This design comes from an exercise in tuning for a short achievable clock period and few clock cycles on the open sky130 flow, not from production work. Function was checked by simulation only, so behaviour that the tests miss may differ from the original. The series may have gaps, and a smaller design here may also do less where the tests do not look. Power is estimated from default activity; no workload was simulated.

## design.v

```verilog
`default_nettype none
module rv32_bus(
	input		i_ack,
	input		busy,		 
	input		k_cont,		 
	input		k_stb,		 
	input		k_stb_idle,	 
	input	[19:0]	pte,
	input	[11:0]	cont_lo,
	input	[3:0]	cont_we,
	input	[31:0]	nc_addr,
	input	[3:0]	nc_we,
	input	[31:0]	h_addr,
	input	[3:0]	h_we,
	output		o_stb,
	output	[31:0]	o_addr,
	output	[3:0]	o_we
);
wire sel_c = busy & i_ack & k_cont;
wire sel_h = busy & ~(i_ack & k_stb);
assign o_stb  = busy ? (i_ack & k_stb) : k_stb_idle;
assign o_addr = sel_c ? {pte, cont_lo} : sel_h ? h_addr : nc_addr;
assign o_we   = sel_c ? cont_we : sel_h ? h_we : nc_we;
endmodule
module rv32_add(
	input	[31:0]	a,
	input	[31:0]	b,
	output	[31:0]	s
);
assign s = a + b;
endmodule
module rv32_rfr(
	input	[991:0]	regs,
	input	[4:0]	idx,
	output	[31:0]	q
);
wire [1023:0] all = {regs, 32'd0};
assign q = all[32*idx +: 32];
endmodule
module rv32_brc(
	input	[31:0]	a,
	input	[31:0]	b,
	input	[2:0]	f3,
	output		y
);
wire [32:0] ds = {a[31], a} - {b[31], b};
wire [32:0] du = {1'b0, a} - {1'b0, b};
wire eq  = (a == b);
wire lt  = ds[32];
wire ltu = du[32];
assign y = (f3 == 3'd0) ? eq : (f3 == 3'd1) ? ~eq : (f3 == 3'd4) ? lt : (f3 == 3'd5) ? ~lt :
           (f3 == 3'd6) ? ltu : (f3 == 3'd7) ? ~ltu : 1'b0;
endmodule
module rv32_alu(
	input	[31:0]	a,
	input	[31:0]	b,
	input	[2:0]	f3,
	input		sub,
	input		arith,
	output	[31:0]	y
);
wire [31:0] plus = a + b;
wire [32:0] ds = {a[31], a} - {b[31], b};
wire [32:0] du = {1'b0, a} - {1'b0, b};
wire rsi = arith & a[31];
wire [63:0] srw = {{32{rsi}}, a} >> b[4:0];
wire [31:0] sr = srw[31:0];
wire [31:0] sl = a << b[4:0];
assign y = (f3 == 3'd0) ? (sub ? du[31:0] : plus) :
           (f3 == 3'd1) ? sl :
           (f3 == 3'd2) ? {31'd0, ds[32]} :
           (f3 == 3'd3) ? {31'd0, du[32]} :
           (f3 == 3'd4) ? a ^ b :
           (f3 == 3'd5) ? sr :
           (f3 == 3'd6) ? a | b : a & b;
endmodule
module rv32_tlbl(
	input	[19:0]	hi,
	input		d0,
	input		dp,
	input		dm,
	input	[7:0]	v,
	input	[159:0]	vpn,
	input	[159:0]	vpp,
	input	[159:0]	vpm,
	input	[159:0]	ppn,
	output		hit,
	output	[19:0]	q
);
wire [7:0] h0, hp, hm;
genvar i;
generate for (i = 0; i < 8; i = i + 1) begin : E
	assign h0[i] = v[i] & (hi == vpn[20*i +: 20]);
	assign hp[i] = v[i] & (hi == vpm[20*i +: 20]);
	assign hm[i] = v[i] & (hi == vpp[20*i +: 20]);
end endgenerate
function [19:0] sel8(input [7:0] h, input [159:0] p);
	integer k;
	begin
		sel8 = 20'd0;
		for (k = 0; k < 8; k = k + 1)
			sel8 = sel8 | ({20{h[k]}} & p[20*k +: 20]);
	end
endfunction
wire [19:0] q0 = sel8(h0, ppn);
wire [19:0] qp = sel8(hp, ppn);
wire [19:0] qm = sel8(hm, ppn);
assign hit = d0 ? |h0 : dp ? |hp : |hm;
assign q   = d0 ? q0 : dp ? qp : qm;
endmodule
`default_nettype none
module rv32(
	input     		i_rst,
	input	 		i_clk,
	output [31:0]	o_addr,
	output [31:0]	o_dat_w,
	output 	[3:0]   o_we,
	input  [31:0]   i_dat_r,
	output	 		o_stb,
	output [1:0]	o_led,
	input      		i_ack,
	input      		i_mtip,
	input      		i_msip,
	input      		i_meip,
	input			i_seip
);
parameter RESET_ADDR       = 32'h00001000;
reg [1:0] privileged_mode;		 
assign o_led = privileged_mode;
reg        ir_v;
reg [31:0] ir;
reg [31:0] ir_pc;
reg [31:0] op1, op2;		 
reg [31:0] x_dva;		 
reg [31:0] x_tgt;		 
reg        x_taken;		 
reg [31:0] x_alub;		 
reg        x_mem, x_amo;	 
reg [3:0]  swm_q;		 
reg        x_started;		 
reg        d_wr;		 
reg        nb_v;
reg [31:0] nb;
reg [31:0] nb_pc;
reg [31:0] nb_op1, nb_op2;
reg        busy;		 
reg        b_fetch;		 
reg        b_kill;		 
reg [1:0]  b_ph;		 
reg        b_wr;
reg [31:0] h_addr;
reg [3:0]  h_we;
reg        f_act;		 
reg        f_paused;		 
reg [1:0]  f_nph;
reg [19:0] pte_sv;
reg [31:0] f_va;
reg [31:0] nf_va;		 
reg        nf_ok;		 
reg [19:0] nf_ppn;
reg [19:0] f_ppn;		 
reg [19:0] ir_ppn, nb_ppn;	 
reg        x_tsame;		 
reg        x_jalr;
reg        d_hit;
reg [19:0] d_ppn;
reg  [7:0] t_v;
reg [19:0] t_vpn[0:7];
reg [19:0] t_vpp[0:7];		 
reg [19:0] t_vpm[0:7];		 
reg [19:0] t_ppn[0:7];
reg  [2:0] t_rr;
reg [31:0] amo_q;
reg [31:0] r_reg[31:1];
wire [7:0] instr_funct3 = 8'b00000001 << ir[14:12];
wire [31:0] instr_Uimm={    ir[31],   ir[30:12], {12{1'b0}}};
wire [31:0] instr_Iimm={{21{ir[31]}}, ir[30:20]};
wire [4:0] opc = ir[6:2];
wire instr_Load    =  (opc == 5'b00000);
wire instr_ALUimm  =  (opc == 5'b00100);
wire instr_AUIPC   =  (opc == 5'b00101);
wire instr_Store   =  (opc == 5'b01000);
wire instr_ALUreg  =  (opc == 5'b01100);
wire instr_LUI     =  (opc == 5'b01101);
wire instr_Branch  =  (opc == 5'b11000);
wire instr_JALR    =  (opc == 5'b11001);
wire instr_JAL     =  (opc == 5'b11011);
wire instr_SYSTEM  =  (opc == 5'b11100);
wire instr_Amoswap =  (opc == 5'b01011);
wire instr_Mem     =  instr_Load | instr_Store | instr_Amoswap;
wire [4:0] instr_rd  = ir[11:7];
wire [4:0] instr_rs2 = ir[24:20];
wire instr_ALU = instr_ALUimm | instr_ALUreg;
wire [31:0] alu_In1 = op1;
wire [31:0] alu_In2 = x_alub;
wire [31:0] alu_Out;
rv32_alu ALU(.a(alu_In1), .b(alu_In2), .f3(ir[14:12]), .sub(ir[30] & ir[5]), .arith(ir[30]), .y(alu_Out));
function [15:0] ctl(input ack, input busy, input b_fetch, input b_kill, input b_last,
	input f_act, input f_paused, input nb_v, input ir_v, input mem, input x_started,
	input amo, input d_wr, input redirect, input d_rdy);
	reg ackb, free, ack_f, fin_fetch, cont_f, ack_d, fin_data, cont_d, sel_d, x_go, x_mem_done,
	    x_done, ir_free, data_new, f_cont, f_pause, cont, arr, nb_to_ir, arr_ir, arr_nb, nb_next,
	    f_busy_after, f_resume, f_new, stb, nbv;
	begin
		ackb      = ack & busy;
		free      = ~busy | ack;
		ack_f     = ackb & b_fetch & ~b_kill;
		fin_fetch = ack_f & b_last;
		cont_f    = ack_f & ~b_last;
		ack_d     = ackb & ~b_fetch;
		fin_data  = ack_d & b_last;
		cont_d    = ack_d & ~b_last;
		sel_d     = ir_v & mem & d_rdy & (~x_started | (amo & ~d_wr));
		x_go      = ir_v & ~mem;
		x_mem_done = fin_data & ~(amo & ~d_wr);
		x_done    = x_go | x_mem_done;
		ir_free   = ~ir_v | x_done;
		data_new  = free & sel_d & ~cont_d;
		f_cont    = cont_f & ~data_new & ~redirect;
		f_pause   = cont_f & data_new;
		cont      = cont_d | f_cont;
		arr       = fin_fetch & ~redirect;
		nbv       = nb_v & ~redirect;	 
		nb_to_ir  = nbv & ir_free;
		arr_ir    = arr & ir_free & ~nbv;
		arr_nb    = fin_fetch & ~(ir_free & ~nbv);
		nb_next   = (nbv & ~ir_free) | arr_nb;
		f_busy_after = f_act & ~fin_fetch & ~redirect;
		f_resume  = free & f_act & f_paused & ~data_new & ~cont_d & ~redirect;
		f_new     = free & ~data_new & ~cont_d & ~f_busy_after & ~nb_next;
		stb       = cont | data_new | f_resume | f_new;
		ctl = {stb, cont, cont_d, f_cont, f_pause, data_new, f_resume, f_new,
		       fin_fetch, fin_data, x_mem_done, x_done, ir_free, nb_to_ir, arr_ir, arr_nb};
	end
endfunction
wire redirect = ir_v & ~x_mem & x_taken;	 
wire [31:0] x_rtgt = x_jalr ? {x_dva[31:1], 1'b0} : x_tgt;
wire x_go     = ir_v & ~x_mem;		 
wire cA_stb, cA_cont, cA_cont_d, cA_f_cont, cA_f_pause, cA_data_new, cA_f_resume, cA_f_new,
     cA_fin_fetch, cA_fin_data, cA_x_mem_done, cA_x_done, cA_ir_free, cA_nb_to_ir, cA_arr_ir, cA_arr_nb;
wire cI_stb, cI_cont, cI_cont_d, cI_f_cont, cI_f_pause, cI_data_new, cI_f_resume, cI_f_new,
     cI_fin_fetch, cI_fin_data, cI_x_mem_done, cI_x_done, cI_ir_free, cI_nb_to_ir, cI_arr_ir, cI_arr_nb;
wire b_last = (b_ph == 2'd3);
assign {cA_stb, cA_cont, cA_cont_d, cA_f_cont, cA_f_pause, cA_data_new, cA_f_resume, cA_f_new,
        cA_fin_fetch, cA_fin_data, cA_x_mem_done, cA_x_done, cA_ir_free, cA_nb_to_ir, cA_arr_ir, cA_arr_nb} =
	ctl(1'b1, 1'b1, b_fetch, b_kill, b_last, f_act, f_paused, nb_v, ir_v, x_mem, x_started,
	    x_amo, d_wr, redirect, d_rdy);
assign {cI_stb, cI_cont, cI_cont_d, cI_f_cont, cI_f_pause, cI_data_new, cI_f_resume, cI_f_new,
        cI_fin_fetch, cI_fin_data, cI_x_mem_done, cI_x_done, cI_ir_free, cI_nb_to_ir, cI_arr_ir, cI_arr_nb} =
	ctl(1'b0, 1'b0, b_fetch, b_kill, b_last, f_act, f_paused, nb_v, ir_v, x_mem, x_started,
	    x_amo, d_wr, redirect, d_rdy);
wire ackc = busy & i_ack;		 
wire idle = ~busy;
wire c_stb        = ackc ? cA_stb        : idle & cI_stb;
wire c_cont       = ackc & cA_cont;
wire c_cont_d     = ackc & cA_cont_d;
wire c_f_cont     = ackc & cA_f_cont;
wire c_f_pause    = ackc & cA_f_pause;
wire c_data_new   = ackc ? cA_data_new   : idle & cI_data_new;
wire c_f_resume   = ackc ? cA_f_resume   : idle & cI_f_resume;
wire c_f_new      = ackc ? cA_f_new      : idle & cI_f_new;
wire fin_fetch    = ackc & cA_fin_fetch;
wire fin_data     = ackc & cA_fin_data;
wire x_mem_done   = ackc & cA_x_mem_done;
wire x_done       = ackc ? cA_x_done     : x_go;
wire ir_free      = ackc ? cA_ir_free    : (~ir_v | x_go);
wire nb_to_ir     = nb_v & ~redirect & ir_free;
wire arr_ir       = ackc & cA_arr_ir;
wire arr_nb       = ackc & cA_arr_nb;
wire amo_rd_done  = fin_data & instr_Amoswap & ~d_wr;
wire x_mem_start  = c_data_new & ~x_started;
wire load_store_byteAccess     = ir[13:12] == 2'b00;
wire load_store_halfwordAccess = ir[13:12] == 2'b01;
wire [15:0] load_halfword = x_dva[1] ? i_dat_r[31:16] : i_dat_r[15:0];
wire  [7:0] load_byte     = x_dva[0] ? load_halfword[15:8] : load_halfword[7:0];
wire load_sign = !ir[14] & (load_store_byteAccess ? load_byte[7] : load_halfword[15]);
wire [31:0] load_data     = load_store_byteAccess ? {{24{load_sign}},     load_byte} :
                            load_store_halfwordAccess ? {{16{load_sign}}, load_halfword} :  i_dat_r;
wire [31:0] pc_plus4 = ir_pc + 4;
wire [11:0] instr_csr = ir[31:20];
wire instr_ECALL = instr_SYSTEM & instr_funct3[0] & (ir[31:20]==12'h000) & x_go;
wire instr_MRET  = instr_SYSTEM & instr_funct3[0] & (ir[31:20]==12'h302) & x_go;
wire instr_SRET  = instr_SYSTEM & instr_funct3[0] & (ir[31:20]==12'h102) & x_go;
wire instr_CSRW  = instr_SYSTEM & (ir[14:12] != 0) & x_go;
wire exception_csr = instr_CSRW & |(instr_csr[9:8] & ~privileged_mode);
wire csr_write = instr_CSRW & ~exception_csr;
wire [31:0] CSR_read;
wire [31:0] CSR_modifier = ir[14] ? {27'd0, ir[19:15]} : op1;
wire [31:0] CSR_write = (ir[13:12] == 2'b10) ? CSR_modifier | CSR_read  :
                        (ir[13:12] == 2'b11) ? ~CSR_modifier & CSR_read :
                                               CSR_modifier ;
wire instr_Jump = x_taken;
wire [31:0] csr_stvec, csr_mepc, csr_sepc, csr_mtvec;
wire [31:0] PC_new   =   instr_ECALL ? csr_stvec :
						 instr_JALR ? {x_dva[31:1],1'b0} :
                         instr_Jump ? x_tgt :
                         instr_MRET ? csr_mepc :
                         instr_SRET ? csr_sepc :
                         pc_plus4;
wire [31:0] writeBackData  =
      (instr_SYSTEM                ? CSR_read    : 32'b0) |
      (instr_LUI                   ? instr_Uimm  : 32'b0) |
      (instr_ALU                   ? alu_Out     : 32'b0) |
      (instr_AUIPC                 ? x_tgt       : 32'b0) |
      (instr_JALR | instr_JAL      ? pc_plus4    : 32'b0) ;
wire wb_x   = x_go & ~instr_Branch & (instr_rd != 5'd0);
wire amo_w  = instr_Amoswap & d_wr;
wire d_wen  = amo_w ? (instr_rs2 != 5'd0) : ((instr_Load | instr_Amoswap) & (instr_rd != 5'd0));
wire       w_en  = wb_x | (fin_data & d_wen);
wire [4:0] w_idx = amo_w ? instr_rs2 : instr_rd;
wire [31:0] w_dat = wb_x ? writeBackData : amo_w ? amo_q : load_data;
always @(posedge i_clk)
	if (w_en) r_reg[w_idx] <= w_dat;
always @(posedge i_clk)
	if (amo_rd_done) amo_q <= load_data;
wire sel_satp = (instr_csr == 12'h180);
wire [31:0] csr_mip, csr_mie, csr_mideleg, csr_sip, csr_sie, csr_satp;
reg r_mie, r_sie;
wire interrupt_m = x_done & (|(csr_mip & csr_mie & ~csr_mideleg)) & (~privileged_mode[1] | (privileged_mode[1]&r_mie));
wire interrupt_s = x_done & (|(csr_sip & csr_sie )) & (~privileged_mode[0] | (~privileged_mode[1]&privileged_mode[0]&r_sie));
wire cur_pg = csr_satp[31] & ~privileged_mode[1];
wire x_hit = (x_dva[11:2] == pc_plus4[11:2]) | cur_pg & ((x_dva[11:2] == pc_plus4[21:12]) | (x_dva[11:2] == pc_plus4[31:22]));
wire lr_now = interrupt_m | interrupt_s |
              instr_ECALL | instr_MRET | instr_SRET | (csr_write & sel_satp) | instr_SFENCE_VMA |
              (x_mem_done & d_wr & x_hit);
wire [31:0] lr_target = interrupt_m ? csr_mtvec : interrupt_s ? csr_stvec : PC_new;
wire d_rdy   = 1'b1;
wire sel_d   = ir_v & x_mem & (~x_started | (x_amo & ~d_wr));
wire sel_res = ~sel_d & f_act & f_paused;
wire sel_r   = ~sel_d & ~sel_res & redirect;
wire sel_n   = ~sel_d & ~sel_res & ~redirect;
wire nc_dir  = sel_d ? d_hit : sel_r ? x_tsame : nf_ok;	 
wire sd_dir = sel_d & (~cur_pg | d_hit), sd_p1 = sel_d & cur_pg & ~d_hit;
wire sr_dir = sel_r & (~cur_pg | x_tsame), sr_p1 = sel_r & cur_pg & ~x_tsame;
wire sn_dir = sel_n & (~cur_pg | nf_ok), sn_p1 = sel_n & cur_pg & ~nf_ok;
wire [19:0] nc_hi =
	({20{sd_dir & ~cur_pg}}          & x_dva[31:12]) |
	({20{sd_dir &  cur_pg}}          & d_ppn) |
	({20{sr_dir & ~cur_pg &  x_jalr}} & x_dva[31:12]) |
	({20{sr_dir & ~cur_pg & ~x_jalr}} & x_tgt[31:12]) |
	({20{sr_dir &  cur_pg}}          & ir_ppn) |
	({20{sn_dir & ~cur_pg}}          & nf_va[31:12]) |
	({20{sn_dir &  cur_pg}}          & nf_ppn) |
	({20{sd_p1 | sr_p1 | sn_p1}}     & csr_satp[19:0]) |
	({20{sel_res}}                   & pte_sv);
wire [11:0] nc_lo =
	({12{sd_dir}}                    & x_dva[11:0]) |
	({12{sr_dir &  x_jalr}}          & {x_dva[11:1], 1'b0}) |
	({12{sr_dir & ~x_jalr}}          & x_tgt[11:0]) |
	({12{sn_dir}}                    & nf_va[11:0]) |
	({12{sd_p1 | sr_p1 & x_jalr}}    & {x_dva[31:22], 2'b00}) |
	({12{sr_p1 & ~x_jalr}}           & {x_tgt[31:22], 2'b00}) |
	({12{sn_p1}}                     & {nf_va[31:22], 2'b00}) |
	({12{sel_res & (f_nph == 2'd2)}} & {f_va[21:12], 2'b00}) |
	({12{sel_res & (f_nph != 2'd2)}} & f_va[11:0]);
wire [31:0] nc_addr = {nc_hi, nc_lo};
wire d_wr_now = instr_Store | (instr_Amoswap & x_started);
wire [3:0] nc_we = (sel_d & d_wr_now & (~cur_pg | d_hit)) ? swm_q : 4'd0;
wire [1:0] nc_ph = sel_res ? f_nph : (cur_pg & ~nc_dir) ? 2'd1 : 2'd3;
wire [31:0] cont_va = b_fetch ? f_va : x_dva;
wire [11:0] cont_lo = (b_ph == 2'd1) ? {cont_va[21:12], 2'b00} : cont_va[11:0];
wire [3:0]  cont_we = (b_ph == 2'd2 & b_wr) ? swm_q : 4'd0;
rv32_bus BUS(.i_ack(i_ack), .busy(busy), .k_cont(cA_cont), .k_stb(cA_stb), .k_stb_idle(cI_stb),
	.pte(i_dat_r[29:10]), .cont_lo(cont_lo), .cont_we(cont_we), .nc_addr(nc_addr), .nc_we(nc_we),
	.h_addr(h_addr), .h_we(h_we), .o_stb(o_stb), .o_addr(o_addr), .o_we(o_we));
assign o_dat_w[ 7: 0] = op2[7:0];
assign o_dat_w[15: 8] = x_dva[0] ? op2[7:0]  : op2[15: 8];
assign o_dat_w[23:16] = x_dva[1] ? op2[7:0]  : op2[23:16];
assign o_dat_w[31:24] = x_dva[0] ? op2[7:0]  :
                        x_dva[1] ? op2[15:8] : op2[31:24];
always @(posedge i_clk)
	if (i_rst) begin
		busy <= 0;
		b_kill <= 0;
	end else if (c_stb) begin
		busy    <= 1;
		b_fetch <= ~(c_cont_d | c_data_new);
		b_ph    <= c_cont ? b_ph + 2'd1 : nc_ph;
		b_wr    <= c_cont ? b_wr : (c_data_new & d_wr_now);
		b_kill  <= ~(c_cont_d | c_data_new) & lr_now;
		h_addr  <= o_addr;
		h_we    <= o_we;
	end else begin
		if (ackc) busy <= 0;
		b_kill <= b_kill | lr_now | redirect;
	end
wire c_fetch_iss = c_stb & ~(c_cont_d | c_data_new);
wire [1:0] c_ph  = c_cont ? b_ph + 2'd1 : nc_ph;
wire [31:0] new_va = redirect ? x_rtgt : nf_va;
wire [31:0] fva_iss = c_f_new ? new_va : f_va;
wire lr_ok = 1'b0;
always @(posedge i_clk)
	if (i_rst) begin
		f_act <= 0;
		f_paused <= 0;
		nf_va <= RESET_ADDR;
		nf_ok <= 0;
	end else if (lr_now) begin
		f_act <= 0;
		f_paused <= 0;
		nf_va <= lr_target;
		nf_ok <= lr_ok;
		nf_ppn <= ir_ppn;
	end else begin
		if (c_f_new) begin
			f_act <= 1;
			f_paused <= 0;
			f_va <= new_va;
			nf_va <= new_va + 4;
		end else if (redirect) begin
			f_act <= 0;
			f_paused <= 0;
			nf_va <= x_rtgt;
		end else if (fin_fetch) begin
			f_act <= 0;
		end else if (c_f_pause) begin
			f_paused <= 1;
			f_nph <= b_ph + 2'd1;
			pte_sv <= i_dat_r[29:10];
		end else if (c_f_resume) begin
			f_paused <= 0;
		end
		if (c_fetch_iss & (c_ph == 2'd3)) begin
			f_ppn  <= o_addr[31:12];
			nf_ppn <= o_addr[31:12];
			nf_ok  <= (fva_iss[11:2] != 10'h3ff);
		end else if (c_f_new) begin
			nf_ok  <= 0;
		end else if (redirect) begin
			nf_ok  <= x_tsame;
			nf_ppn <= ir_ppn;
		end
	end
wire [7:0] t_inv;
genvar gi;
generate for (gi = 0; gi < 8; gi = gi + 1) begin : TLB
	assign t_inv[gi]  = (x_dva[11:2] == t_vpn[gi][19:10]) | (x_dva[11:2] == t_vpn[gi][9:0]);
end endgenerate
wire c_wr_iss = c_stb & (c_cont_d | c_data_new) & (c_ph == 2'd3) & (c_cont ? b_wr : d_wr_now);
wire t_fill = c_cont_d & (b_ph == 2'd2);
wire t_fill_ok = ~(c_wr_iss & ((x_dva[11:2] == x_dva[31:22]) | (x_dva[11:2] == x_dva[21:12])));
wire instr_SFENCE_VMA = instr_SYSTEM & instr_funct3[0] & (ir[31:25]==7'h09) & x_go;
always @(posedge i_clk)
	if (i_rst | (csr_write & sel_satp) | instr_SFENCE_VMA) begin
		t_v <= 0;
	end else begin
		if (c_wr_iss) t_v <= t_v & ~t_inv;
		if (t_fill) begin
			t_v[t_rr]   <= t_fill_ok;
			t_vpn[t_rr] <= x_dva[31:12];
			t_vpp[t_rr] <= x_dva[31:12] + 20'd1;
			t_vpm[t_rr] <= x_dva[31:12] - 20'd1;
			t_ppn[t_rr] <= i_dat_r[29:10];
			t_rr <= t_rr + 3'd1;
		end
	end
always @(posedge i_clk) begin
	if (ir_load) begin
		d_hit <= in_hit;
		d_ppn <= in_ppn;
	end
	if (t_fill) begin
		d_hit <= 1;
		d_ppn <= i_dat_r[29:10];
	end
end
wire [4:0] rs1_in = i_dat_r[19:15];
wire [4:0] rs2_in = i_dat_r[24:20];
wire [991:0] rf_flat;
generate for (gi = 1; gi < 32; gi = gi + 1) begin : RF
	assign rf_flat[32*gi-32 +: 32] = r_reg[gi];
end endgenerate
wire [31:0] rf1, rf2;
rv32_rfr RF1(.regs(rf_flat), .idx(rs1_in), .q(rf1));
rv32_rfr RF2(.regs(rf_flat), .idx(rs2_in), .q(rf2));
wire [31:0] rd1 = (rs1_in == 5'd0) ? 32'd0 : (wb_x & (instr_rd == rs1_in)) ? writeBackData : rf1;
wire [31:0] rd2 = (rs2_in == 5'd0) ? 32'd0 : (wb_x & (instr_rd == rs2_in)) ? writeBackData : rf2;
wire [31:0] nb_op1_s = (w_en & (w_idx == nb[19:15])) ? w_dat : nb_op1;
wire [31:0] nb_op2_s = (w_en & (w_idx == nb[24:20])) ? w_dat : nb_op2;
wire [31:0] inw = nb_v ? nb : i_dat_r;
wire [31:0] inpc = nb_v ? nb_pc : f_va;
wire [31:0] in1 = nb_v ? nb_op1_s : rd1;	 
wire [31:0] in2 = nb_v ? nb_op2_s : rd2;
wire [31:0] in1_d = nb_v ? nb_op1 : rf1;	 
wire [31:0] inw_I = {{21{inw[31]}}, inw[30:20]};
wire [31:0] inw_S = {{21{inw[31]}}, inw[30:25], inw[11:7]};
wire [31:0] inw_B = {{20{inw[31]}}, inw[7], inw[30:25], inw[11:8], 1'b0};
wire [31:0] inw_J = {{12{inw[31]}}, inw[19:12], inw[20], inw[30:21], 1'b0};
wire [31:0] inw_U = {inw[31:12], 12'd0};
wire inw_store = (inw[6:2] == 5'b01000);
wire inw_amo   = (inw[6:2] == 5'b01011);
wire [31:0] inw_immA = inw_store ? inw_S : inw_amo ? 32'd0 : inw_I;
wire [31:0] inw_immT = inw[3] ? inw_J : inw[4] ? inw_U : inw_B;
wire [31:0] in_dva, in_tgt;
rv32_add ADD_D(.a(in1_d), .b(inw_immA), .s(in_dva));
rv32_add ADD_T(.a(inpc), .b(inw_immT), .s(in_tgt));
wire in_tsame = (in_tgt[31:12] == inpc[31:12]);
wire [19:0] inppn = nb_v ? nb_ppn : f_ppn;
wire [7:0]  in_f3 = 8'b00000001 << inw[14:12];
wire in_pred;
rv32_brc BRC(.a(in1), .b(in2), .f3(inw[14:12]), .y(in_pred));
wire in_jalr  = (inw[6:2] == 5'b11001);
wire in_taken = (inw[6:2] == 5'b11011) | in_jalr | ((inw[6:2] == 5'b11000) & in_pred);
wire in_c12 = in_dva[12] ^ in1_d[12] ^ inw_immA[12];	 
wire in_jsame = (in1_d[31:12] == inpc[31:12]) & (in_c12 == inw_immA[11]);
wire in_d0 = (in_c12 == inw_immA[11]);
wire in_dp = in_c12 & ~inw_immA[11];
wire in_dm = ~in_c12 & inw_immA[11];
wire [159:0] t_vpn_f, t_vpp_f, t_vpm_f, t_ppn_f;
generate for (gi = 0; gi < 8; gi = gi + 1) begin : TLBF
	assign t_vpn_f[20*gi +: 20] = t_vpn[gi];
	assign t_vpp_f[20*gi +: 20] = t_vpp[gi];
	assign t_vpm_f[20*gi +: 20] = t_vpm[gi];
	assign t_ppn_f[20*gi +: 20] = t_ppn[gi];
end endgenerate
wire in_hit;
wire [19:0] in_ppn;
rv32_tlbl TLBL(.hi(in1_d[31:12]), .d0(in_d0), .dp(in_dp), .dm(in_dm), .v(t_v),
	.vpn(t_vpn_f), .vpp(t_vpp_f), .vpm(t_vpm_f), .ppn(t_ppn_f), .hit(in_hit), .q(in_ppn));
wire in_byte = inw[13:12] == 2'b00;
wire in_half = inw[13:12] == 2'b01;
wire [3:0] in_wmask = in_byte ?
							(in_dva[1] ? (in_dva[0] ? 4'b1000 : 4'b0100) :
							             (in_dva[0] ? 4'b0010 : 4'b0001)) :
						in_half ?
							(in_dva[1] ? 4'b1100 : 4'b0011) :
							4'b1111;
wire inw_branch = (inw[6:2] == 5'b11000);
wire inw_needd  = (inw[6:2] == 5'b11001) | (inw[6:2] == 5'b00000) | inw_store | inw_amo;
wire in_haz = inw_needd & w_en & (w_idx == inw[19:15]);
wire ir_load  = (nb_to_ir | arr_ir) & ~in_haz;
wire nb_take  = nb_to_ir & ~in_haz;
wire arr_to_nb = arr_nb | (arr_ir & in_haz);
wire inw_alureg = (inw[6:2] == 5'b01100);
always @(posedge i_clk)
	if (i_rst | lr_now) begin
		ir_v <= 0;
		nb_v <= 0;
		x_started <= 0;
	end else begin
		if (c_data_new) x_started <= 1;
		if (ir_free) begin
			x_started <= 0;
			ir_v <= ir_load;
		end
		if (ir_load) begin
			ir    <= inw;
			ir_pc <= inpc;
			op1   <= in1;
			op2   <= in2;
			x_alub <= inw_alureg ? in2 : inw_I;
			x_mem <= (inw[6:2] == 5'b00000) | inw_store | inw_amo;
			x_amo <= inw_amo;
			x_dva <= in_dva;
			x_tgt <= in_tgt;
			x_taken <= in_taken;
			x_tsame <= in_jalr ? in_jsame : in_tsame;
			x_jalr <= in_jalr;
			ir_ppn <= inppn;
			swm_q <= in_wmask;
			d_wr  <= inw_store;
		end else if (c_data_new & x_amo & x_started)
			d_wr  <= 1;
		if (nb_take | redirect) nb_v <= 0;
		if (arr_to_nb) begin
			nb_v   <= 1;
			nb     <= i_dat_r;
			nb_pc  <= f_va;
			nb_ppn <= f_ppn;
			nb_op1 <= rd1;
			nb_op2 <= rd2;
		end else if (nb_v) begin
			nb_op1 <= nb_op1_s;
			nb_op2 <= nb_op2_s;
		end
	end
always @(posedge i_clk)
	if (i_rst) privileged_mode <=2'b11;
	else if (interrupt_m) privileged_mode <= 2'b11;
	else if (interrupt_s) privileged_mode <= 2'b01;
	else if (instr_ECALL) privileged_mode <= 2'b01;
	else if (instr_MRET) privileged_mode <= r_mpp;
	else if (instr_SRET & ~privileged_mode[1]) privileged_mode <= {1'b0,r_spp};
always @(posedge i_clk)
	if (i_rst) r_sie <= 0;
	else if (interrupt_m) r_sie <= r_sie;
	else if (interrupt_s) r_sie <= 0;
	else if (csr_write & sel_mstatus) r_sie <= CSR_write[1];
	else if (csr_write & sel_sstatus) r_sie <= CSR_write[1];
always @(posedge i_clk)
	if (i_rst) r_mie <= 0;
	else if (interrupt_m) r_mie <= 0;
	else if (interrupt_s) r_mie <= r_mie;
	else if (csr_write & sel_mstatus) r_mie <= CSR_write[3];
reg r_spie;
always @(posedge i_clk)
	if (i_rst) r_spie <= 0;
	else if (interrupt_m) r_spie <= r_spie;
	else if (interrupt_s) r_spie <= r_sie;
reg r_mpie;
always @(posedge i_clk)
	if (i_rst) r_mpie <= 0;
	else if (interrupt_m) r_mpie <= r_mie;
	else if (interrupt_s) r_mpie <= r_mpie;
	else if (csr_write & sel_mstatus) r_mpie <= CSR_write[7];
reg r_spp;
always @(posedge i_clk)
	if (i_rst) r_spp <= 0;
	else if (interrupt_m) r_spp <= r_spp;
	else if (interrupt_s) r_spp <= privileged_mode[0];
	else if (csr_write & sel_mstatus) r_spp <= CSR_write[8];
	else if (csr_write & sel_sstatus) r_spp <= CSR_write[8];
reg [1:0] r_mpp;
always @(posedge i_clk)
	if (i_rst) r_mpp <= 0;
	else if (interrupt_m) r_mpp <= privileged_mode;
	else if (interrupt_s) r_mpp <= r_mpp;
	else if (instr_MRET) r_mpp <= 0;
	else if (csr_write & sel_mstatus) r_mpp <= CSR_write[12:11];
wire sel_mstatus = (instr_csr == 12'h300);
wire [31:0] csr_mstatus={19'd0,r_mpp,2'b00,r_spp,r_mpie,1'b0,r_spie,1'b0,r_mie,1'b0,r_sie,1'b0};
wire [31:0] csr_sstatus={19'd0,2'b00,2'b00,r_spp,1'b0,1'b0,r_spie,1'b0,1'b0,1'b0,r_sie,1'b0};
wire sel_sstatus = (instr_csr == 12'h100);
reg  [31:0] r_medeleg;
wire sel_medeleg = (instr_csr == 12'h302);
always @(posedge i_clk)
	if (i_rst) r_medeleg <= 0;
	else if (csr_write & sel_medeleg) r_medeleg <= CSR_write[31:0];
reg  [31:0] r_mideleg;
wire sel_mideleg = (instr_csr == 12'h303);
always @(posedge i_clk)
	if (i_rst) r_mideleg <= 0;
	else if (csr_write & sel_mideleg) r_mideleg <= CSR_write[31:0] & 32'b00000000000000000000_0010_0010_0010;
assign csr_mideleg = r_mideleg;
reg [31:0] r_mie_csr;
wire sel_mie = (instr_csr == 12'h304);
wire sel_sie = (instr_csr == 12'h104);
always @(posedge i_clk)
	if (i_rst) r_mie_csr <= 0;
	else if (csr_write & sel_mie) r_mie_csr <= CSR_write;
	else if (csr_write & sel_sie) r_mie_csr <= (r_mie_csr & ~csr_mideleg) | (CSR_write & csr_mideleg);
assign csr_mie = r_mie_csr;
assign csr_sie = csr_mie & csr_mideleg;
reg r_ssip;
reg r_stip;
reg r_seip;
wire sel_mip = (instr_csr == 12'h344);
wire sel_sip = (instr_csr == 12'h144);
assign csr_mip = {20'd0,i_meip,1'b0,r_seip|i_seip,1'b0,i_mtip,1'b0,r_stip,1'b0,i_msip,1'b0,r_ssip,1'b0};
always @(posedge i_clk)
	if (i_rst) r_ssip <= 0;
	else if (csr_write & sel_mip) r_ssip <= CSR_write[1];
	else if (csr_write & sel_sip & csr_mideleg[1]) r_ssip <= CSR_write[1];
always @(posedge i_clk)
	if (i_rst) r_stip <= 0;
	else if (csr_write & sel_mip) r_stip <= CSR_write[5];
always @(posedge i_clk)
	if (i_rst) r_seip <= 0;
	else if (csr_write & sel_mip) r_seip <= CSR_write[9];
assign csr_sip = csr_mip & csr_mideleg;
reg  [31:0] r_mtvec;
wire sel_mtvec   = (instr_csr == 12'h305);
always @(posedge i_clk)
	if (i_rst) r_mtvec <= 0;
	else if (csr_write & sel_mtvec) r_mtvec <= CSR_write[31:0];
assign csr_mtvec = r_mtvec;
reg  [31:0] r_stvec;
wire sel_stvec   = (instr_csr == 12'h105);
always @(posedge i_clk)
	if (i_rst) r_stvec <= 0;
	else if (csr_write & sel_stvec) r_stvec <= CSR_write[31:0];
assign csr_stvec = r_stvec;
reg  [31:0] csr_mscratch;
wire sel_mscratch= (instr_csr == 12'h340);
always @(posedge i_clk)
	if (i_rst) csr_mscratch <= 0;
	else if (csr_write & sel_mscratch) csr_mscratch <= CSR_write[31:0];
reg  [31:0] csr_sscratch;
wire sel_sscratch= (instr_csr == 12'h140);
always @(posedge i_clk)
	if (i_rst) csr_sscratch <= 0;
	else if (csr_write & sel_sscratch) csr_sscratch <= CSR_write[31:0];
reg  [31:0] r_mepc;
wire sel_mepc    = (instr_csr == 12'h341);
always @(posedge i_clk)
	if (i_rst) r_mepc <= 0;
	else if (interrupt_m) r_mepc <= PC_new;
	else if (interrupt_s) r_mepc <= r_mepc;
	else if (csr_write & sel_mepc) r_mepc <= CSR_write[31:0];
assign csr_mepc = r_mepc;
reg  [31:0] r_sepc;
wire sel_sepc    = (instr_csr == 12'h141);
always @(posedge i_clk)
	if (i_rst) r_sepc <= 0;
	else if (interrupt_m) r_sepc <= r_sepc;
	else if (interrupt_s) r_sepc <= PC_new;
	else if (instr_ECALL) r_sepc <= ir_pc;
	else if (csr_write & sel_sepc) r_sepc <= CSR_write[31:0];
assign csr_sepc = r_sepc;
reg  [31:0] csr_mcause;
wire sel_mcause  = (instr_csr == 12'h342);
always @(posedge i_clk)
	if (i_rst) csr_mcause <= 0;
	else if (interrupt_m) csr_mcause <= csr_mip[7]? {1'b1,31'd7}: csr_mip[11]? {1'b1,31'd11}:csr_mip[9]?{1'b1,31'd9}:32'd42;
reg  [31:0] csr_scause;
wire sel_scause  = (instr_csr == 12'h142);
always @(posedge i_clk)
	if (i_rst) csr_scause <= 0;
	else if (interrupt_m) csr_scause <= csr_scause;
	else if (interrupt_s) csr_scause <= csr_mip[1]? {1'b1,31'd1}: csr_mip[9]?{1'b1,31'd9}:32'd41;
	else if (instr_ECALL) csr_scause <= 32'd8;
reg  [31:0] csr_mtval;
wire sel_mtval   = (instr_csr == 12'h343);
always @(posedge i_clk)
	if (i_rst) csr_mtval <= 0;
	else if (csr_write & sel_mtval) csr_mtval <= CSR_write[31:0];
reg  [31:0] csr_stval;
wire sel_stval   = (instr_csr == 12'h143);
always @(posedge i_clk)
	if (i_rst) csr_stval <= 0;
	else if (csr_write & sel_stval) csr_stval <= CSR_write[31:0];
reg  [31:0] r_satp;
always @(posedge i_clk)
	if (i_rst) r_satp <= 0;
	else if (csr_write & sel_satp) r_satp <= CSR_write[31:0];
assign csr_satp = r_satp;
reg  [63:0] csr_cycles;
wire sel_cycles  = (instr_csr == 12'hC00);
wire sel_cyclesh = (instr_csr == 12'hC80);
always @(posedge i_clk)
	if(i_rst) csr_cycles <= 0;
	else csr_cycles <= csr_cycles + 1;
assign CSR_read =
     (sel_sstatus ? csr_sstatus         : 32'b0) |
     (sel_sie     ? csr_sie             : 32'b0) |
     (sel_stvec   ? csr_stvec           : 32'b0) |
     (sel_sscratch? csr_sscratch        : 32'b0) |
     (sel_sepc    ? csr_sepc            : 32'b0) |
     (sel_scause  ? csr_scause          : 32'b0) |
     (sel_stval   ? csr_stval           : 32'b0) |
     (sel_sip     ? csr_sip             : 32'b0) |
     (sel_satp    ? csr_satp            : 32'b0) |
     (sel_mstatus ? csr_mstatus         : 32'b0) |
     (sel_medeleg ? r_medeleg           : 32'b0) |
     (sel_mideleg ? csr_mideleg         : 32'b0) |
     (sel_mie     ? csr_mie             : 32'b0) |
     (sel_mtvec   ? csr_mtvec           : 32'b0) |
     (sel_mscratch? csr_mscratch        : 32'b0) |
     (sel_mepc    ? csr_mepc            : 32'b0) |
     (sel_mcause  ? csr_mcause          : 32'b0) |
     (sel_mtval   ? csr_mtval           : 32'b0) |
     (sel_mip     ? csr_mip             : 32'b0) |
     (sel_cycles  ? csr_cycles[31:0]    : 32'b0) |
     (sel_cyclesh ? csr_cycles[63:32]   : 32'b0) ;
endmodule
```

## run.sh

```bash
#!/bin/bash
# synth_recipe.tcl (not shown) runs the flow's synth.tcl, then flattens the netlist and writes it again
# the make line also repeats each setting of config.mk as NAME=value (left out here)
make -C /OpenROAD-flow-scripts/flow DESIGN_CONFIG=/design/flow/config.mk WORK_HOME=/design/flow/orfs CLKGATE_MAP_FILE= SYNTH_SCRIPT=/design/flow/synth_recipe.tcl finish
```

## config.mk

```make
export PLATFORM = sky130hd
export DESIGN_NAME = rv32
export DESIGN_NICKNAME = rv32
export VERILOG_FILES = /design/flow/design.v
export SDC_FILE = /design/flow/constraint.sdc
export NUM_CORES = 4
export LEC_CHECK = 0
export CAP_MARGIN = 20
export CORE_MARGIN = 2
export CORE_UTILIZATION = 40
export SETUP_SLACK_MARGIN = 5
export SLEW_MARGIN = 20
export TNS_END_PERCENT = 100
```

## constraint.sdc

```tcl
create_clock -name core_clock -period 11.0 [get_ports {i_clk}]
set_input_delay 2.2000 -clock core_clock [delete_from_list [all_inputs] [get_ports {i_clk}]]
set_output_delay 2.2000 -clock core_clock [all_outputs]
set_load 0.01 [all_outputs]
```

Figure 1. Met1 routing (run 1).
Drawn at 1 px/um. Supply wires on this layer in gray.
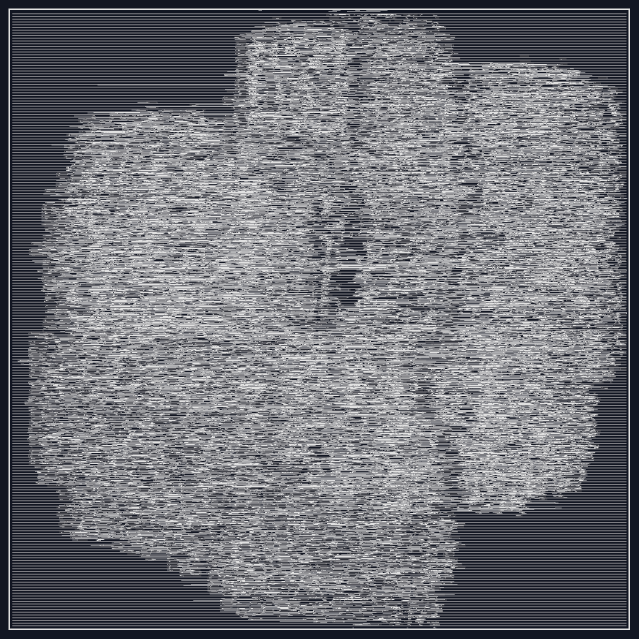
share of all routed wire: 34%
wire length on this layer: 261 mm
nets with wire on the layer: 13639
main direction: horizontal
longest straight run: 144 um
total via count in the routed design: 134k
met1 usage: 47.5%

Figure 2. Met2 routing (run 1).
Drawn at 1 px/um.
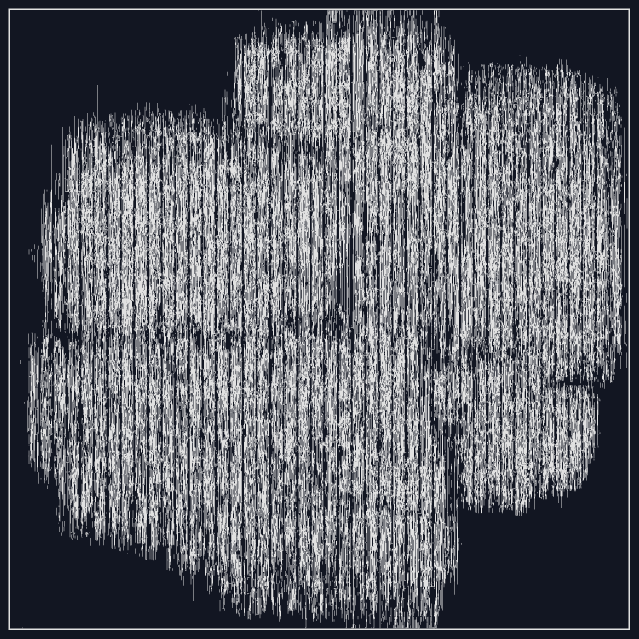
nets with wire on the layer: 11885
share of all routed wire: 40%
main direction: vertical
longest straight run: 189 um
wire length on this layer: 305 mm
total wire length: 765000 um
met2 Usage GRT: 53.0%

Figure 3. Signal wires on met3 (run 1).
Drawn at 1 px/um.
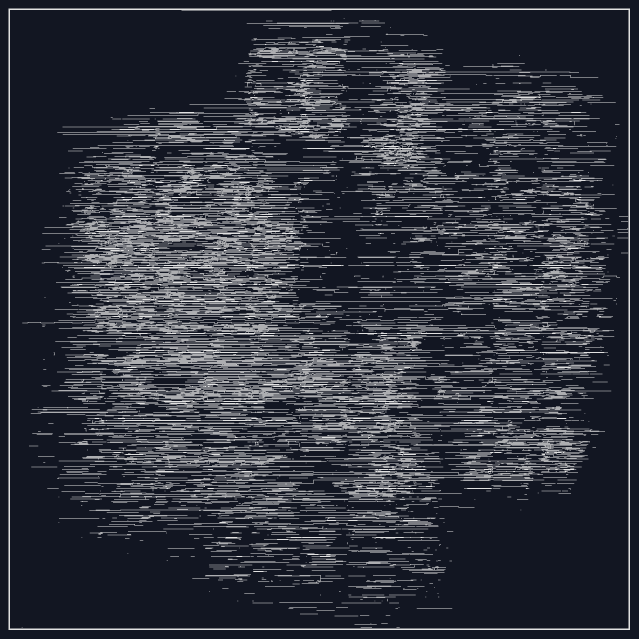
main direction: horizontal
share of all routed wire: 15%
nets with wire on the layer: 2659
wire length on this layer: 118 mm
grt met3 use: 13.6%

==> impl_metrics.xml, run 1 <==
<?xml version="1.0" encoding="UTF-8"?>
<metrics>
  <group name="layout">
    <metric name="nFlopsAndLatches" unit="">2699</metric>
    <metric name="multi_input_combinational_gate_total" unit="">9287</metric>
    <metric name="share_of_the_final_layout_cell_area_in_sequential_cells" unit="%">41.6</metric>
    <metric name="largest_register_ff_count" unit="">992</metric>
    <metric name="mostFrequentLayoutCells" unit="">sky130_fd_sc_hd__edfxtp_1 (2210), sky130_fd_sc_hd__nand2_1 (1157), sky130_fd_sc_hd__nor2_1 (992), sky130_fd_sc_hd__buf_4 (956), sky130_fd_sc_hd__a21oi_1 (740)</metric>
    <metric name="final_layout_size_suffix_gt1_share" unit="%">24.2</metric>
    <metric name="multi_input_area" unit="mm^2">0.0749</metric>
    <metric name="synth_to_layout_area_growth" unit="%">21.1</metric>
    <metric name="clock_buffers" unit="">382</metric>
    <metric name="clockNetworkAreaShare" unit="%">5.56</metric>
  </group>
  <group name="power">
    <metric name="power_frac_clock" unit="%">40.0</metric>
    <metric name="power.combinational.total" unit="uW">4560</metric>
    <metric name="internal_power" unit="uW">18900</metric>
    <metric name="power.sequential.total" unit="uW">11400</metric>
    <metric name="vdd_ir_drop_max" unit="mV">0.139</metric>
    <metric name="p_per_area" unit="mW/mm^2">146</metric>
  </group>
  <group name="synth">
    <metric name="avgSynthCellArea" unit="um^2">11.3</metric>
    <metric name="synth_edf_count" unit="">2210</metric>
    <metric name="synth.most_common_cell" unit="">sky130_fd_sc_hd__edfxtp_1</metric>
    <metric name="synth-seq-area-share" unit="%">50.4</metric>
    <metric name="synth.ff_latch_count" unit="">2699</metric>
    <metric name="yosys.cell_types.count" unit="">131</metric>
  </group>
  <group name="floorplanning">
    <metric name="coreArea" unit="mm^2">0.376</metric>
    <metric name="placement_rows" unit="">225</metric>
  </group>
  <group name="status">
    <metric name="outcome" unit="">timing/DRC/antenna clean</metric>
  </group>
  <group name="worst_setup_path">
    <metric name="r2r_start" unit="">ir[30]$_DFFE_PP_</metric>
    <metric name="path_depth" unit="">28</metric>
    <metric name="rrSetupSlack" unit="ps">4460</metric>
  </group>
  <group name="timing">
    <metric name="finalWorstPathRequiredPeriod" unit="ps">6540</metric>
    <metric name="worst_slack" unit="ps">4460</metric>
  </group>
  <group name="flow_run">
    <metric name="max_cap_violations" unit="">0</metric>
  </group>
  <group name="placed_design">
    <metric name="place.port_buffers" unit="">109</metric>
  </group>
  <group name="cts">
    <metric name="cts_buf_count" unit="">308</metric>
    <metric name="htreeDepth" unit="">5</metric>
    <metric name="cts_root_buf" unit="">sky130_fd_sc_hd__clkbuf_16</metric>
  </group>
  <group name="min_path">
    <metric name="timing.hold.worst.start" unit="">f_ppn[16]$_DFFE_PP_</metric>
    <metric name="holdPathStages" unit="">0</metric>
  </group>
  <group name="grt">
    <metric name="grt_busiest_layer" unit="">met2</metric>
  </group>
</metrics>
Testbench counts for the RTL of run 1, summed over its fixed seeds: cycles 78,253.
==> run 1: per-layer routing <==
metal	up-vias	part of all wire (%)
li1	52900	-
met1	65800	34
met2	12500	40
met4	36	11
met5	-	0.040
met3	3298	15
==> run 1: worst reg2reg max path: cells and delay by family (launching register included) <==
kind / cells / cell delay, ps
AOI/OAI and AO/OA: 11 / 2500
and+or+nand+nor: 7 / 1250
buffers and inverters: 6 / 1120
muxes: 2 / 540
DFF: 1 / 420
adders and majority gates: 1 / 320
xor gates and xnor gates: 1 / 130
==> run 1: kinds of logic (layout without fill, tap and decap cells) <==
logic type	after synthesis	in the layout	synth area share [%]
and+or+nand+nor	3527	3541	10.7
AOI/OAI and AO/OA	3403	3412	15.6
DFF	2699	2699	50.4
buffers and inverters	1362	2276	3.84
muxes	1236	1236	12.5
xor gates and xnor gates	892	892	5.20
adders and majority gates	206	206	1.73
other	0	71	0
==> run 1: repair_timing <==
| item | 4_1_cts | 5_1_grt |
|---|---|---|
| setup endpoints to repair | 997 | 576 |
| setup buffers | 426 | 219 |
| gates cloned | 60 | 21 |
| pin swaps | 162 | 221 |
| gates resized for setup | 1034 | 589 |
==> run 2: changes to the inputs <==
--- a/design.v
+++ b/design.v
@@ -322,5 +322,5 @@
 wire x_hit = (x_dva[11:2] == pc_plus4[11:2]) | cur_pg & ((x_dva[11:2] == pc_plus4[21:12]) | (x_dva[11:2] == pc_plus4[31:22]));
 wire lr_now = interrupt_m | interrupt_s |
-              instr_ECALL | instr_MRET | instr_SRET | (csr_write & sel_satp) | instr_SFENCE_VMA |
+              instr_ECALL | instr_MRET | instr_SRET | (csr_write & sel_satp & ~privileged_mode[1]) | instr_SFENCE_VMA |
               (x_mem_done & d_wr & x_hit);
 wire [31:0] lr_target = interrupt_m ? csr_mtvec : interrupt_s ? csr_stvec : PC_new;
--- a/config.mk
+++ b/config.mk
@@ -8,5 +8,5 @@
 export CAP_MARGIN = 20
 export CORE_MARGIN = 2
-export CORE_UTILIZATION = 40
+export CORE_UTILIZATION = 55
 export SETUP_SLACK_MARGIN = 5
 export SLEW_MARGIN = 20
Figure 4. Signal wires on met4 (run 2).
Drawn at 1 px/um. Supply wires on this layer in gray.
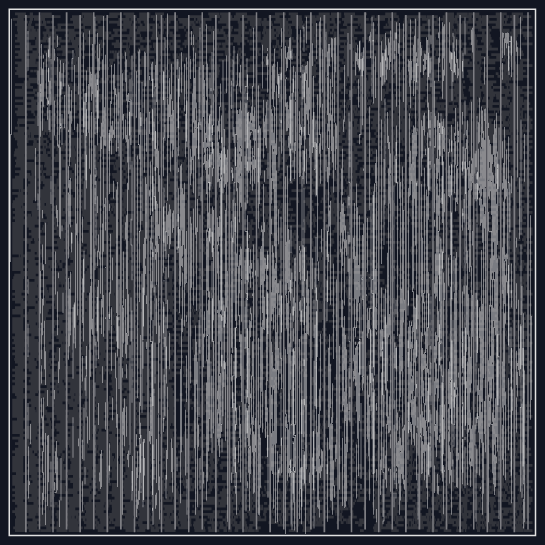
wire length on this layer: 79.0 mm
longest straight run: 273 um
share of all routed wire: 11%
nets with wire on the layer: 987
main direction: vertical
total via count in the routed design: 131k
total wire length: 729000 um

Figure 5. Routing congestion (run 2).
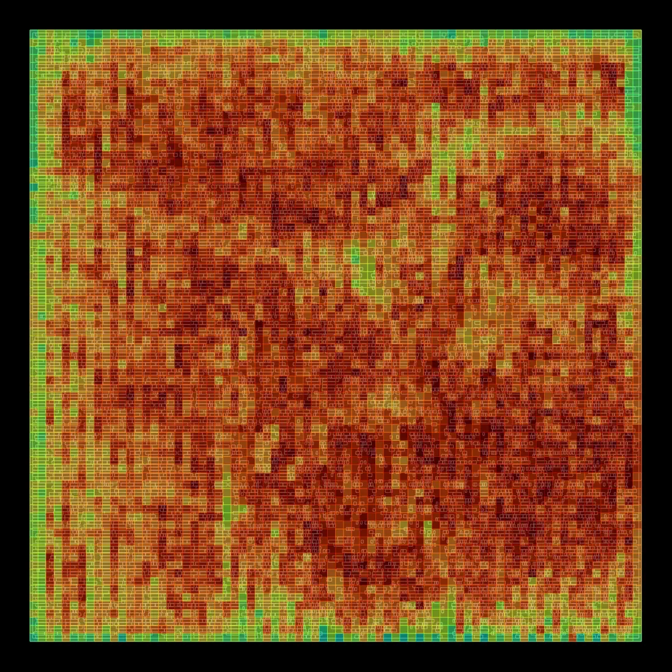
gr usage total: 51.3%
grt met3 use: 18.9%
busiest layer in global routing: met2

Figure 6. Signal wires on met3 (run 2).
Drawn at 1 px/um.
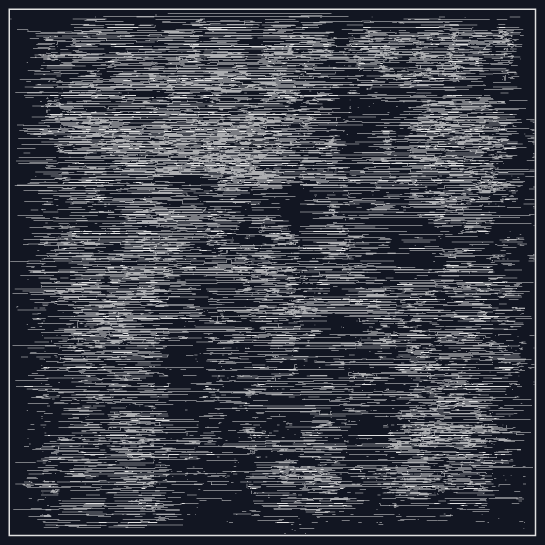
wire length on this layer: 119 mm
nets with wire on the layer: 2693
main direction: horizontal
longest straight run: 300 um

==> run 2 against run 1 <==
Now fails the layout checks on capacitance limit, slew limit. Utilization up 15 points. Cell area down 5.4%. Die area decreased by 28%. Clock power down 5%. Non-clock buffer count fell by 324. Register-to-register slack worse by 550 ps. Power is 4.5% lower. Routed wire length shrank 4.8%. Critical path depth decreased by 2.
==> impl_metrics.xml, run 2 <==
<?xml version="1.0" encoding="UTF-8"?>
<metrics>
  <group name="status">
    <metric name="outcome" unit="">complete, but fails checks</metric>
    <metric name="check.faults" unit="">capacitance limit, slew limit</metric>
  </group>
  <group name="min_path">
    <metric name="holdPathStages" unit="">0</metric>
    <metric name="timing.hold.worst.start" unit="">f_ppn[10]$_DFFE_PP_</metric>
    <metric name="min_delay_worst_endpoint" unit="">nb_ppn[10]$_DFFE_PP_</metric>
  </group>
  <group name="flow_run">
    <metric name="max_cap_violations" unit="">1</metric>
  </group>
  <group name="layout">
    <metric name="largest_cell_class" unit="">registers</metric>
    <metric name="final_area" unit="mm^2">0.173</metric>
    <metric name="mostFrequentLayoutCells" unit="">sky130_fd_sc_hd__edfxtp_1 (2210), sky130_fd_sc_hd__nand2_1 (1142), sky130_fd_sc_hd__nor2_1 (1051), sky130_fd_sc_hd__buf_4 (766), sky130_fd_sc_hd__a21oi_1 (677)</metric>
    <metric name="nFlopsAndLatches" unit="">2699</metric>
    <metric name="clockNetworkAreaShare" unit="%">5.56</metric>
    <metric name="multi_input_area" unit="mm^2">0.0715</metric>
    <metric name="bufAreaShareNonClock" unit="%">5.74</metric>
    <metric name="share_of_the_final_layout_cell_area_in_sequential_cells" unit="%">44.0</metric>
    <metric name="final_layout_size_suffix_gt1_share" unit="%">20.9</metric>
    <metric name="largest_register_ff_count" unit="">992</metric>
    <metric name="clock_buffers" unit="">374</metric>
    <metric name="multi_input_combinational_gate_total" unit="">9014</metric>
    <metric name="synth_to_layout_area_growth" unit="%">16.1</metric>
  </group>
  <group name="worst_setup_path">
    <metric name="r2r_start" unit="">ir[20]$_DFFE_PP_</metric>
    <metric name="worst-r2r-cell-count" unit="">26</metric>
    <metric name="path_depth" unit="">26</metric>
    <metric name="critical_path_buf_inv_count" unit="">2</metric>
  </group>
  <group name="power">
    <metric name="power_frac_clock" unit="%">40.0</metric>
    <metric name="vdd_ir_drop_max" unit="mV">0.217</metric>
    <metric name="p_per_area" unit="mW/mm^2">147</metric>
    <metric name="power.combinational.total" unit="uW">3900</metric>
  </group>
  <group name="synth">
    <metric name="synth_adder_area_share" unit="%">1.75</metric>
    <metric name="muxShareOfSynthArea" unit="%">13.1</metric>
    <metric name="yosys.cell_types.count" unit="">124</metric>
    <metric name="synth_top_family_by_area" unit="">compound AO/OA/AOI/OAI gates</metric>
    <metric name="synth_simple_gate_area_share" unit="%">10.6</metric>
    <metric name="synth-seq-area-share" unit="%">51.1</metric>
    <metric name="synth.most_common_cell" unit="">sky130_fd_sc_hd__edfxtp_1</metric>
    <metric name="avgSynthCellArea" unit="um^2">11.5</metric>
    <metric name="synth_compound_gate_area_share" unit="%">14.1</metric>
    <metric name="synth_edf_count" unit="">2210</metric>
    <metric name="ys_async_sr_fraction" unit="%">0</metric>
    <metric name="synth.ff_latch_count" unit="">2699</metric>
  </group>
  <group name="timing">
    <metric name="final-max-slew-violation-count" unit="">4</metric>
    <metric name="worst_slack" unit="ps">3920</metric>
    <metric name="finalWorstPathRequiredPeriod" unit="ps">7080</metric>
  </group>
  <group name="cts">
    <metric name="cts_root_buf" unit="">sky130_fd_sc_hd__clkbuf_16</metric>
    <metric name="cts_buf_count" unit="">299</metric>
    <metric name="cts_hold_buffers" unit="">0</metric>
    <metric name="htreeDepth" unit="">5</metric>
  </group>
  <group name="placed_design">
    <metric name="place.port_buffers" unit="">109</metric>
    <metric name="dp_cells" unit="">16300</metric>
    <metric name="dp_worst_setup_slack" unit="ps">1400</metric>
  </group>
  <group name="floorplanning">
    <metric name="placement_rows" unit="">191</metric>
    <metric name="coreArea" unit="mm^2">0.270</metric>
    <metric name="initial_utilization" unit="%">55.2</metric>
  </group>
  <group name="grt">
    <metric name="grt_use_met1" unit="%">63.7</metric>
    <metric name="grt_use_met2" unit="%">70.8</metric>
  </group>
  <group name="routing">
    <metric name="drt-vias-per-instance" unit="">7.59</metric>
    <metric name="routed-wl-met2" unit="um">292000</metric>
    <metric name="route.layer.met1.wl" unit="um">238000</metric>
    <metric name="highest_layer" unit="">met5</metric>
    <metric name="drtAntennaViolNets" unit="">0</metric>
    <metric name="route.met3.wl" unit="um">119000</metric>
  </group>
</metrics>
Testbench counts for the RTL of run 2, summed over its fixed seeds: cycles 77,863.
[run 2: cell count changes in the layout (fill, tap and decap cells not counted), moves of 31 or more]
cell / change
sky130_fd_sc_hd__buf_4: -190
sky130_fd_sc_hd__xor2_1: +111
sky130_fd_sc_hd__a21oi_1: -63
sky130_fd_sc_hd__buf_12: -60
sky130_fd_sc_hd__nor2_1: +59
sky130_fd_sc_hd__mux4_2: +53
sky130_fd_sc_hd__a22oi_1: +50
sky130_fd_sc_hd__buf_6: -41
sky130_fd_sc_hd__a222oi_1: -32
sky130_fd_sc_hd__mux2_2: -31
sky130_fd_sc_hd__nand2b_1: -31
[run 2: cell families (layout without fill, tap and decap cells)]
family | Yosys count | after routing
AND/OR/NAND/NOR | 3492 | 3505
XOR/XNOR | 967 | 967
multiplexers | 1253 | 1253
flip-flops | 2699 | 2699
other | 0 | 51
AO/OA/AOI/OAI | 3073 | 3083
adder cells (fa/ha/maj) | 206 | 206
buffers and inverters | 1297 | 1903
[run 2: repair_timing]
action,in CTS,in global routing
buffers inserted,226,84
gates resized for setup,729,273
cloned,51,7
pin swaps,134,124
endpoints found under the setup margin,993,494
==> run 3: changes to the inputs <==
--- a/design.v
+++ b/design.v
@@ -44,12 +44,31 @@
 	output		y
 );
-wire [32:0] ds = {a[31], a} - {b[31], b};
-wire [32:0] du = {1'b0, a} - {1'b0, b};
-wire eq  = (a == b);
-wire lt  = ds[32];
-wire ltu = du[32];
+wire eq, ltu, lt;
+rv32_cmp CMP(.a(a), .b(b), .eq(eq), .ltu(ltu), .lt(lt));
 assign y = (f3 == 3'd0) ? eq : (f3 == 3'd1) ? ~eq : (f3 == 3'd4) ? lt : (f3 == 3'd5) ? ~lt :
            (f3 == 3'd6) ? ltu : (f3 == 3'd7) ? ~ltu : 1'b0;
 endmodule
+module rv32_cmp(
+	input	[31:0]	a,
+	input	[31:0]	b,
+	output		eq,
+	output		ltu,
+	output		lt
+);
+wire [7:0] ge, gl;	 
+genvar i;
+generate for (i = 0; i < 8; i = i + 1) begin : G
+	wire [3:0] x = a[4*i +: 4], z = b[4*i +: 4];
+	assign ge[i] = (x == z);
+	assign gl[i] = (~x[3] & z[3]) | ((x[3] ~^ z[3]) & ((~x[2] & z[2]) | ((x[2] ~^ z[2]) & ((~x[1] & z[1]) | ((x[1] ~^ z[1]) & ~x[0] & z[0])))));
+end endgenerate
+wire l_hi = gl[7] | ge[7] & (gl[6] | ge[6] & (gl[5] | ge[5] & gl[4]));
+wire e_hi = &ge[7:4];
+wire l_lo = gl[3] | ge[3] & (gl[2] | ge[2] & (gl[1] | ge[1] & gl[0]));
+wire e_lo = &ge[3:0];
+assign eq  = e_hi & e_lo;
+assign ltu = l_hi | e_hi & l_lo;
+assign lt  = (a[31] ^ b[31]) ? a[31] : ltu;
+endmodule
 module rv32_alu(
 	input	[31:0]	a,
@@ -61,14 +80,15 @@
 );
 wire [31:0] plus = a + b;
-wire [32:0] ds = {a[31], a} - {b[31], b};
-wire [32:0] du = {1'b0, a} - {1'b0, b};
+wire [31:0] minus = a - b;
+wire c_eq, c_ltu, c_lt;
+rv32_cmp CMP(.a(a), .b(b), .eq(c_eq), .ltu(c_ltu), .lt(c_lt));
 wire rsi = arith & a[31];
 wire [63:0] srw = {{32{rsi}}, a} >> b[4:0];
 wire [31:0] sr = srw[31:0];
 wire [31:0] sl = a << b[4:0];
-assign y = (f3 == 3'd0) ? (sub ? du[31:0] : plus) :
+assign y = (f3 == 3'd0) ? (sub ? minus : plus) :
            (f3 == 3'd1) ? sl :
-           (f3 == 3'd2) ? {31'd0, ds[32]} :
-           (f3 == 3'd3) ? {31'd0, du[32]} :
+           (f3 == 3'd2) ? {31'd0, c_lt} :
+           (f3 == 3'd3) ? {31'd0, c_ltu} :
            (f3 == 3'd4) ? a ^ b :
            (f3 == 3'd5) ? sr :
@@ -77,7 +97,4 @@
 module rv32_tlbl(
 	input	[19:0]	hi,
-	input		d0,
-	input		dp,
-	input		dm,
 	input	[7:0]	v,
 	input	[159:0]	vpn,
@@ -85,13 +102,17 @@
 	input	[159:0]	vpm,
 	input	[159:0]	ppn,
-	output		hit,
-	output	[19:0]	q
+	output		h0,
+	output		hp,
+	output		hm,
+	output	[19:0]	q0,
+	output	[19:0]	qp,
+	output	[19:0]	qm
 );
-wire [7:0] h0, hp, hm;
+wire [7:0] e0, ep, em;
 genvar i;
 generate for (i = 0; i < 8; i = i + 1) begin : E
-	assign h0[i] = v[i] & (hi == vpn[20*i +: 20]);
-	assign hp[i] = v[i] & (hi == vpm[20*i +: 20]);
-	assign hm[i] = v[i] & (hi == vpp[20*i +: 20]);
+	assign e0[i] = v[i] & (hi == vpn[20*i +: 20]);
+	assign ep[i] = v[i] & (hi == vpm[20*i +: 20]);
+	assign em[i] = v[i] & (hi == vpp[20*i +: 20]);
 end endgenerate
 function [19:0] sel8(input [7:0] h, input [159:0] p);
@@ -103,9 +124,10 @@
 	end
 endfunction
-wire [19:0] q0 = sel8(h0, ppn);
-wire [19:0] qp = sel8(hp, ppn);
-wire [19:0] qm = sel8(hm, ppn);
-assign hit = d0 ? |h0 : dp ? |hp : |hm;
-assign q   = d0 ? q0 : dp ? qp : qm;
+assign q0 = sel8(e0, ppn);
+assign qp = sel8(ep, ppn);
+assign qm = sel8(em, ppn);
+assign h0 = |e0;
+assign hp = |ep;
+assign hm = |em;
 endmodule
 `default_nettype none
@@ -137,4 +159,5 @@
 reg [31:0] x_alub;		 
 reg        x_mem, x_amo;	 
+reg        x_isadd;		 
 reg [3:0]  swm_q;		 
 reg        x_started;		 
@@ -163,6 +186,11 @@
 reg        x_tsame;		 
 reg        x_jalr;
-reg        d_hit;
-reg [19:0] d_ppn;
+reg        th0, thp, thm;
+reg [19:0] tq0, tqp, tqm;
+reg        tsel0, tselp;
+reg        tfill;		 
+reg [19:0] tfill_ppn;
+wire d_hit = tfill | (tsel0 ? th0 : tselp ? thp : thm);
+wire [19:0] d_ppn = tfill ? tfill_ppn : tsel0 ? tq0 : tselp ? tqp : tqm;
 reg  [7:0] t_v;
 reg [19:0] t_vpn[0:7];
@@ -457,10 +485,12 @@
 always @(posedge i_clk) begin
 	if (ir_load) begin
-		d_hit <= in_hit;
-		d_ppn <= in_ppn;
+		th0 <= in_h0; thp <= in_hp; thm <= in_hm;
+		tq0 <= in_q0; tqp <= in_qp; tqm <= in_qm;
+		tsel0 <= in_d0; tselp <= in_dp;
+		tfill <= 1'b0;
 	end
 	if (t_fill) begin
-		d_hit <= 1;
-		d_ppn <= i_dat_r[29:10];
+		tfill <= 1'b1;
+		tfill_ppn <= i_dat_r[29:10];
 	end
 end
@@ -483,4 +513,5 @@
 wire [31:0] in2 = nb_v ? nb_op2_s : rd2;
 wire [31:0] in1_d = nb_v ? nb_op1 : rf1;	 
+wire [31:0] in2_d = nb_v ? nb_op2 : rf2;
 wire [31:0] inw_I = {{21{inw[31]}}, inw[30:20]};
 wire [31:0] inw_S = {{21{inw[31]}}, inw[30:25], inw[11:7]};
@@ -494,4 +525,5 @@
 wire [31:0] in_dva, in_tgt;
 rv32_add ADD_D(.a(in1_d), .b(inw_immA), .s(in_dva));
+wire in_c12 = in_dva[12] ^ in1_d[12] ^ inw_immA[12];	 
 rv32_add ADD_T(.a(inpc), .b(inw_immT), .s(in_tgt));
 wire in_tsame = (in_tgt[31:12] == inpc[31:12]);
@@ -499,8 +531,12 @@
 wire [7:0]  in_f3 = 8'b00000001 << inw[14:12];
 wire in_pred;
-rv32_brc BRC(.a(in1), .b(in2), .f3(inw[14:12]), .y(in_pred));
+wire [31:0] x_sum;
+rv32_add ADD_X(.a(op1), .b(x_alub), .s(x_sum));
+wire x_addw = wb_x & x_isadd;
+wire [31:0] in1_b = (x_addw & (instr_rd == inw[19:15])) ? x_sum : in1_d;
+wire [31:0] in2_b = (x_addw & (instr_rd == inw[24:20])) ? x_sum : in2_d;
+rv32_brc BRC(.a(in1_b), .b(in2_b), .f3(inw[14:12]), .y(in_pred));
 wire in_jalr  = (inw[6:2] == 5'b11001);
 wire in_taken = (inw[6:2] == 5'b11011) | in_jalr | ((inw[6:2] == 5'b11000) & in_pred);
-wire in_c12 = in_dva[12] ^ in1_d[12] ^ inw_immA[12];	 
 wire in_jsame = (in1_d[31:12] == inpc[31:12]) & (in_c12 == inw_immA[11]);
 wire in_d0 = (in_c12 == inw_immA[11]);
@@ -514,8 +550,8 @@
 	assign t_ppn_f[20*gi +: 20] = t_ppn[gi];
 end endgenerate
-wire in_hit;
-wire [19:0] in_ppn;
-rv32_tlbl TLBL(.hi(in1_d[31:12]), .d0(in_d0), .dp(in_dp), .dm(in_dm), .v(t_v),
-	.vpn(t_vpn_f), .vpp(t_vpp_f), .vpm(t_vpm_f), .ppn(t_ppn_f), .hit(in_hit), .q(in_ppn));
+wire in_h0, in_hp, in_hm;
+wire [19:0] in_q0, in_qp, in_qm;
+rv32_tlbl TLBL(.hi(in1_d[31:12]), .v(t_v), .vpn(t_vpn_f), .vpp(t_vpp_f), .vpm(t_vpm_f), .ppn(t_ppn_f),
+	.h0(in_h0), .hp(in_hp), .hm(in_hm), .q0(in_q0), .qp(in_qp), .qm(in_qm));
 wire in_byte = inw[13:12] == 2'b00;
 wire in_half = inw[13:12] == 2'b01;
@@ -528,5 +564,6 @@
 wire inw_branch = (inw[6:2] == 5'b11000);
 wire inw_needd  = (inw[6:2] == 5'b11001) | (inw[6:2] == 5'b00000) | inw_store | inw_amo;
-wire in_haz = inw_needd & w_en & (w_idx == inw[19:15]);
+wire in_haz = inw_needd & w_en & (w_idx == inw[19:15]) |
+              inw_branch & w_en & ~x_addw & ((w_idx == inw[19:15]) | (w_idx == inw[24:20]));
 wire ir_load  = (nb_to_ir | arr_ir) & ~in_haz;
 wire nb_take  = nb_to_ir & ~in_haz;
@@ -552,4 +589,5 @@
 			x_mem <= (inw[6:2] == 5'b00000) | inw_store | inw_amo;
 			x_amo <= inw_amo;
+			x_isadd <= ((inw[6:2] == 5'b00100) | inw_alureg) & (inw[14:12] == 3'd0) & ~(inw[30] & inw[5]);
 			x_dva <= in_dva;
 			x_tgt <= in_tgt;
--- a/config.mk
+++ b/config.mk
@@ -8,5 +8,5 @@
 export CAP_MARGIN = 20
 export CORE_MARGIN = 2
-export CORE_UTILIZATION = 55
+export CORE_UTILIZATION = 40
 export SETUP_SLACK_MARGIN = 5
 export SLEW_MARGIN = 20
Figure 7. Signal wires on met3 (run 3).
Drawn at 1 px/um.
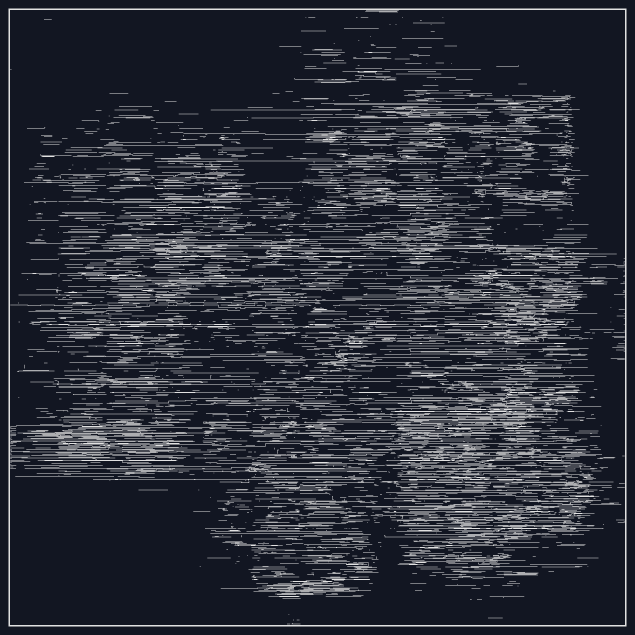
grt met3 use: 9.38%
total via count in the routed design: 120k
total wire length: 666000 um

Figure 8. Met1 routing (run 3).
Drawn at 1 px/um. Supply wires on this layer in gray.
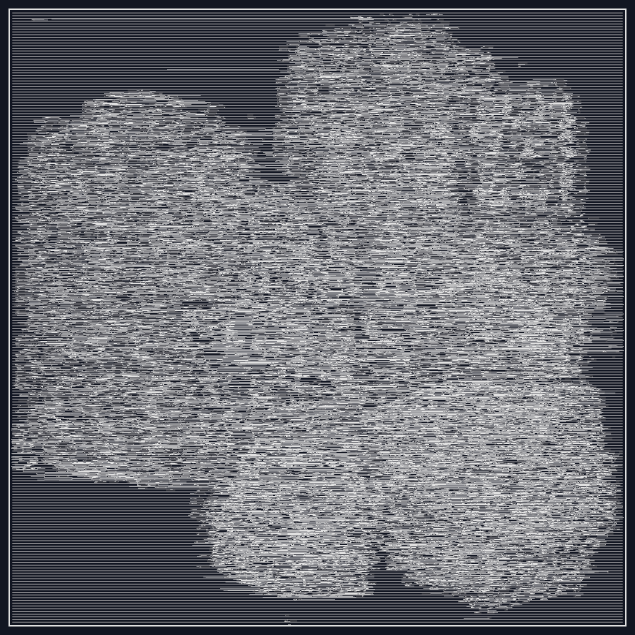
longest straight run: 380 um
wire length on this layer: 242 mm
share of all routed wire: 36%
main direction: horizontal
met1 usage: 44.3%

Figure 9. Met2 routing (run 3).
Drawn at 1 px/um.
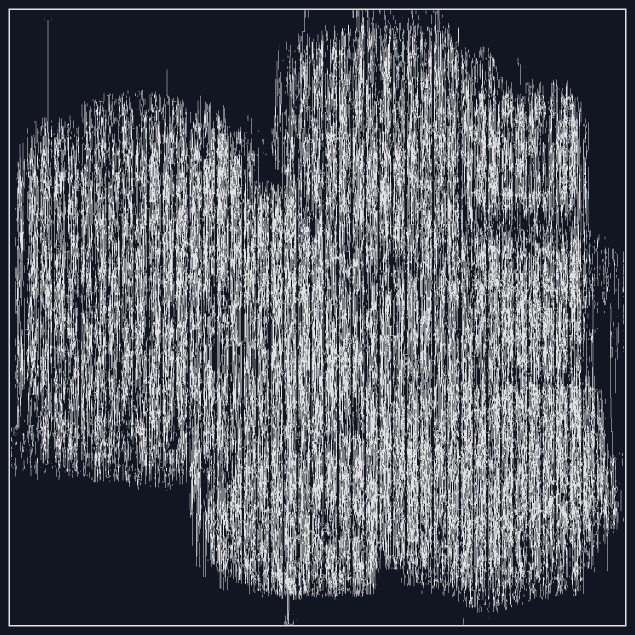
share of all routed wire: 41%
longest straight run: 161 um
nets with wire on the layer: 10786
wire length on this layer: 276 mm
main direction: vertical
met2 Usage GRT: 48.3%

==> run 3 against run 2 <==
Clock skew rose by 14 ps. Utilization decreased by 17 points. Critical endpoint is now o_addr[19]. Critical path type is now flop to primary output. Cell count up 5.8%. Now clean on timing, DRC and antenna. Cell area grew 0.26%. Sequential power hardly changed. Largest power group unchanged. Via count is 8.5% lower. Sequential share of layout area up 1.0 points. Power rose by 1.9%. Highest routed layer unchanged. Flip-flop and latch count is 66 higher.
==> impl_metrics.xml, run 3 <==
<?xml version="1.0" encoding="UTF-8"?>
<metrics>
  <group name="layout">
    <metric name="bufAreaShareNonClock" unit="%">4.92</metric>
    <metric name="clock_buffers" unit="">376</metric>
    <metric name="largest_cell_class" unit="">registers</metric>
    <metric name="clockNetworkAreaShare" unit="%">5.98</metric>
    <metric name="synth_to_layout_area_growth" unit="%">16.2</metric>
    <metric name="share_of_the_final_layout_cell_area_in_sequential_cells" unit="%">45.0</metric>
    <metric name="multi_input_area" unit="mm^2">0.0693</metric>
    <metric name="largest_register_ff_count" unit="">992</metric>
    <metric name="final_layout_size_suffix_gt1_share" unit="%">19.3</metric>
    <metric name="multi_input_combinational_gate_total" unit="">8824</metric>
    <metric name="mostFrequentLayoutCells" unit="">sky130_fd_sc_hd__edfxtp_1 (2276), sky130_fd_sc_hd__nand2_1 (1404), sky130_fd_sc_hd__nor2_1 (815), sky130_fd_sc_hd__a21oi_1 (793), sky130_fd_sc_hd__xnor2_1 (591)</metric>
    <metric name="final_area" unit="mm^2">0.174</metric>
  </group>
  <group name="min_path">
    <metric name="holdPathStages" unit="">0</metric>
    <metric name="timing.hold.worst.start" unit="">f_ppn[4]$_DFFE_PP_</metric>
    <metric name="min_delay_worst_endpoint" unit="">nb_ppn[4]$_DFFE_PP_</metric>
  </group>
  <group name="routing">
    <metric name="drt-vias-per-instance" unit="">6.57</metric>
    <metric name="highest_layer" unit="">met5</metric>
    <metric name="drtAntennaViolNets" unit="">0</metric>
    <metric name="routed-wl-met2" unit="um">276000</metric>
    <metric name="route.layer.met1.wl" unit="um">242000</metric>
  </group>
  <group name="synth">
    <metric name="synth.most_common_cell" unit="">sky130_fd_sc_hd__edfxtp_1</metric>
    <metric name="synth_adder_area_share" unit="%">1.88</metric>
    <metric name="synth_compound_gate_area_share" unit="%">12.4</metric>
    <metric name="synth_top_family_by_area" unit="">multiplexers</metric>
    <metric name="synth.ff_latch_count" unit="">2765</metric>
    <metric name="synth_edf_count" unit="">2276</metric>
    <metric name="synth-xor-area-share" unit="%">5.98</metric>
    <metric name="synth-seq-area-share" unit="%">52.3</metric>
    <metric name="synth_simple_gate_area_share" unit="%">10.5</metric>
    <metric name="avgSynthCellArea" unit="um^2">11.7</metric>
    <metric name="ys_async_sr_fraction" unit="%">0</metric>
  </group>
  <group name="floorplanning">
    <metric name="die_area" unit="mm^2">0.378</metric>
    <metric name="initial_utilization" unit="%">40.2</metric>
    <metric name="placement_rows" unit="">224</metric>
    <metric name="coreArea" unit="mm^2">0.372</metric>
  </group>
  <group name="timing">
    <metric name="finClkSkew" unit="ps">75.6</metric>
    <metric name="final-max-slew-violation-count" unit="">0</metric>
    <metric name="maxSlewHeadroom" unit="%">6.94</metric>
    <metric name="worst_slack" unit="ps">4540</metric>
  </group>
  <group name="worst_setup_path">
    <metric name="critPathKind" unit="">flop to primary output</metric>
    <metric name="r2r_start" unit="">ir[31]$_DFFE_PP_</metric>
    <metric name="critical_path_buf_inv_count" unit="">2</metric>
    <metric name="crit_path_capture_type" unit="">primary output</metric>
    <metric name="worst-r2r-cell-count" unit="">13</metric>
  </group>
  <group name="power">
    <metric name="power.combinational.total" unit="uW">3480</metric>
    <metric name="p_per_area" unit="mW/mm^2">149</metric>
    <metric name="power_frac_clock" unit="%">41.8</metric>
    <metric name="vdd_ir_drop_max" unit="mV">0.156</metric>
  </group>
  <group name="cts">
    <metric name="cts_buf_count" unit="">315</metric>
    <metric name="count_of_cells_resized_by_post_cts_repair" unit="">524</metric>
    <metric name="htreeDepth" unit="">5</metric>
    <metric name="cts_root_buf" unit="">sky130_fd_sc_hd__clkbuf_16</metric>
  </group>
  <group name="placed_design">
    <metric name="dp_cells" unit="">17400</metric>
    <metric name="dp_worst_setup_slack" unit="ps">2490</metric>
    <metric name="place.port_buffers" unit="">109</metric>
  </group>
  <group name="grt">
    <metric name="gr-usage-all-layers" unit="%">33.8</metric>
    <metric name="grt_busiest_layer" unit="">met2</metric>
  </group>
  <group name="status">
    <metric name="outcome" unit="">timing/DRC/antenna clean</metric>
  </group>
  <group name="flow_run">
    <metric name="max_cap_violations" unit="">0</metric>
  </group>
</metrics>
Testbench counts for the RTL of run 3, summed over its fixed seeds: cycles 77,918.
-- run 3: changes by cell type after synthesis, moves of 66 or more --
cell | before | now
sky130_fd_sc_hd__a211oi_1 | 266 | 168
sky130_fd_sc_hd__a21oi_1 | 727 | 844
sky130_fd_sc_hd__buf_2 | 117 | 183
sky130_fd_sc_hd__edfxtp_1 | 2210 | 2276
sky130_fd_sc_hd__inv_1 | 306 | 235
sky130_fd_sc_hd__nand2_1 | 1168 | 1428
sky130_fd_sc_hd__nor2_1 | 1133 | 880
-- run 3: worst max path at each step --
| stage | from | end | slack [ps] | depth (start not counted) |
|---|---|---|---|---|
| after global routing | x_mem$_DFFE_PP_ | o_addr[19] | 4610 | 13 |
| after CTS | x_mem$_DFFE_PP_ | o_addr[20] | 4680 | 11 |
| final | x_mem$_DFFE_PP_ | o_addr[19] | 4540 | 9 |
| after detailed placement | i_dat_r[15] | x_dva[28]$_DFFE_PP_ | 2490 | 19 |
| after floorplan | i_ack | ir[10]$_DFFE_PP_ | 3000 | 14 |
| after global placement | i_dat_r[15] | x_dva[28]$_DFFE_PP_ | 2510 | 19 |
==> run 4: changes to the inputs <==
--- a/config.mk
+++ b/config.mk
@@ -11,3 +11,4 @@
 export SETUP_SLACK_MARGIN = 5
 export SLEW_MARGIN = 20
+export SYNTH_HIERARCHICAL = 1
 export TNS_END_PERCENT = 100
Figure 10. Met1 routing (run 4).
Drawn at 1 px/um. Supply wires on this layer in gray.
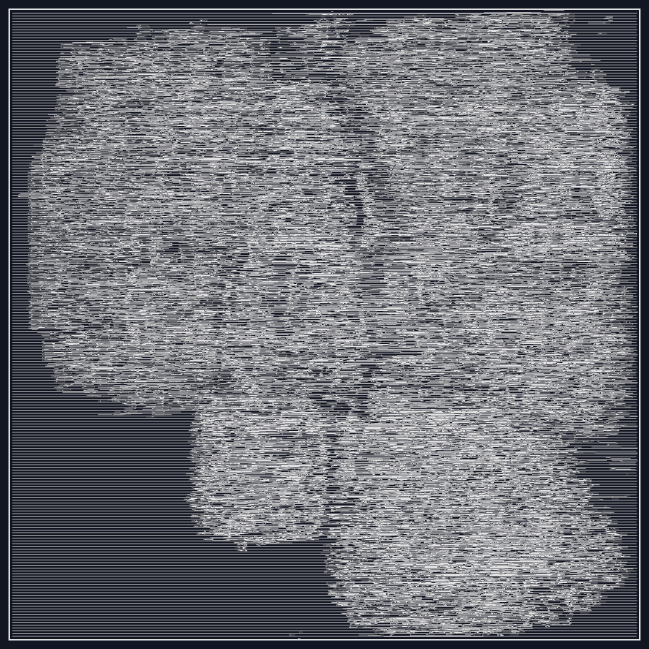
share of all routed wire: 36%
nets with wire on the layer: 13515
wire length on this layer: 263 mm
longest straight run: 297 um
main direction: horizontal
total wire length: 725000 um
met1 usage: 44.7%

Figure 11. Met2 routing (run 4).
Drawn at 1 px/um.
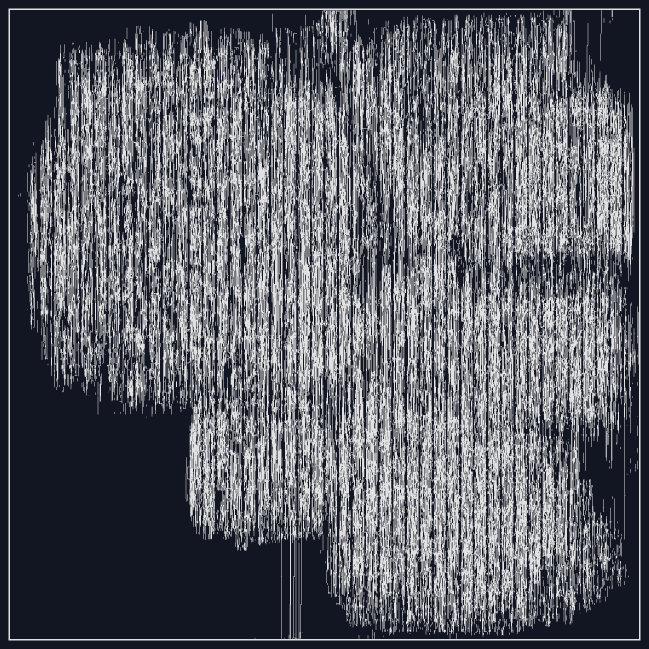
main direction: vertical
longest straight run: 209 um
met2 Usage GRT: 51.8%
total via count in the routed design: 130k

Figure 12. Routing congestion (run 4).
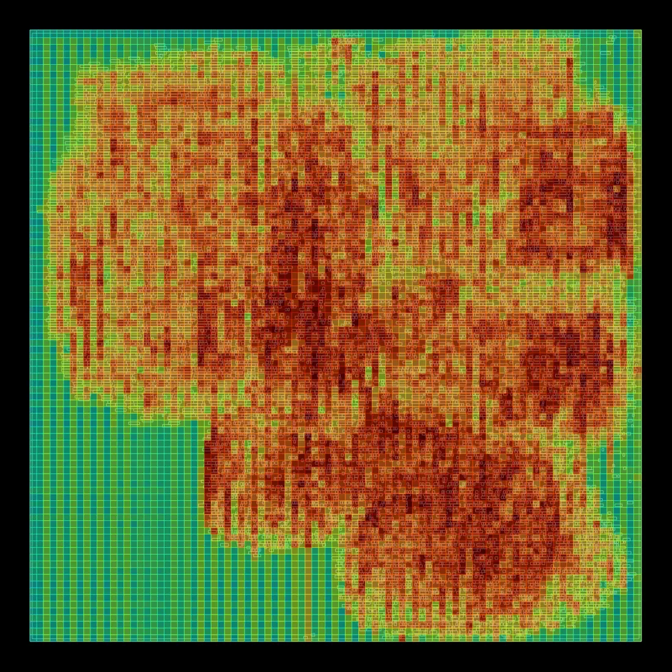
grt met3 use: 9.63%
post-layout utilization of the core: 46.7%
gr usage total: 35.1%
drt wl/cell: 37.5 um

==> run 4 against run 3 <==
The layout now fails its checks (capacitance limit, slew limit). Highest routed layer unchanged. Clock power hardly changed. Synthesized cell count is 6.5% higher. Die area rose by 4.6%.
==> impl_metrics.xml, run 4 <==
<?xml version="1.0" encoding="UTF-8"?>
<metrics>
  <group name="status">
    <metric name="outcome" unit="">complete, but fails checks</metric>
    <metric name="check.faults" unit="">capacitance limit, slew limit</metric>
  </group>
  <group name="layout">
    <metric name="final_area" unit="mm^2">0.182</metric>
    <metric name="synth_to_layout_area_growth" unit="%">16.3</metric>
    <metric name="largest_register_ff_count" unit="">992</metric>
    <metric name="mostFrequentLayoutCell" unit="">sky130_fd_sc_hd__edfxtp_1</metric>
    <metric name="mostFrequentLayoutCells" unit="">sky130_fd_sc_hd__edfxtp_1 (2277), sky130_fd_sc_hd__nor2_1 (1123), sky130_fd_sc_hd__nand2_1 (808), sky130_fd_sc_hd__xnor2_1 (738), sky130_fd_sc_hd__buf_4 (666)</metric>
    <metric name="final_layout_size_suffix_gt1_share" unit="%">19.5</metric>
    <metric name="multi_input_area" unit="mm^2">0.0756</metric>
  </group>
  <group name="worst_setup_path">
    <metric name="crit_chain" unit="">clkdlybuf4s50_1 -&gt; a222oi_1 -&gt; o221ai_2 -&gt; o221ai_4 -&gt; buf_4 -&gt; nand2_1 -&gt; o21ai_0 -&gt; nor3_1 -&gt; a211oi_2</metric>
    <metric name="worst-endpoint-required" unit="ps">11860</metric>
    <metric name="startpoint" unit="">i_meip</metric>
    <metric name="path_depth" unit="">9</metric>
    <metric name="timing.critical_path.to" unit="">nf_va[22]$_SDFF_PP0_</metric>
    <metric name="rrSetupSlack" unit="ps">4950</metric>
    <metric name="r2r_start" unit="">x_alub[3]$_DFFE_PP_</metric>
    <metric name="critPathKind" unit="">input pin to flop</metric>
    <metric name="critical_path_buf_inv_count" unit="">2</metric>
    <metric name="crit_path_capture_type" unit="">flop</metric>
    <metric name="worst-r2r-cell-count" unit="">20</metric>
  </group>
  <group name="power">
    <metric name="power_frac_comb" unit="%">15.1</metric>
    <metric name="power.combinational.total" unit="uW">4050</metric>
    <metric name="p_per_area" unit="mW/mm^2">148</metric>
    <metric name="power.sequential.total" unit="uW">11800</metric>
    <metric name="vdd_ir_drop_max" unit="mV">0.138</metric>
    <metric name="switching_share" unit="%">28.1</metric>
    <metric name="internal_power" unit="uW">19300</metric>
    <metric name="power_top_consumer" unit="">sequential cells</metric>
    <metric name="power_frac_clock" unit="%">41.1</metric>
  </group>
  <group name="timing">
    <metric name="final-max-slew-violation-count" unit="">3</metric>
    <metric name="max_slew.worst_pin.slew" unit="ps">1860</metric>
    <metric name="report.final.hold_viol_count" unit="">0</metric>
    <metric name="maxSlewHeadroom" unit="%">-24.9</metric>
    <metric name="finClkSkew" unit="ps">136</metric>
    <metric name="finalWorstPathRequiredPeriod" unit="ps">6130</metric>
  </group>
  <group name="placed_design">
    <metric name="place.port_buffers" unit="">109</metric>
    <metric name="place_area" unit="mm^2">0.164</metric>
    <metric name="dp_cells" unit="">18400</metric>
  </group>
  <group name="cts">
    <metric name="cts_hold_buffers" unit="">0</metric>
    <metric name="cts.sink_count" unit="">2766</metric>
    <metric name="htreeDepth" unit="">5</metric>
    <metric name="clock_latency_on_the_worst_skew_pair" unit="ps">1020</metric>
    <metric name="cts_buf_count" unit="">316</metric>
    <metric name="cts_root_buf" unit="">sky130_fd_sc_hd__clkbuf_16</metric>
  </group>
  <group name="synth">
    <metric name="avgSynthCellArea" unit="um^2">11.5</metric>
    <metric name="synth_warn" unit="">8</metric>
  </group>
  <group name="min_path">
    <metric name="min_delay_worst_endpoint" unit="">nb_ppn[12]$_DFFE_PP_</metric>
    <metric name="timing.hold.worst.start" unit="">f_ppn[12]$_DFFE_PP_</metric>
    <metric name="holdPathStages" unit="">0</metric>
    <metric name="hold_class" unit="">flop to flop</metric>
  </group>
  <group name="floorplanning">
    <metric name="placement_rows" unit="">229</metric>
    <metric name="coreArea" unit="mm^2">0.389</metric>
    <metric name="die_area" unit="mm^2">0.396</metric>
    <metric name="initial_utilization" unit="%">40.2</metric>
  </group>
  <group name="routing">
    <metric name="drt-vias-per-instance" unit="">6.74</metric>
    <metric name="drcViolationCount" unit="">0</metric>
    <metric name="drtAntennaViolNets" unit="">0</metric>
    <metric name="initialDrtViolationCount" unit="">21800</metric>
  </group>
  <group name="grt">
    <metric name="grt_max_degree" unit="">180</metric>
  </group>
  <group name="flow_run">
    <metric name="max_cap_violations" unit="">1</metric>
  </group>
</metrics>
-- run 4: cell type report --
class	instances	share of cell area, %
Antenna cell	59	0.0813
Clock buffer	393	4.69
Clock inverter	191	1.16
Inverter	287	0.605
Multi-Input combinational cell	9511	41.6
Sequential cell	2766	43.0
Tap cell	5197	3.58
Timing Repair Buffer	941	5.24
Timing Repair inverter	1	0.00276
-- run 4: per-layer routing --
layer  vias up  routed length [um]  global-route usage (%)
met3      2382               92900                    9.63
met2     10300              308000                    51.8
met5         -                 695                   0.386
met1     64800              263000                    44.7
met4        30               60600                    24.3
li1      52900                   -                       -
-- run 4: timing repair --
| action | 4_1_cts | 5_1_grt |
|---|---|---|
| endpoints found under the setup margin | 1362 | 621 |
| gates resized for setup | 496 | 322 |
| pin swaps | 50 | 87 |
| endpoints found under the hold margin | 0 | 0 |
| setup buffers | 121 | 107 |
| cloned | 43 | 12 |
-- run 4: per-stage QoR --
| stage | worst slack, ps | power (uW) |
|---|---|---|
| finish | 4870 | 26800 |
| global route | 4780 | 27400 |
| CTS | 4910 | 26500 |
| detailed placement | 2310 | 15500 |
| global placement | 2300 | 15500 |
| floorplan | 424 | 14100 |
==> run 5: changes to the inputs <==
--- a/design.v
+++ b/design.v
@@ -160,4 +160,13 @@
 reg        x_mem, x_amo;	 
 reg        x_isadd;		 
+reg [31:0] x_taddr;		 
+reg [31:0] nf_addr;		 
+reg        x_bthit;		 
+reg        bt_v;
+reg [31:0] bt_tag, bt_tag4;
+reg [31:0] bt_addr4;		 
+reg [31:0] bt_word;
+reg [19:0] bt_ppn;
+reg        bt_fill;		 
 reg [3:0]  swm_q;		 
 reg        x_started;		 
@@ -185,5 +194,4 @@
 reg [19:0] ir_ppn, nb_ppn;	 
 reg        x_tsame;		 
-reg        x_jalr;
 reg        th0, thp, thm;
 reg [19:0] tq0, tqp, tqm;
@@ -223,4 +231,6 @@
 wire [31:0] alu_In2 = x_alub;
 wire [31:0] alu_Out;
+wire [31:0] x_sum;		 
+rv32_add ADD_X(.a(op1), .b(x_alub), .s(x_sum));
 rv32_alu ALU(.a(alu_In1), .b(alu_In2), .f3(ir[14:12]), .sub(ir[30] & ir[5]), .arith(ir[30]), .y(alu_Out));
 function [15:0] ctl(input ack, input busy, input b_fetch, input b_kill, input b_last,
@@ -263,5 +273,6 @@
 endfunction
 wire redirect = ir_v & ~x_mem & x_taken;	 
-wire [31:0] x_rtgt = x_jalr ? {x_dva[31:1], 1'b0} : x_tgt;
+wire bthit = redirect & x_bthit;	 
+wire [31:0] x_rtgt = x_bthit ? bt_tag4 : x_tgt;
 wire x_go     = ir_v & ~x_mem;		 
 wire cA_stb, cA_cont, cA_cont_d, cA_f_cont, cA_f_pause, cA_data_new, cA_f_resume, cA_f_new,
@@ -321,5 +332,5 @@
 wire [31:0] csr_stvec, csr_mepc, csr_sepc, csr_mtvec;
 wire [31:0] PC_new   =   instr_ECALL ? csr_stvec :
-						 instr_JALR ? {x_dva[31:1],1'b0} :
+						 instr_JALR ? {x_sum[31:1],1'b0} :
                          instr_Jump ? x_tgt :
                          instr_MRET ? csr_mepc :
@@ -350,5 +361,5 @@
 wire x_hit = (x_dva[11:2] == pc_plus4[11:2]) | cur_pg & ((x_dva[11:2] == pc_plus4[21:12]) | (x_dva[11:2] == pc_plus4[31:22]));
 wire lr_now = interrupt_m | interrupt_s |
-              instr_ECALL | instr_MRET | instr_SRET | (csr_write & sel_satp & ~privileged_mode[1]) | instr_SFENCE_VMA |
+              instr_ECALL | instr_MRET | instr_SRET | (x_go & instr_JALR) | (csr_write & sel_satp & ~privileged_mode[1]) | instr_SFENCE_VMA |
               (x_mem_done & d_wr & x_hit);
 wire [31:0] lr_target = interrupt_m ? csr_mtvec : interrupt_s ? csr_stvec : PC_new;
@@ -359,28 +370,7 @@
 wire sel_n   = ~sel_d & ~sel_res & ~redirect;
 wire nc_dir  = sel_d ? d_hit : sel_r ? x_tsame : nf_ok;	 
-wire sd_dir = sel_d & (~cur_pg | d_hit), sd_p1 = sel_d & cur_pg & ~d_hit;
-wire sr_dir = sel_r & (~cur_pg | x_tsame), sr_p1 = sel_r & cur_pg & ~x_tsame;
-wire sn_dir = sel_n & (~cur_pg | nf_ok), sn_p1 = sel_n & cur_pg & ~nf_ok;
-wire [19:0] nc_hi =
-	({20{sd_dir & ~cur_pg}}          & x_dva[31:12]) |
-	({20{sd_dir &  cur_pg}}          & d_ppn) |
-	({20{sr_dir & ~cur_pg &  x_jalr}} & x_dva[31:12]) |
-	({20{sr_dir & ~cur_pg & ~x_jalr}} & x_tgt[31:12]) |
-	({20{sr_dir &  cur_pg}}          & ir_ppn) |
-	({20{sn_dir & ~cur_pg}}          & nf_va[31:12]) |
-	({20{sn_dir &  cur_pg}}          & nf_ppn) |
-	({20{sd_p1 | sr_p1 | sn_p1}}     & csr_satp[19:0]) |
-	({20{sel_res}}                   & pte_sv);
-wire [11:0] nc_lo =
-	({12{sd_dir}}                    & x_dva[11:0]) |
-	({12{sr_dir &  x_jalr}}          & {x_dva[11:1], 1'b0}) |
-	({12{sr_dir & ~x_jalr}}          & x_tgt[11:0]) |
-	({12{sn_dir}}                    & nf_va[11:0]) |
-	({12{sd_p1 | sr_p1 & x_jalr}}    & {x_dva[31:22], 2'b00}) |
-	({12{sr_p1 & ~x_jalr}}           & {x_tgt[31:22], 2'b00}) |
-	({12{sn_p1}}                     & {nf_va[31:22], 2'b00}) |
-	({12{sel_res & (f_nph == 2'd2)}} & {f_va[21:12], 2'b00}) |
-	({12{sel_res & (f_nph != 2'd2)}} & f_va[11:0]);
-wire [31:0] nc_addr = {nc_hi, nc_lo};
+wire [31:0] d_addr = ~cur_pg ? x_dva : d_hit ? {d_ppn, x_dva[11:0]} : {csr_satp[19:0], x_dva[31:22], 2'b00};
+wire [31:0] a_res  = {pte_sv, (f_nph == 2'd2) ? {f_va[21:12], 2'b00} : f_va[11:0]};
+wire [31:0] nc_addr = sel_d ? d_addr : sel_res ? a_res : sel_r ? (x_bthit ? bt_addr4 : x_taddr) : nf_addr;
 wire d_wr_now = instr_Store | (instr_Amoswap & x_started);
 wire [3:0] nc_we = (sel_d & d_wr_now & (~cur_pg | d_hit)) ? swm_q : 4'd0;
@@ -417,5 +407,12 @@
 wire [31:0] new_va = redirect ? x_rtgt : nf_va;
 wire [31:0] fva_iss = c_f_new ? new_va : f_va;
-wire lr_ok = 1'b0;
+wire lr_ok = x_go & instr_JALR & ~interrupt_m & ~interrupt_s & (x_sum[31:12] == ir_pc[31:12]);
+wire [31:0] nf_va_n = i_rst ? RESET_ADDR : lr_now ? lr_target : c_f_new ? new_va + 4 : redirect ? x_rtgt : nf_va;
+wire        nf_ok_n = i_rst ? 1'b0 : lr_now ? lr_ok : (c_fetch_iss & (c_ph == 2'd3)) ? (fva_iss[11:2] != 10'h3ff) :
+                      c_f_new ? 1'b0 : redirect ? x_tsame : nf_ok;
+wire [19:0] nf_ppn_n = lr_now ? ir_ppn : (c_fetch_iss & (c_ph == 2'd3)) ? o_addr[31:12] : redirect ? ir_ppn : nf_ppn;
+wire pg_n = satp_n[31] & ~priv_n[1];
+always @(posedge i_clk)
+	nf_addr <= ~pg_n ? nf_va_n : nf_ok_n ? {nf_ppn_n, nf_va_n[11:0]} : {satp_n[19:0], nf_va_n[31:22], 2'b00};
 always @(posedge i_clk)
 	if (i_rst) begin
@@ -495,4 +492,28 @@
 	end
 end
+wire in_jal = (inw[6:2] == 5'b11011) & (inw[11:7] != 5'd0);
+wire btw_needd  = (bt_word[6:2] == 5'b00000) | (bt_word[6:2] == 5'b01000) | (bt_word[6:2] == 5'b01011);
+wire btw_branch = (bt_word[6:2] == 5'b11000);
+wire bt_haz = in_jal & ((btw_needd | btw_branch) & (bt_word[19:15] == inw[11:7]) |
+                        btw_branch & (bt_word[24:20] == inw[11:7]));
+wire bt_inval = c_wr_iss & ((x_dva[11:2] == bt_tag[11:2]) | (x_dva[11:2] == bt_tag[21:12]) | (x_dva[11:2] == bt_tag[31:22]));
+wire bt_take  = bt_fill & fin_fetch & ~redirect & (f_va[11:2] != 10'h3ff);
+wire bt_change = bt_inval | bt_take | lr_now;
+always @(posedge i_clk)
+	if (i_rst | lr_now) begin
+		bt_v <= 0;
+		bt_fill <= 0;
+	end else begin
+		if (redirect & ~x_bthit) bt_fill <= 1;
+		else if (fin_fetch) bt_fill <= 0;
+		if (bt_take) begin
+			bt_v    <= 1;
+			bt_tag  <= f_va;
+			bt_tag4 <= nf_va;
+			bt_word <= i_dat_r;
+			bt_ppn  <= f_ppn;
+			bt_addr4 <= cur_pg ? {f_ppn, nf_va[11:0]} : nf_va;
+		end else if (bt_inval) bt_v <= 0;
+	end
 wire [4:0] rs1_in = i_dat_r[19:15];
 wire [4:0] rs2_in = i_dat_r[24:20];
@@ -508,10 +529,15 @@
 wire [31:0] nb_op1_s = (w_en & (w_idx == nb[19:15])) ? w_dat : nb_op1;
 wire [31:0] nb_op2_s = (w_en & (w_idx == nb[24:20])) ? w_dat : nb_op2;
-wire [31:0] inw = nb_v ? nb : i_dat_r;
-wire [31:0] inpc = nb_v ? nb_pc : f_va;
-wire [31:0] in1 = nb_v ? nb_op1_s : rd1;	 
-wire [31:0] in2 = nb_v ? nb_op2_s : rd2;
-wire [31:0] in1_d = nb_v ? nb_op1 : rf1;	 
-wire [31:0] in2_d = nb_v ? nb_op2 : rf2;
+wire [31:0] bt_rf1, bt_rf2;
+rv32_rfr RF3(.regs(rf_flat), .idx(bt_word[19:15]), .q(bt_rf1));
+rv32_rfr RF4(.regs(rf_flat), .idx(bt_word[24:20]), .q(bt_rf2));
+wire [31:0] bt_rd1 = (wb_x & (instr_rd == bt_word[19:15]) & (bt_word[19:15] != 5'd0)) ? writeBackData : bt_rf1;
+wire [31:0] bt_rd2 = (wb_x & (instr_rd == bt_word[24:20]) & (bt_word[24:20] != 5'd0)) ? writeBackData : bt_rf2;
+wire [31:0] inw = bthit ? bt_word : nb_v ? nb : i_dat_r;
+wire [31:0] inpc = bthit ? bt_tag : nb_v ? nb_pc : f_va;
+wire [31:0] in1 = bthit ? bt_rd1 : nb_v ? nb_op1_s : rd1;	 
+wire [31:0] in2 = bthit ? bt_rd2 : nb_v ? nb_op2_s : rd2;
+wire [31:0] in1_d = bthit ? bt_rf1 : nb_v ? nb_op1 : rf1;	 
+wire [31:0] in2_d = bthit ? bt_rf2 : nb_v ? nb_op2 : rf2;
 wire [31:0] inw_I = {{21{inw[31]}}, inw[30:20]};
 wire [31:0] inw_S = {{21{inw[31]}}, inw[30:25], inw[11:7]};
@@ -523,21 +549,31 @@
 wire [31:0] inw_immA = inw_store ? inw_S : inw_amo ? 32'd0 : inw_I;
 wire [31:0] inw_immT = inw[3] ? inw_J : inw[4] ? inw_U : inw_B;
-wire [31:0] in_dva, in_tgt;
-rv32_add ADD_D(.a(in1_d), .b(inw_immA), .s(in_dva));
+wire [31:0] in_tgt;
+wire [31:0] arr_I = {{21{i_dat_r[31]}}, i_dat_r[30:20]};
+wire [31:0] arr_S = {{21{i_dat_r[31]}}, i_dat_r[30:25], i_dat_r[11:7]};
+wire [31:0] arr_immA = (i_dat_r[6:2] == 5'b01000) ? arr_S : (i_dat_r[6:2] == 5'b01011) ? 32'd0 : arr_I;
+wire [31:0] nb_I = {{21{nb[31]}}, nb[30:20]};
+wire [31:0] nb_S = {{21{nb[31]}}, nb[30:25], nb[11:7]};
+wire [31:0] nb_immA = (nb[6:2] == 5'b01000) ? nb_S : (nb[6:2] == 5'b01011) ? 32'd0 : nb_I;
+wire [31:0] arr_dva, nb_dva;
+rv32_add ADD_DA(.a(rf1), .b(arr_immA), .s(arr_dva));
+rv32_add ADD_DN(.a(nb_op1), .b(nb_immA), .s(nb_dva));
+wire [31:0] bt_I = {{21{bt_word[31]}}, bt_word[30:20]};
+wire [31:0] bt_S = {{21{bt_word[31]}}, bt_word[30:25], bt_word[11:7]};
+wire [31:0] bt_immA = (bt_word[6:2] == 5'b01000) ? bt_S : (bt_word[6:2] == 5'b01011) ? 32'd0 : bt_I;
+wire [31:0] bt_dva;
+rv32_add ADD_DB(.a(bt_rf1), .b(bt_immA), .s(bt_dva));
+wire [31:0] in_dva = bthit ? bt_dva : nb_v ? nb_dva : arr_dva;
 wire in_c12 = in_dva[12] ^ in1_d[12] ^ inw_immA[12];	 
 rv32_add ADD_T(.a(inpc), .b(inw_immT), .s(in_tgt));
 wire in_tsame = (in_tgt[31:12] == inpc[31:12]);
-wire [19:0] inppn = nb_v ? nb_ppn : f_ppn;
+wire [19:0] inppn = bthit ? bt_ppn : nb_v ? nb_ppn : f_ppn;
 wire [7:0]  in_f3 = 8'b00000001 << inw[14:12];
 wire in_pred;
-wire [31:0] x_sum;
-rv32_add ADD_X(.a(op1), .b(x_alub), .s(x_sum));
 wire x_addw = wb_x & x_isadd;
 wire [31:0] in1_b = (x_addw & (instr_rd == inw[19:15])) ? x_sum : in1_d;
 wire [31:0] in2_b = (x_addw & (instr_rd == inw[24:20])) ? x_sum : in2_d;
 rv32_brc BRC(.a(in1_b), .b(in2_b), .f3(inw[14:12]), .y(in_pred));
-wire in_jalr  = (inw[6:2] == 5'b11001);
-wire in_taken = (inw[6:2] == 5'b11011) | in_jalr | ((inw[6:2] == 5'b11000) & in_pred);
-wire in_jsame = (in1_d[31:12] == inpc[31:12]) & (in_c12 == inw_immA[11]);
+wire in_taken = (inw[6:2] == 5'b11011) | ((inw[6:2] == 5'b11000) & in_pred);
 wire in_d0 = (in_c12 == inw_immA[11]);
 wire in_dp = in_c12 & ~inw_immA[11];
@@ -563,8 +599,8 @@
 							4'b1111;
 wire inw_branch = (inw[6:2] == 5'b11000);
-wire inw_needd  = (inw[6:2] == 5'b11001) | (inw[6:2] == 5'b00000) | inw_store | inw_amo;
+wire inw_needd  = (inw[6:2] == 5'b00000) | inw_store | inw_amo;
 wire in_haz = inw_needd & w_en & (w_idx == inw[19:15]) |
               inw_branch & w_en & ~x_addw & ((w_idx == inw[19:15]) | (w_idx == inw[24:20]));
-wire ir_load  = (nb_to_ir | arr_ir) & ~in_haz;
+wire ir_load  = bthit | (nb_to_ir | arr_ir) & ~in_haz;
 wire nb_take  = nb_to_ir & ~in_haz;
 wire arr_to_nb = arr_nb | (arr_ir & in_haz);
@@ -593,6 +629,7 @@
 			x_tgt <= in_tgt;
 			x_taken <= in_taken;
-			x_tsame <= in_jalr ? in_jsame : in_tsame;
-			x_jalr <= in_jalr;
+			x_tsame <= in_tsame;
+			x_taddr <= ~cur_pg ? in_tgt : in_tsame ? {inppn, in_tgt[11:0]} : {csr_satp[19:0], in_tgt[31:22], 2'b00};
+			x_bthit <= bt_v & (in_tgt == bt_tag) & ~bt_haz & ~bt_change;
 			ir_ppn <= inppn;
 			swm_q <= in_wmask;
@@ -613,11 +650,13 @@
 		end
 	end
+wire [1:0] priv_n =
+	i_rst ? 2'b11 :
+	interrupt_m ? 2'b11 :
+	interrupt_s ? 2'b01 :
+	instr_ECALL ? 2'b01 :
+	instr_MRET ? r_mpp :
+	(instr_SRET & ~privileged_mode[1]) ? {1'b0,r_spp} : privileged_mode;
 always @(posedge i_clk)
-	if (i_rst) privileged_mode <=2'b11;
-	else if (interrupt_m) privileged_mode <= 2'b11;
-	else if (interrupt_s) privileged_mode <= 2'b01;
-	else if (instr_ECALL) privileged_mode <= 2'b01;
-	else if (instr_MRET) privileged_mode <= r_mpp;
-	else if (instr_SRET & ~privileged_mode[1]) privileged_mode <= {1'b0,r_spp};
+	privileged_mode <= priv_n;
 always @(posedge i_clk)
 	if (i_rst) r_sie <= 0;
@@ -759,7 +798,7 @@
 	else if (csr_write & sel_stval) csr_stval <= CSR_write[31:0];
 reg  [31:0] r_satp;
+wire [31:0] satp_n = i_rst ? 32'd0 : (csr_write & sel_satp) ? CSR_write[31:0] : r_satp;
 always @(posedge i_clk)
-	if (i_rst) r_satp <= 0;
-	else if (csr_write & sel_satp) r_satp <= CSR_write[31:0];
+	r_satp <= satp_n;
 assign csr_satp = r_satp;
 reg  [63:0] csr_cycles;
Figure 13. Signal wires on met4 (run 5).
Drawn at 1 px/um. Supply wires on this layer in gray.
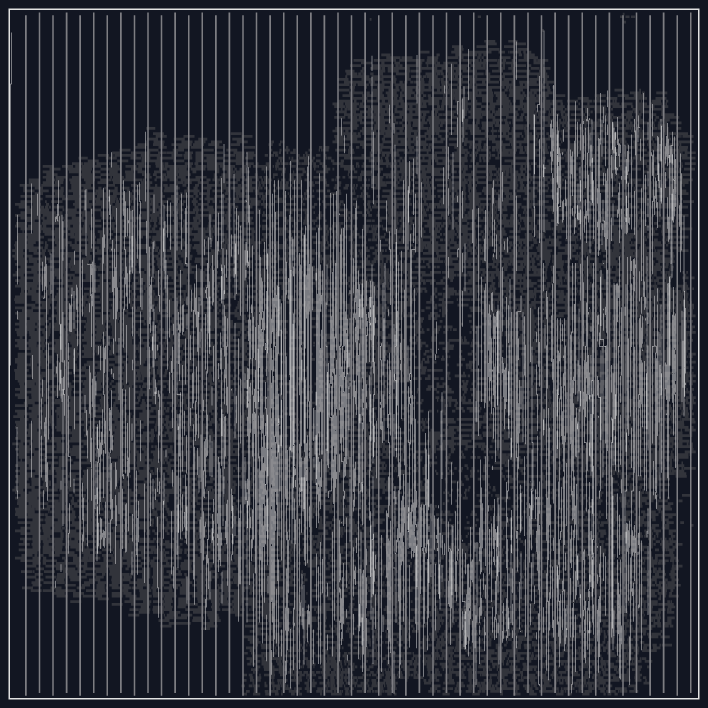
nets with wire on the layer: 979
share of all routed wire: 8.6%
wire length on this layer: 81.2 mm
main direction: vertical
longest straight run: 307 um
total via count in the routed design: 165k
total wire length: 939000 um

Figure 14. Met1 routing (run 5).
Drawn at 1 px/um. Supply wires on this layer in gray.
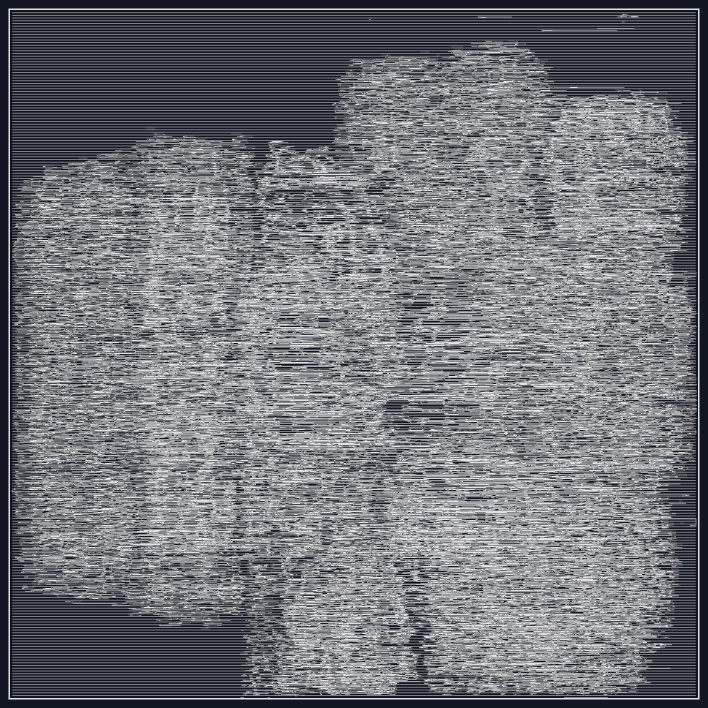
share of all routed wire: 35%
nets with wire on the layer: 16576
wire length on this layer: 332 mm
longest straight run: 137 um
met1 usage: 47.2%

Figure 15. Signal wires on met3 (run 5).
Drawn at 1 px/um.
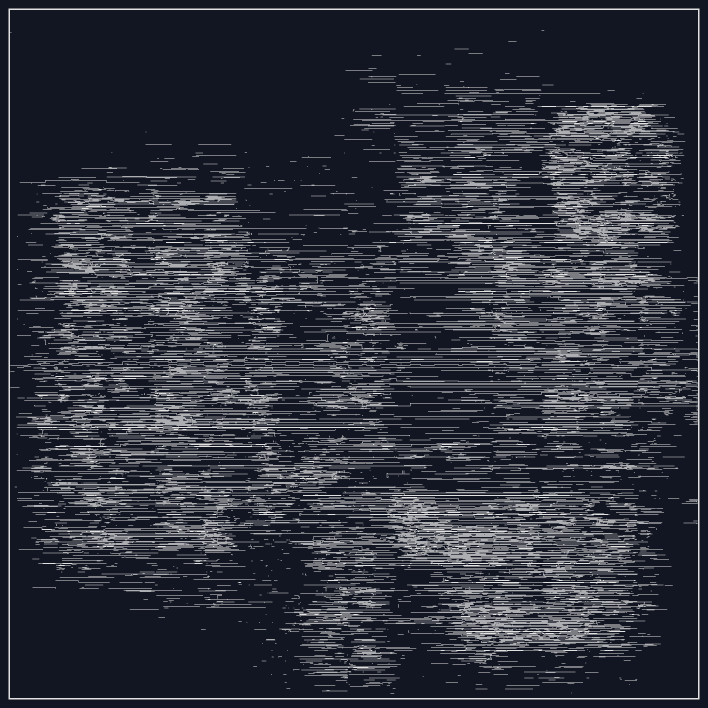
grt met3 use: 13.8%

==> run 5 against run 4 <==
Clock-buffer cell count grew 55. Critical path type is now flop to flop. The run now finishes clean. Setup slack lost 260 ps. Critical path depth grew 12. Power grew 12%.
==> impl_metrics.xml, run 5 <==
<?xml version="1.0" encoding="UTF-8"?>
<metrics>
  <group name="routing">
    <metric name="initialDrtViolationCount" unit="">27900</metric>
    <metric name="drtAntennaViolNets" unit="">0</metric>
    <metric name="post_drt_wl_per_cell" unit="um">39.8</metric>
    <metric name="drt-vias-per-instance" unit="">6.98</metric>
  </group>
  <group name="flow_run">
    <metric name="max_cap_violations" unit="">0</metric>
  </group>
  <group name="layout">
    <metric name="bufAreaShareNonClock" unit="%">6.25</metric>
    <metric name="postLayoutCoreUtil" unit="%">47.0</metric>
    <metric name="clockNetworkAreaShare" unit="%">5.28</metric>
    <metric name="mostFrequentLayoutCell" unit="">sky130_fd_sc_hd__edfxtp_1</metric>
    <metric name="clock_buffers" unit="">448</metric>
    <metric name="largest_cell_class" unit="">multi-input gates</metric>
    <metric name="final_layout_size_suffix_gt1_share" unit="%">21.8</metric>
    <metric name="mostFrequentLayoutCells" unit="">sky130_fd_sc_hd__edfxtp_1 (2443), sky130_fd_sc_hd__nor2_1 (1354), sky130_fd_sc_hd__nand2_1 (976), sky130_fd_sc_hd__buf_4 (897), sky130_fd_sc_hd__mux2i_1 (882)</metric>
    <metric name="diodes_inserted" unit="">100</metric>
    <metric name="signal_buffers" unit="">1293</metric>
    <metric name="nFlopsAndLatches" unit="">2966</metric>
    <metric name="share_of_the_final_layout_cell_area_in_sequential_cells" unit="%">38.2</metric>
    <metric name="largest_register_ff_count" unit="">992</metric>
    <metric name="inverters" unit="">298</metric>
    <metric name="fraction_of_standard_cell_area_in_multi_input_logic" unit="%">46.1</metric>
  </group>
  <group name="min_path">
    <metric name="hold_class" unit="">flop to flop</metric>
  </group>
  <group name="worst_setup_path">
    <metric name="crit_path_capture_type" unit="">flop</metric>
    <metric name="worst-endpoint-required" unit="ps">11770</metric>
    <metric name="critPathKind" unit="">flop to flop</metric>
  </group>
  <group name="timing">
    <metric name="finalWorstPathRequiredPeriod" unit="ps">6390</metric>
    <metric name="max_slew.worst_pin.slew" unit="ps">1310</metric>
    <metric name="worst_slack" unit="ps">4610</metric>
    <metric name="maxSlewHeadroom" unit="%">12.6</metric>
    <metric name="finClkSkew" unit="ps">158</metric>
    <metric name="report.final.hold_viol_count" unit="">0</metric>
  </group>
  <group name="placed_design">
    <metric name="dp_cells" unit="">22400</metric>
    <metric name="dp_worst_setup_slack" unit="ps">2020</metric>
    <metric name="place_area" unit="mm^2">0.197</metric>
  </group>
  <group name="power">
    <metric name="power.total" unit="uW">30000</metric>
  </group>
  <group name="floorplanning">
    <metric name="initial_utilization" unit="%">40.1</metric>
    <metric name="placement_rows" unit="">251</metric>
    <metric name="n_tap_cell" unit="">6198</metric>
    <metric name="die_area" unit="mm^2">0.474</metric>
  </group>
  <group name="cts">
    <metric name="clock_latency_on_the_worst_skew_pair" unit="ps">1110</metric>
    <metric name="htreeDepth" unit="">5</metric>
    <metric name="cts_buf_count" unit="">348</metric>
    <metric name="cts.sink_count" unit="">2966</metric>
  </group>
  <group name="grt">
    <metric name="gr-usage-all-layers" unit="%">37.7</metric>
    <metric name="grt_max_degree" unit="">173</metric>
  </group>
  <group name="status">
    <metric name="outcome" unit="">timing/DRC/antenna clean</metric>
  </group>
  <group name="synth">
    <metric name="synth_warn" unit="">8</metric>
  </group>
</metrics>
Testbench counts for the RTL of run 5, summed over its fixed seeds: cycles 75,832.
run 5: report_power, final:
group	switching [uW]	total, uW	internal, uW
Sequential	185	12600	12500
Clock	5200	12100	6900
Combinational	3430	5220	1800
Total	8810	30000	21200
run 5: final timing paths:
path	depth (start not counted)	endpoint	slack, ps	from
max reg2reg	21	x_taken$_DFFE_PP_	4610	bt_word[21]$_DFFE_PP_
max	21	x_taken$_DFFE_PP_	4610	bt_word[21]$_DFFE_PP_
min reg2reg	0	bt_addr4[1]$_DFFE_PP_	410	nf_va[1]$_DFF_P_
min	0	bt_addr4[1]$_DFFE_PP_	410	nf_va[1]$_DFF_P_
run 5: routing by layer:
layer / global-route usage, % / vias up / routed length (um)
met2: 54.1 / 14000 / 387000
met1: 47.2 / 81700 / 332000
met5: 0.347 / - / 533
met4: 25.9 / 32 / 81200
li1: - / 65700 / -
met3: 13.8 / 3352 / 139000
run 5: timing repair:
item                       4_1_cts  5_1_grt
buffers inserted               217      159
hold endpoints to repair         0        0
cloned                          67       26
pin swaps                      161      199
setup endpoints to repair     1546      827
resized for setup              866      405
==> run 6: changes to the inputs <==
--- a/config.mk
+++ b/config.mk
@@ -11,4 +11,3 @@
 export SETUP_SLACK_MARGIN = 5
 export SLEW_MARGIN = 20
-export SYNTH_HIERARCHICAL = 1
 export TNS_END_PERCENT = 100
Figure 16. Met2 routing (run 6).
Drawn at 1 px/um.
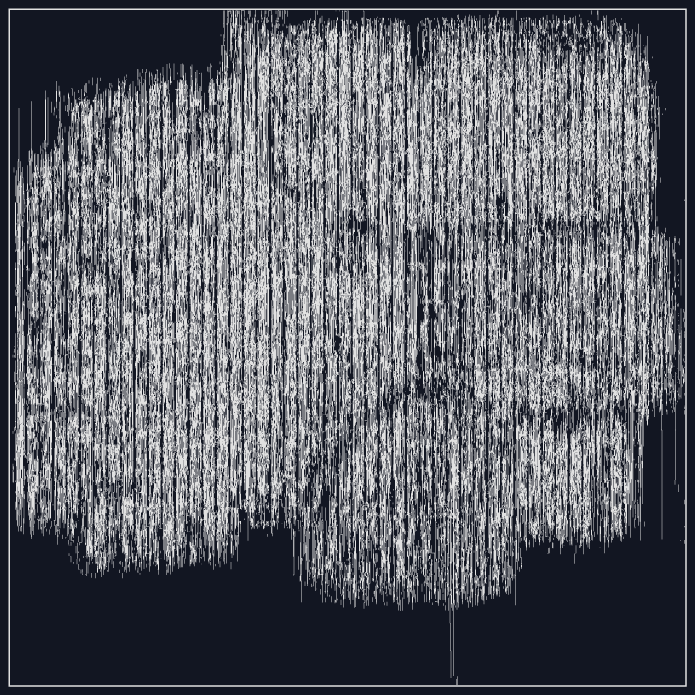
longest straight run: 192 um
main direction: vertical
wire length on this layer: 358 mm
share of all routed wire: 41%
nets with wire on the layer: 13520
met2 Usage GRT: 51.6%
total wire length: 876000 um
total via count in the routed design: 154k

Figure 17. Routing congestion (run 6).
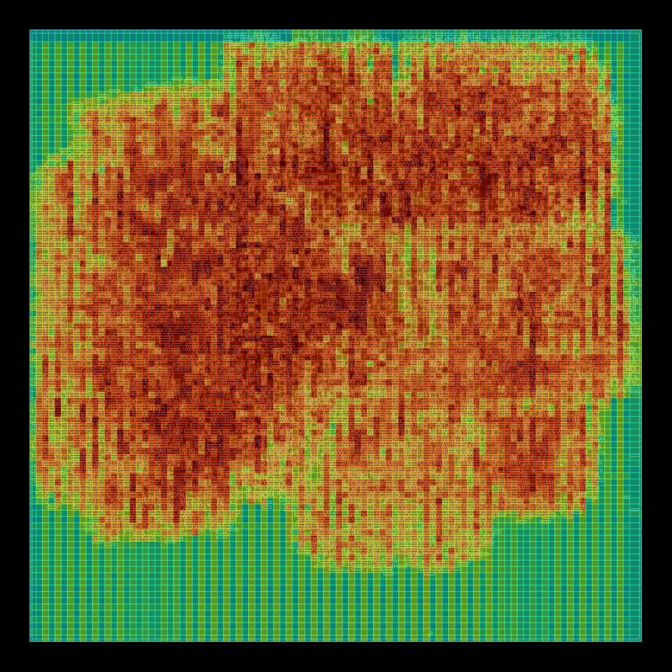
grt met3 use: 14.2%
post-layout utilization of the core: 47.3%

Figure 18. Signal wires on met3 (run 6).
Drawn at 1 px/um.
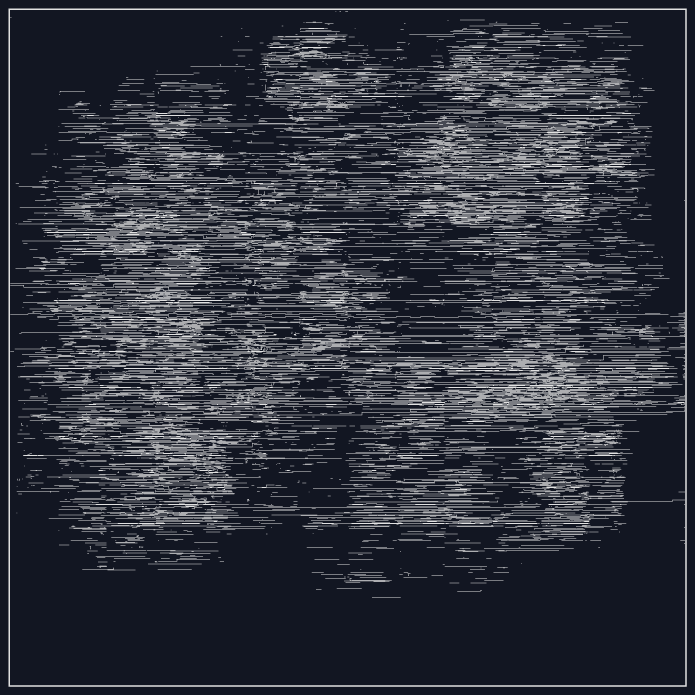

==> run 6 against run 5 <==
Global-route usage decreased by 0.91 points. Synthesized area decreased by 3.7%. Die area decreased by 3.7%. Register-to-register slack got worse by 60 ps. Flip-flop and latch count decreased by 1. Critical path depth decreased by 6. Highest routed layer unchanged.
==> impl_metrics.xml, run 6 <==
<?xml version="1.0" encoding="UTF-8"?>
<metrics>
  <group name="status">
    <metric name="outcome" unit="">timing/DRC/antenna clean</metric>
  </group>
  <group name="power">
    <metric name="power_in_the_clock_group" unit="uW">11700</metric>
    <metric name="power.switching" unit="uW">8240</metric>
    <metric name="power_frac_clock" unit="%">40.4</metric>
    <metric name="internal_power" unit="uW">20700</metric>
    <metric name="share_seq_of_total_power" unit="%">43.4</metric>
    <metric name="power_frac_comb" unit="%">16.2</metric>
    <metric name="switching_share" unit="%">28.5</metric>
    <metric name="power_top_consumer" unit="">sequential cells</metric>
    <metric name="power.sequential.total" unit="uW">12500</metric>
  </group>
  <group name="timing">
    <metric name="worst_slack" unit="ps">4500</metric>
    <metric name="finClkSkew" unit="ps">86.3</metric>
    <metric name="max_slew.worst_pin.slew" unit="ps">1340</metric>
  </group>
  <group name="routing">
    <metric name="highest_layer" unit="">met5</metric>
    <metric name="drt-vias-per-instance" unit="">6.89</metric>
    <metric name="post_drt_wl_per_cell" unit="um">39.1</metric>
    <metric name="routed-wl-met2" unit="um">358000</metric>
    <metric name="initialDrtViolationCount" unit="">27200</metric>
  </group>
  <group name="grt">
    <metric name="gr-usage-all-layers" unit="%">36.8</metric>
    <metric name="grt_max_degree" unit="">137</metric>
    <metric name="grt_use_met1" unit="%">45.4</metric>
    <metric name="grt_busiest_layer" unit="">met2</metric>
  </group>
  <group name="layout">
    <metric name="largest_register_ff_count" unit="">992</metric>
    <metric name="mostFrequentLayoutCell" unit="">sky130_fd_sc_hd__edfxtp_1</metric>
    <metric name="final_layout_size_suffix_gt1_share" unit="%">22.4</metric>
  </group>
  <group name="worst_setup_path">
    <metric name="path_depth" unit="">15</metric>
    <metric name="rr_endpoint" unit="">op1[12]$_DFFE_PP_</metric>
    <metric name="critPathKind" unit="">input pin to flop</metric>
    <metric name="worst-endpoint-required" unit="ps">11730</metric>
    <metric name="startpoint" unit="">i_dat_r[24]</metric>
    <metric name="r2r_start" unit="">ir[25]$_DFFE_PP_</metric>
    <metric name="timing.critical_path.to" unit="">x_taken$_DFFE_PP_</metric>
    <metric name="crit_path_capture_type" unit="">flop</metric>
  </group>
  <group name="floorplanning">
    <metric name="die_area" unit="mm^2">0.456</metric>
    <metric name="initial_utilization" unit="%">40.2</metric>
    <metric name="placement_rows" unit="">246</metric>
  </group>
  <group name="placed_design">
    <metric name="dp_worst_setup_slack" unit="ps">1940</metric>
    <metric name="dp_cells" unit="">21200</metric>
  </group>
  <group name="min_path">
    <metric name="min_delay_worst_endpoint" unit="">bt_tag4[1]$_DFFE_PP_</metric>
    <metric name="hold_class" unit="">flop to flop</metric>
  </group>
  <group name="cts">
    <metric name="cts.sink_count" unit="">2965</metric>
    <metric name="clock_latency_on_the_worst_skew_pair" unit="ps">1020</metric>
  </group>
  <group name="flow_run">
    <metric name="max_cap_violations" unit="">0</metric>
  </group>
</metrics>
## run 6: cell count changes in the layout (fill, tap and decap cells not counted), moves of 196 or more
cell and delta:
sky130_fd_sc_hd__xnor2_1 -213, sky130_fd_sc_hd__a22oi_1 +196, sky130_fd_sc_hd__a22o_1 -366, sky130_fd_sc_hd__a21oi_1 +270, sky130_fd_sc_hd__nand2_1 +624, sky130_fd_sc_hd__mux4_2 +208
sky130_fd_sc_hd__nor2_1 -276, sky130_fd_sc_hd__a211oi_1 -244, sky130_fd_sc_hd__nand4_1 -212
## run 6: cells by family after synthesis
group           synth area share [%]
simple gates                    10.3
xor+xnor                        5.66
buf+inv                         3.81
mux                             18.7
flops                           46.5
fa+ha+maj                       2.00
compound gates                  13.1
## run 6: cell type report
class                      count  area share [%]
antenna                       86           0.101
clock buffer                 426            4.25
clock inverter               184           0.963
inverter                     335           0.613
multi-input combinational  11200            44.5
sequential                  2965            39.5
tap                         5952            3.51
timing repair buffer        1253            6.60
timing repair inverter         2         0.00589
## run 6: repair_timing
| action | CTS | global route |
|---|---|---|
| cloned | 66 | 34 |
| pin swaps | 107 | 164 |
| resized for setup | 806 | 522 |
| buffers inserted | 215 | 203 |
| endpoints found under the setup margin | 1052 | 494 |

==> notes/layouts.md <==
Pictures saved along the way, in no particular order.

Signal wires on met4.
Drawn at 1 px/um. Supply wires on this layer in gray.
image #1
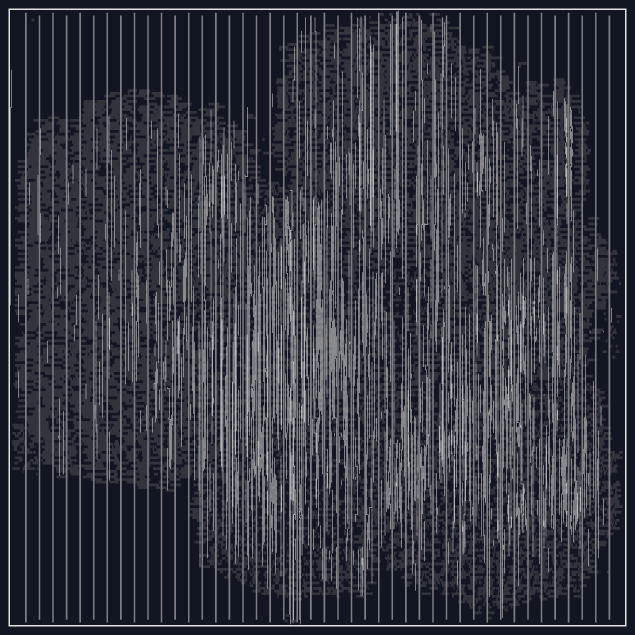
image #2
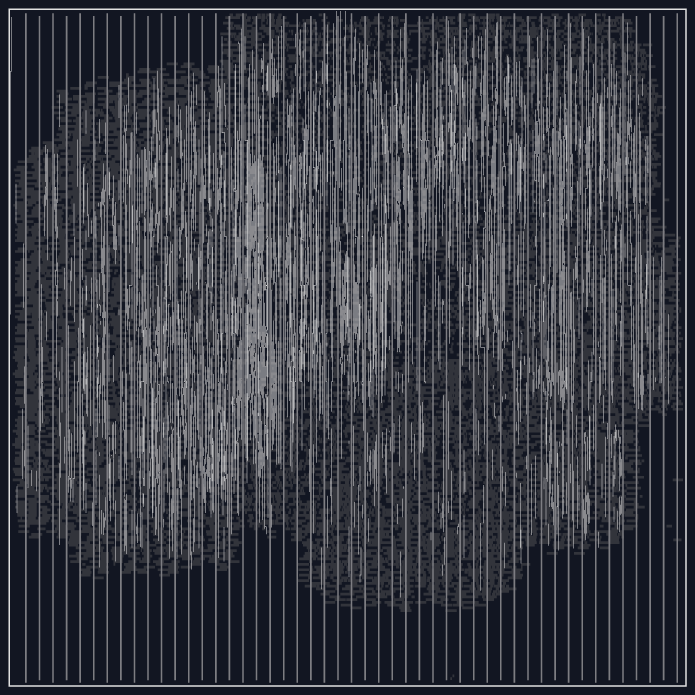
image #3
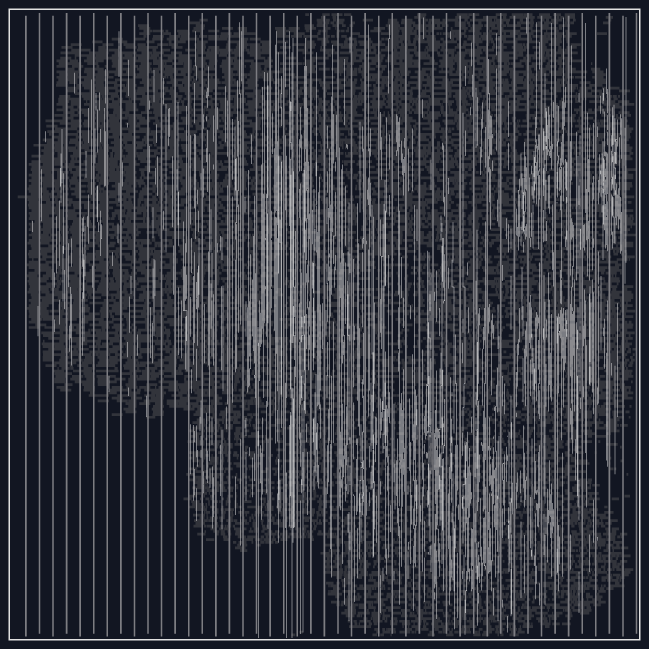
image #4
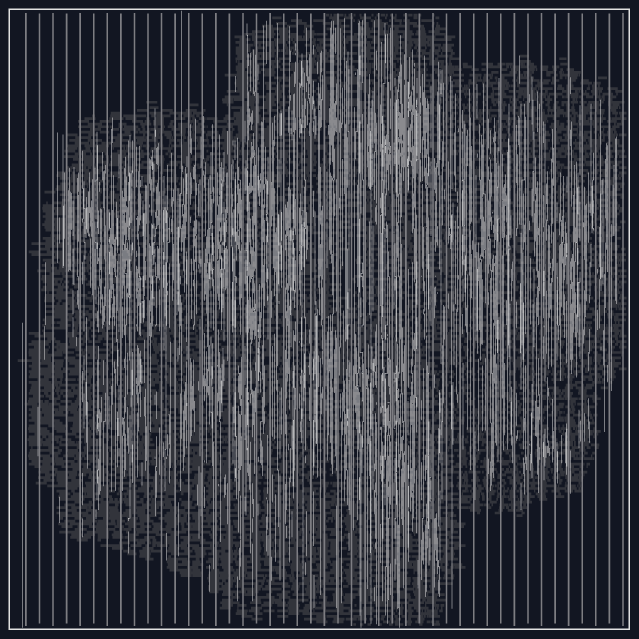
- image #3 = run 4
- image #4 = run 1
- image #2 = run 6
- image #1 = run 3
The one with the largest die is image #2.


==> notes/layouts.md <==
Pictures saved along the way, in no particular order.

Routing congestion.
(a)
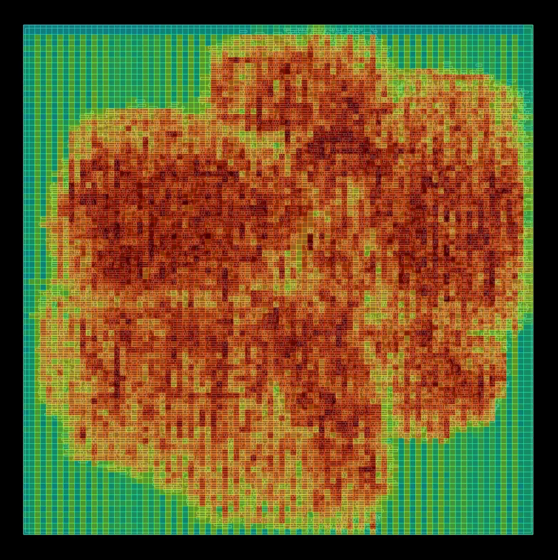
(b)
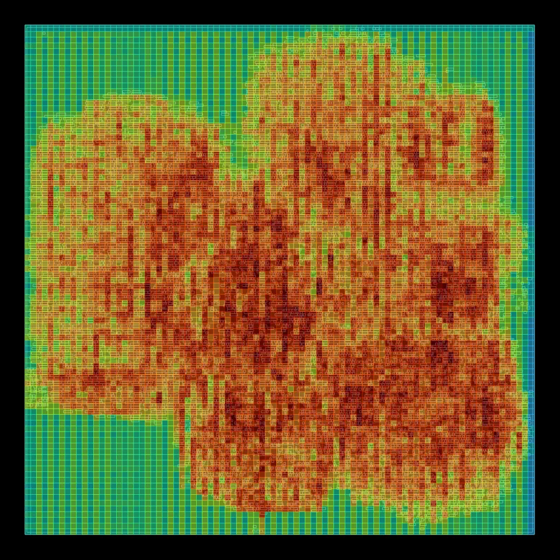
(c)
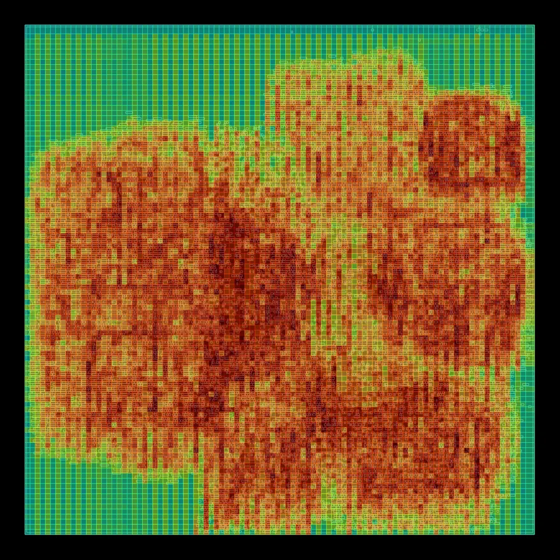
(c) is run 5.
(b) is run 3.
(a) is run 1.

afterwards: timing with drivers on the ports:
No port has a modelled driver above. Below, the same layouts with a new extraction and two added sets of constraints.
Step 1 assumes that a clkbuf_16 drives the clock port and a buf_2 every other input.
Step 2 adds t to the input delays and takes it off the output delays; t is the mean of the earliest and latest rising clock arrival at the registers after step 1. Input paths then give back, and output paths get back, about the clock's delay inside the block.
Three values: no drivers, after step 1, after step 2; two values: the first two.
| run | t (ns) | slack for setup (ns) | worst hold slack (ns) | worst data-port slew with drivers (ns) |
|---|---|---|---|---|
| run 1 | 1.063 | 4.465 / 4.257 / 3.193 | 0.444 / 0.444 / 0.444 | 0.60 |
| run 2 | 1.050 | 3.915 / 3.779 / 2.729 | 0.446 / 0.446 / 0.446 | 0.76 |
| run 3 | 1.047 | 4.535 / 4.433 / 3.413 | 0.427 / 0.427 / 0.427 | 0.61 |
| run 4 | 1.075 | 4.873 / 4.582 / 3.507 | 0.444 / 0.444 / 0.444 | 0.67 |
| run 5 | 1.150 | 4.608 / 4.229 / 3.079 | 0.408 / 0.408 / 0.408 | 0.76 |
| run 6 | 1.102 | 4.501 / 4.005 / 2.904 | 0.429 / 0.429 / 0.429 | 0.93 |
The setup slack of run 6, which loses most, moves by -0.496 ns with the drivers and by -1.597 ns with both steps.
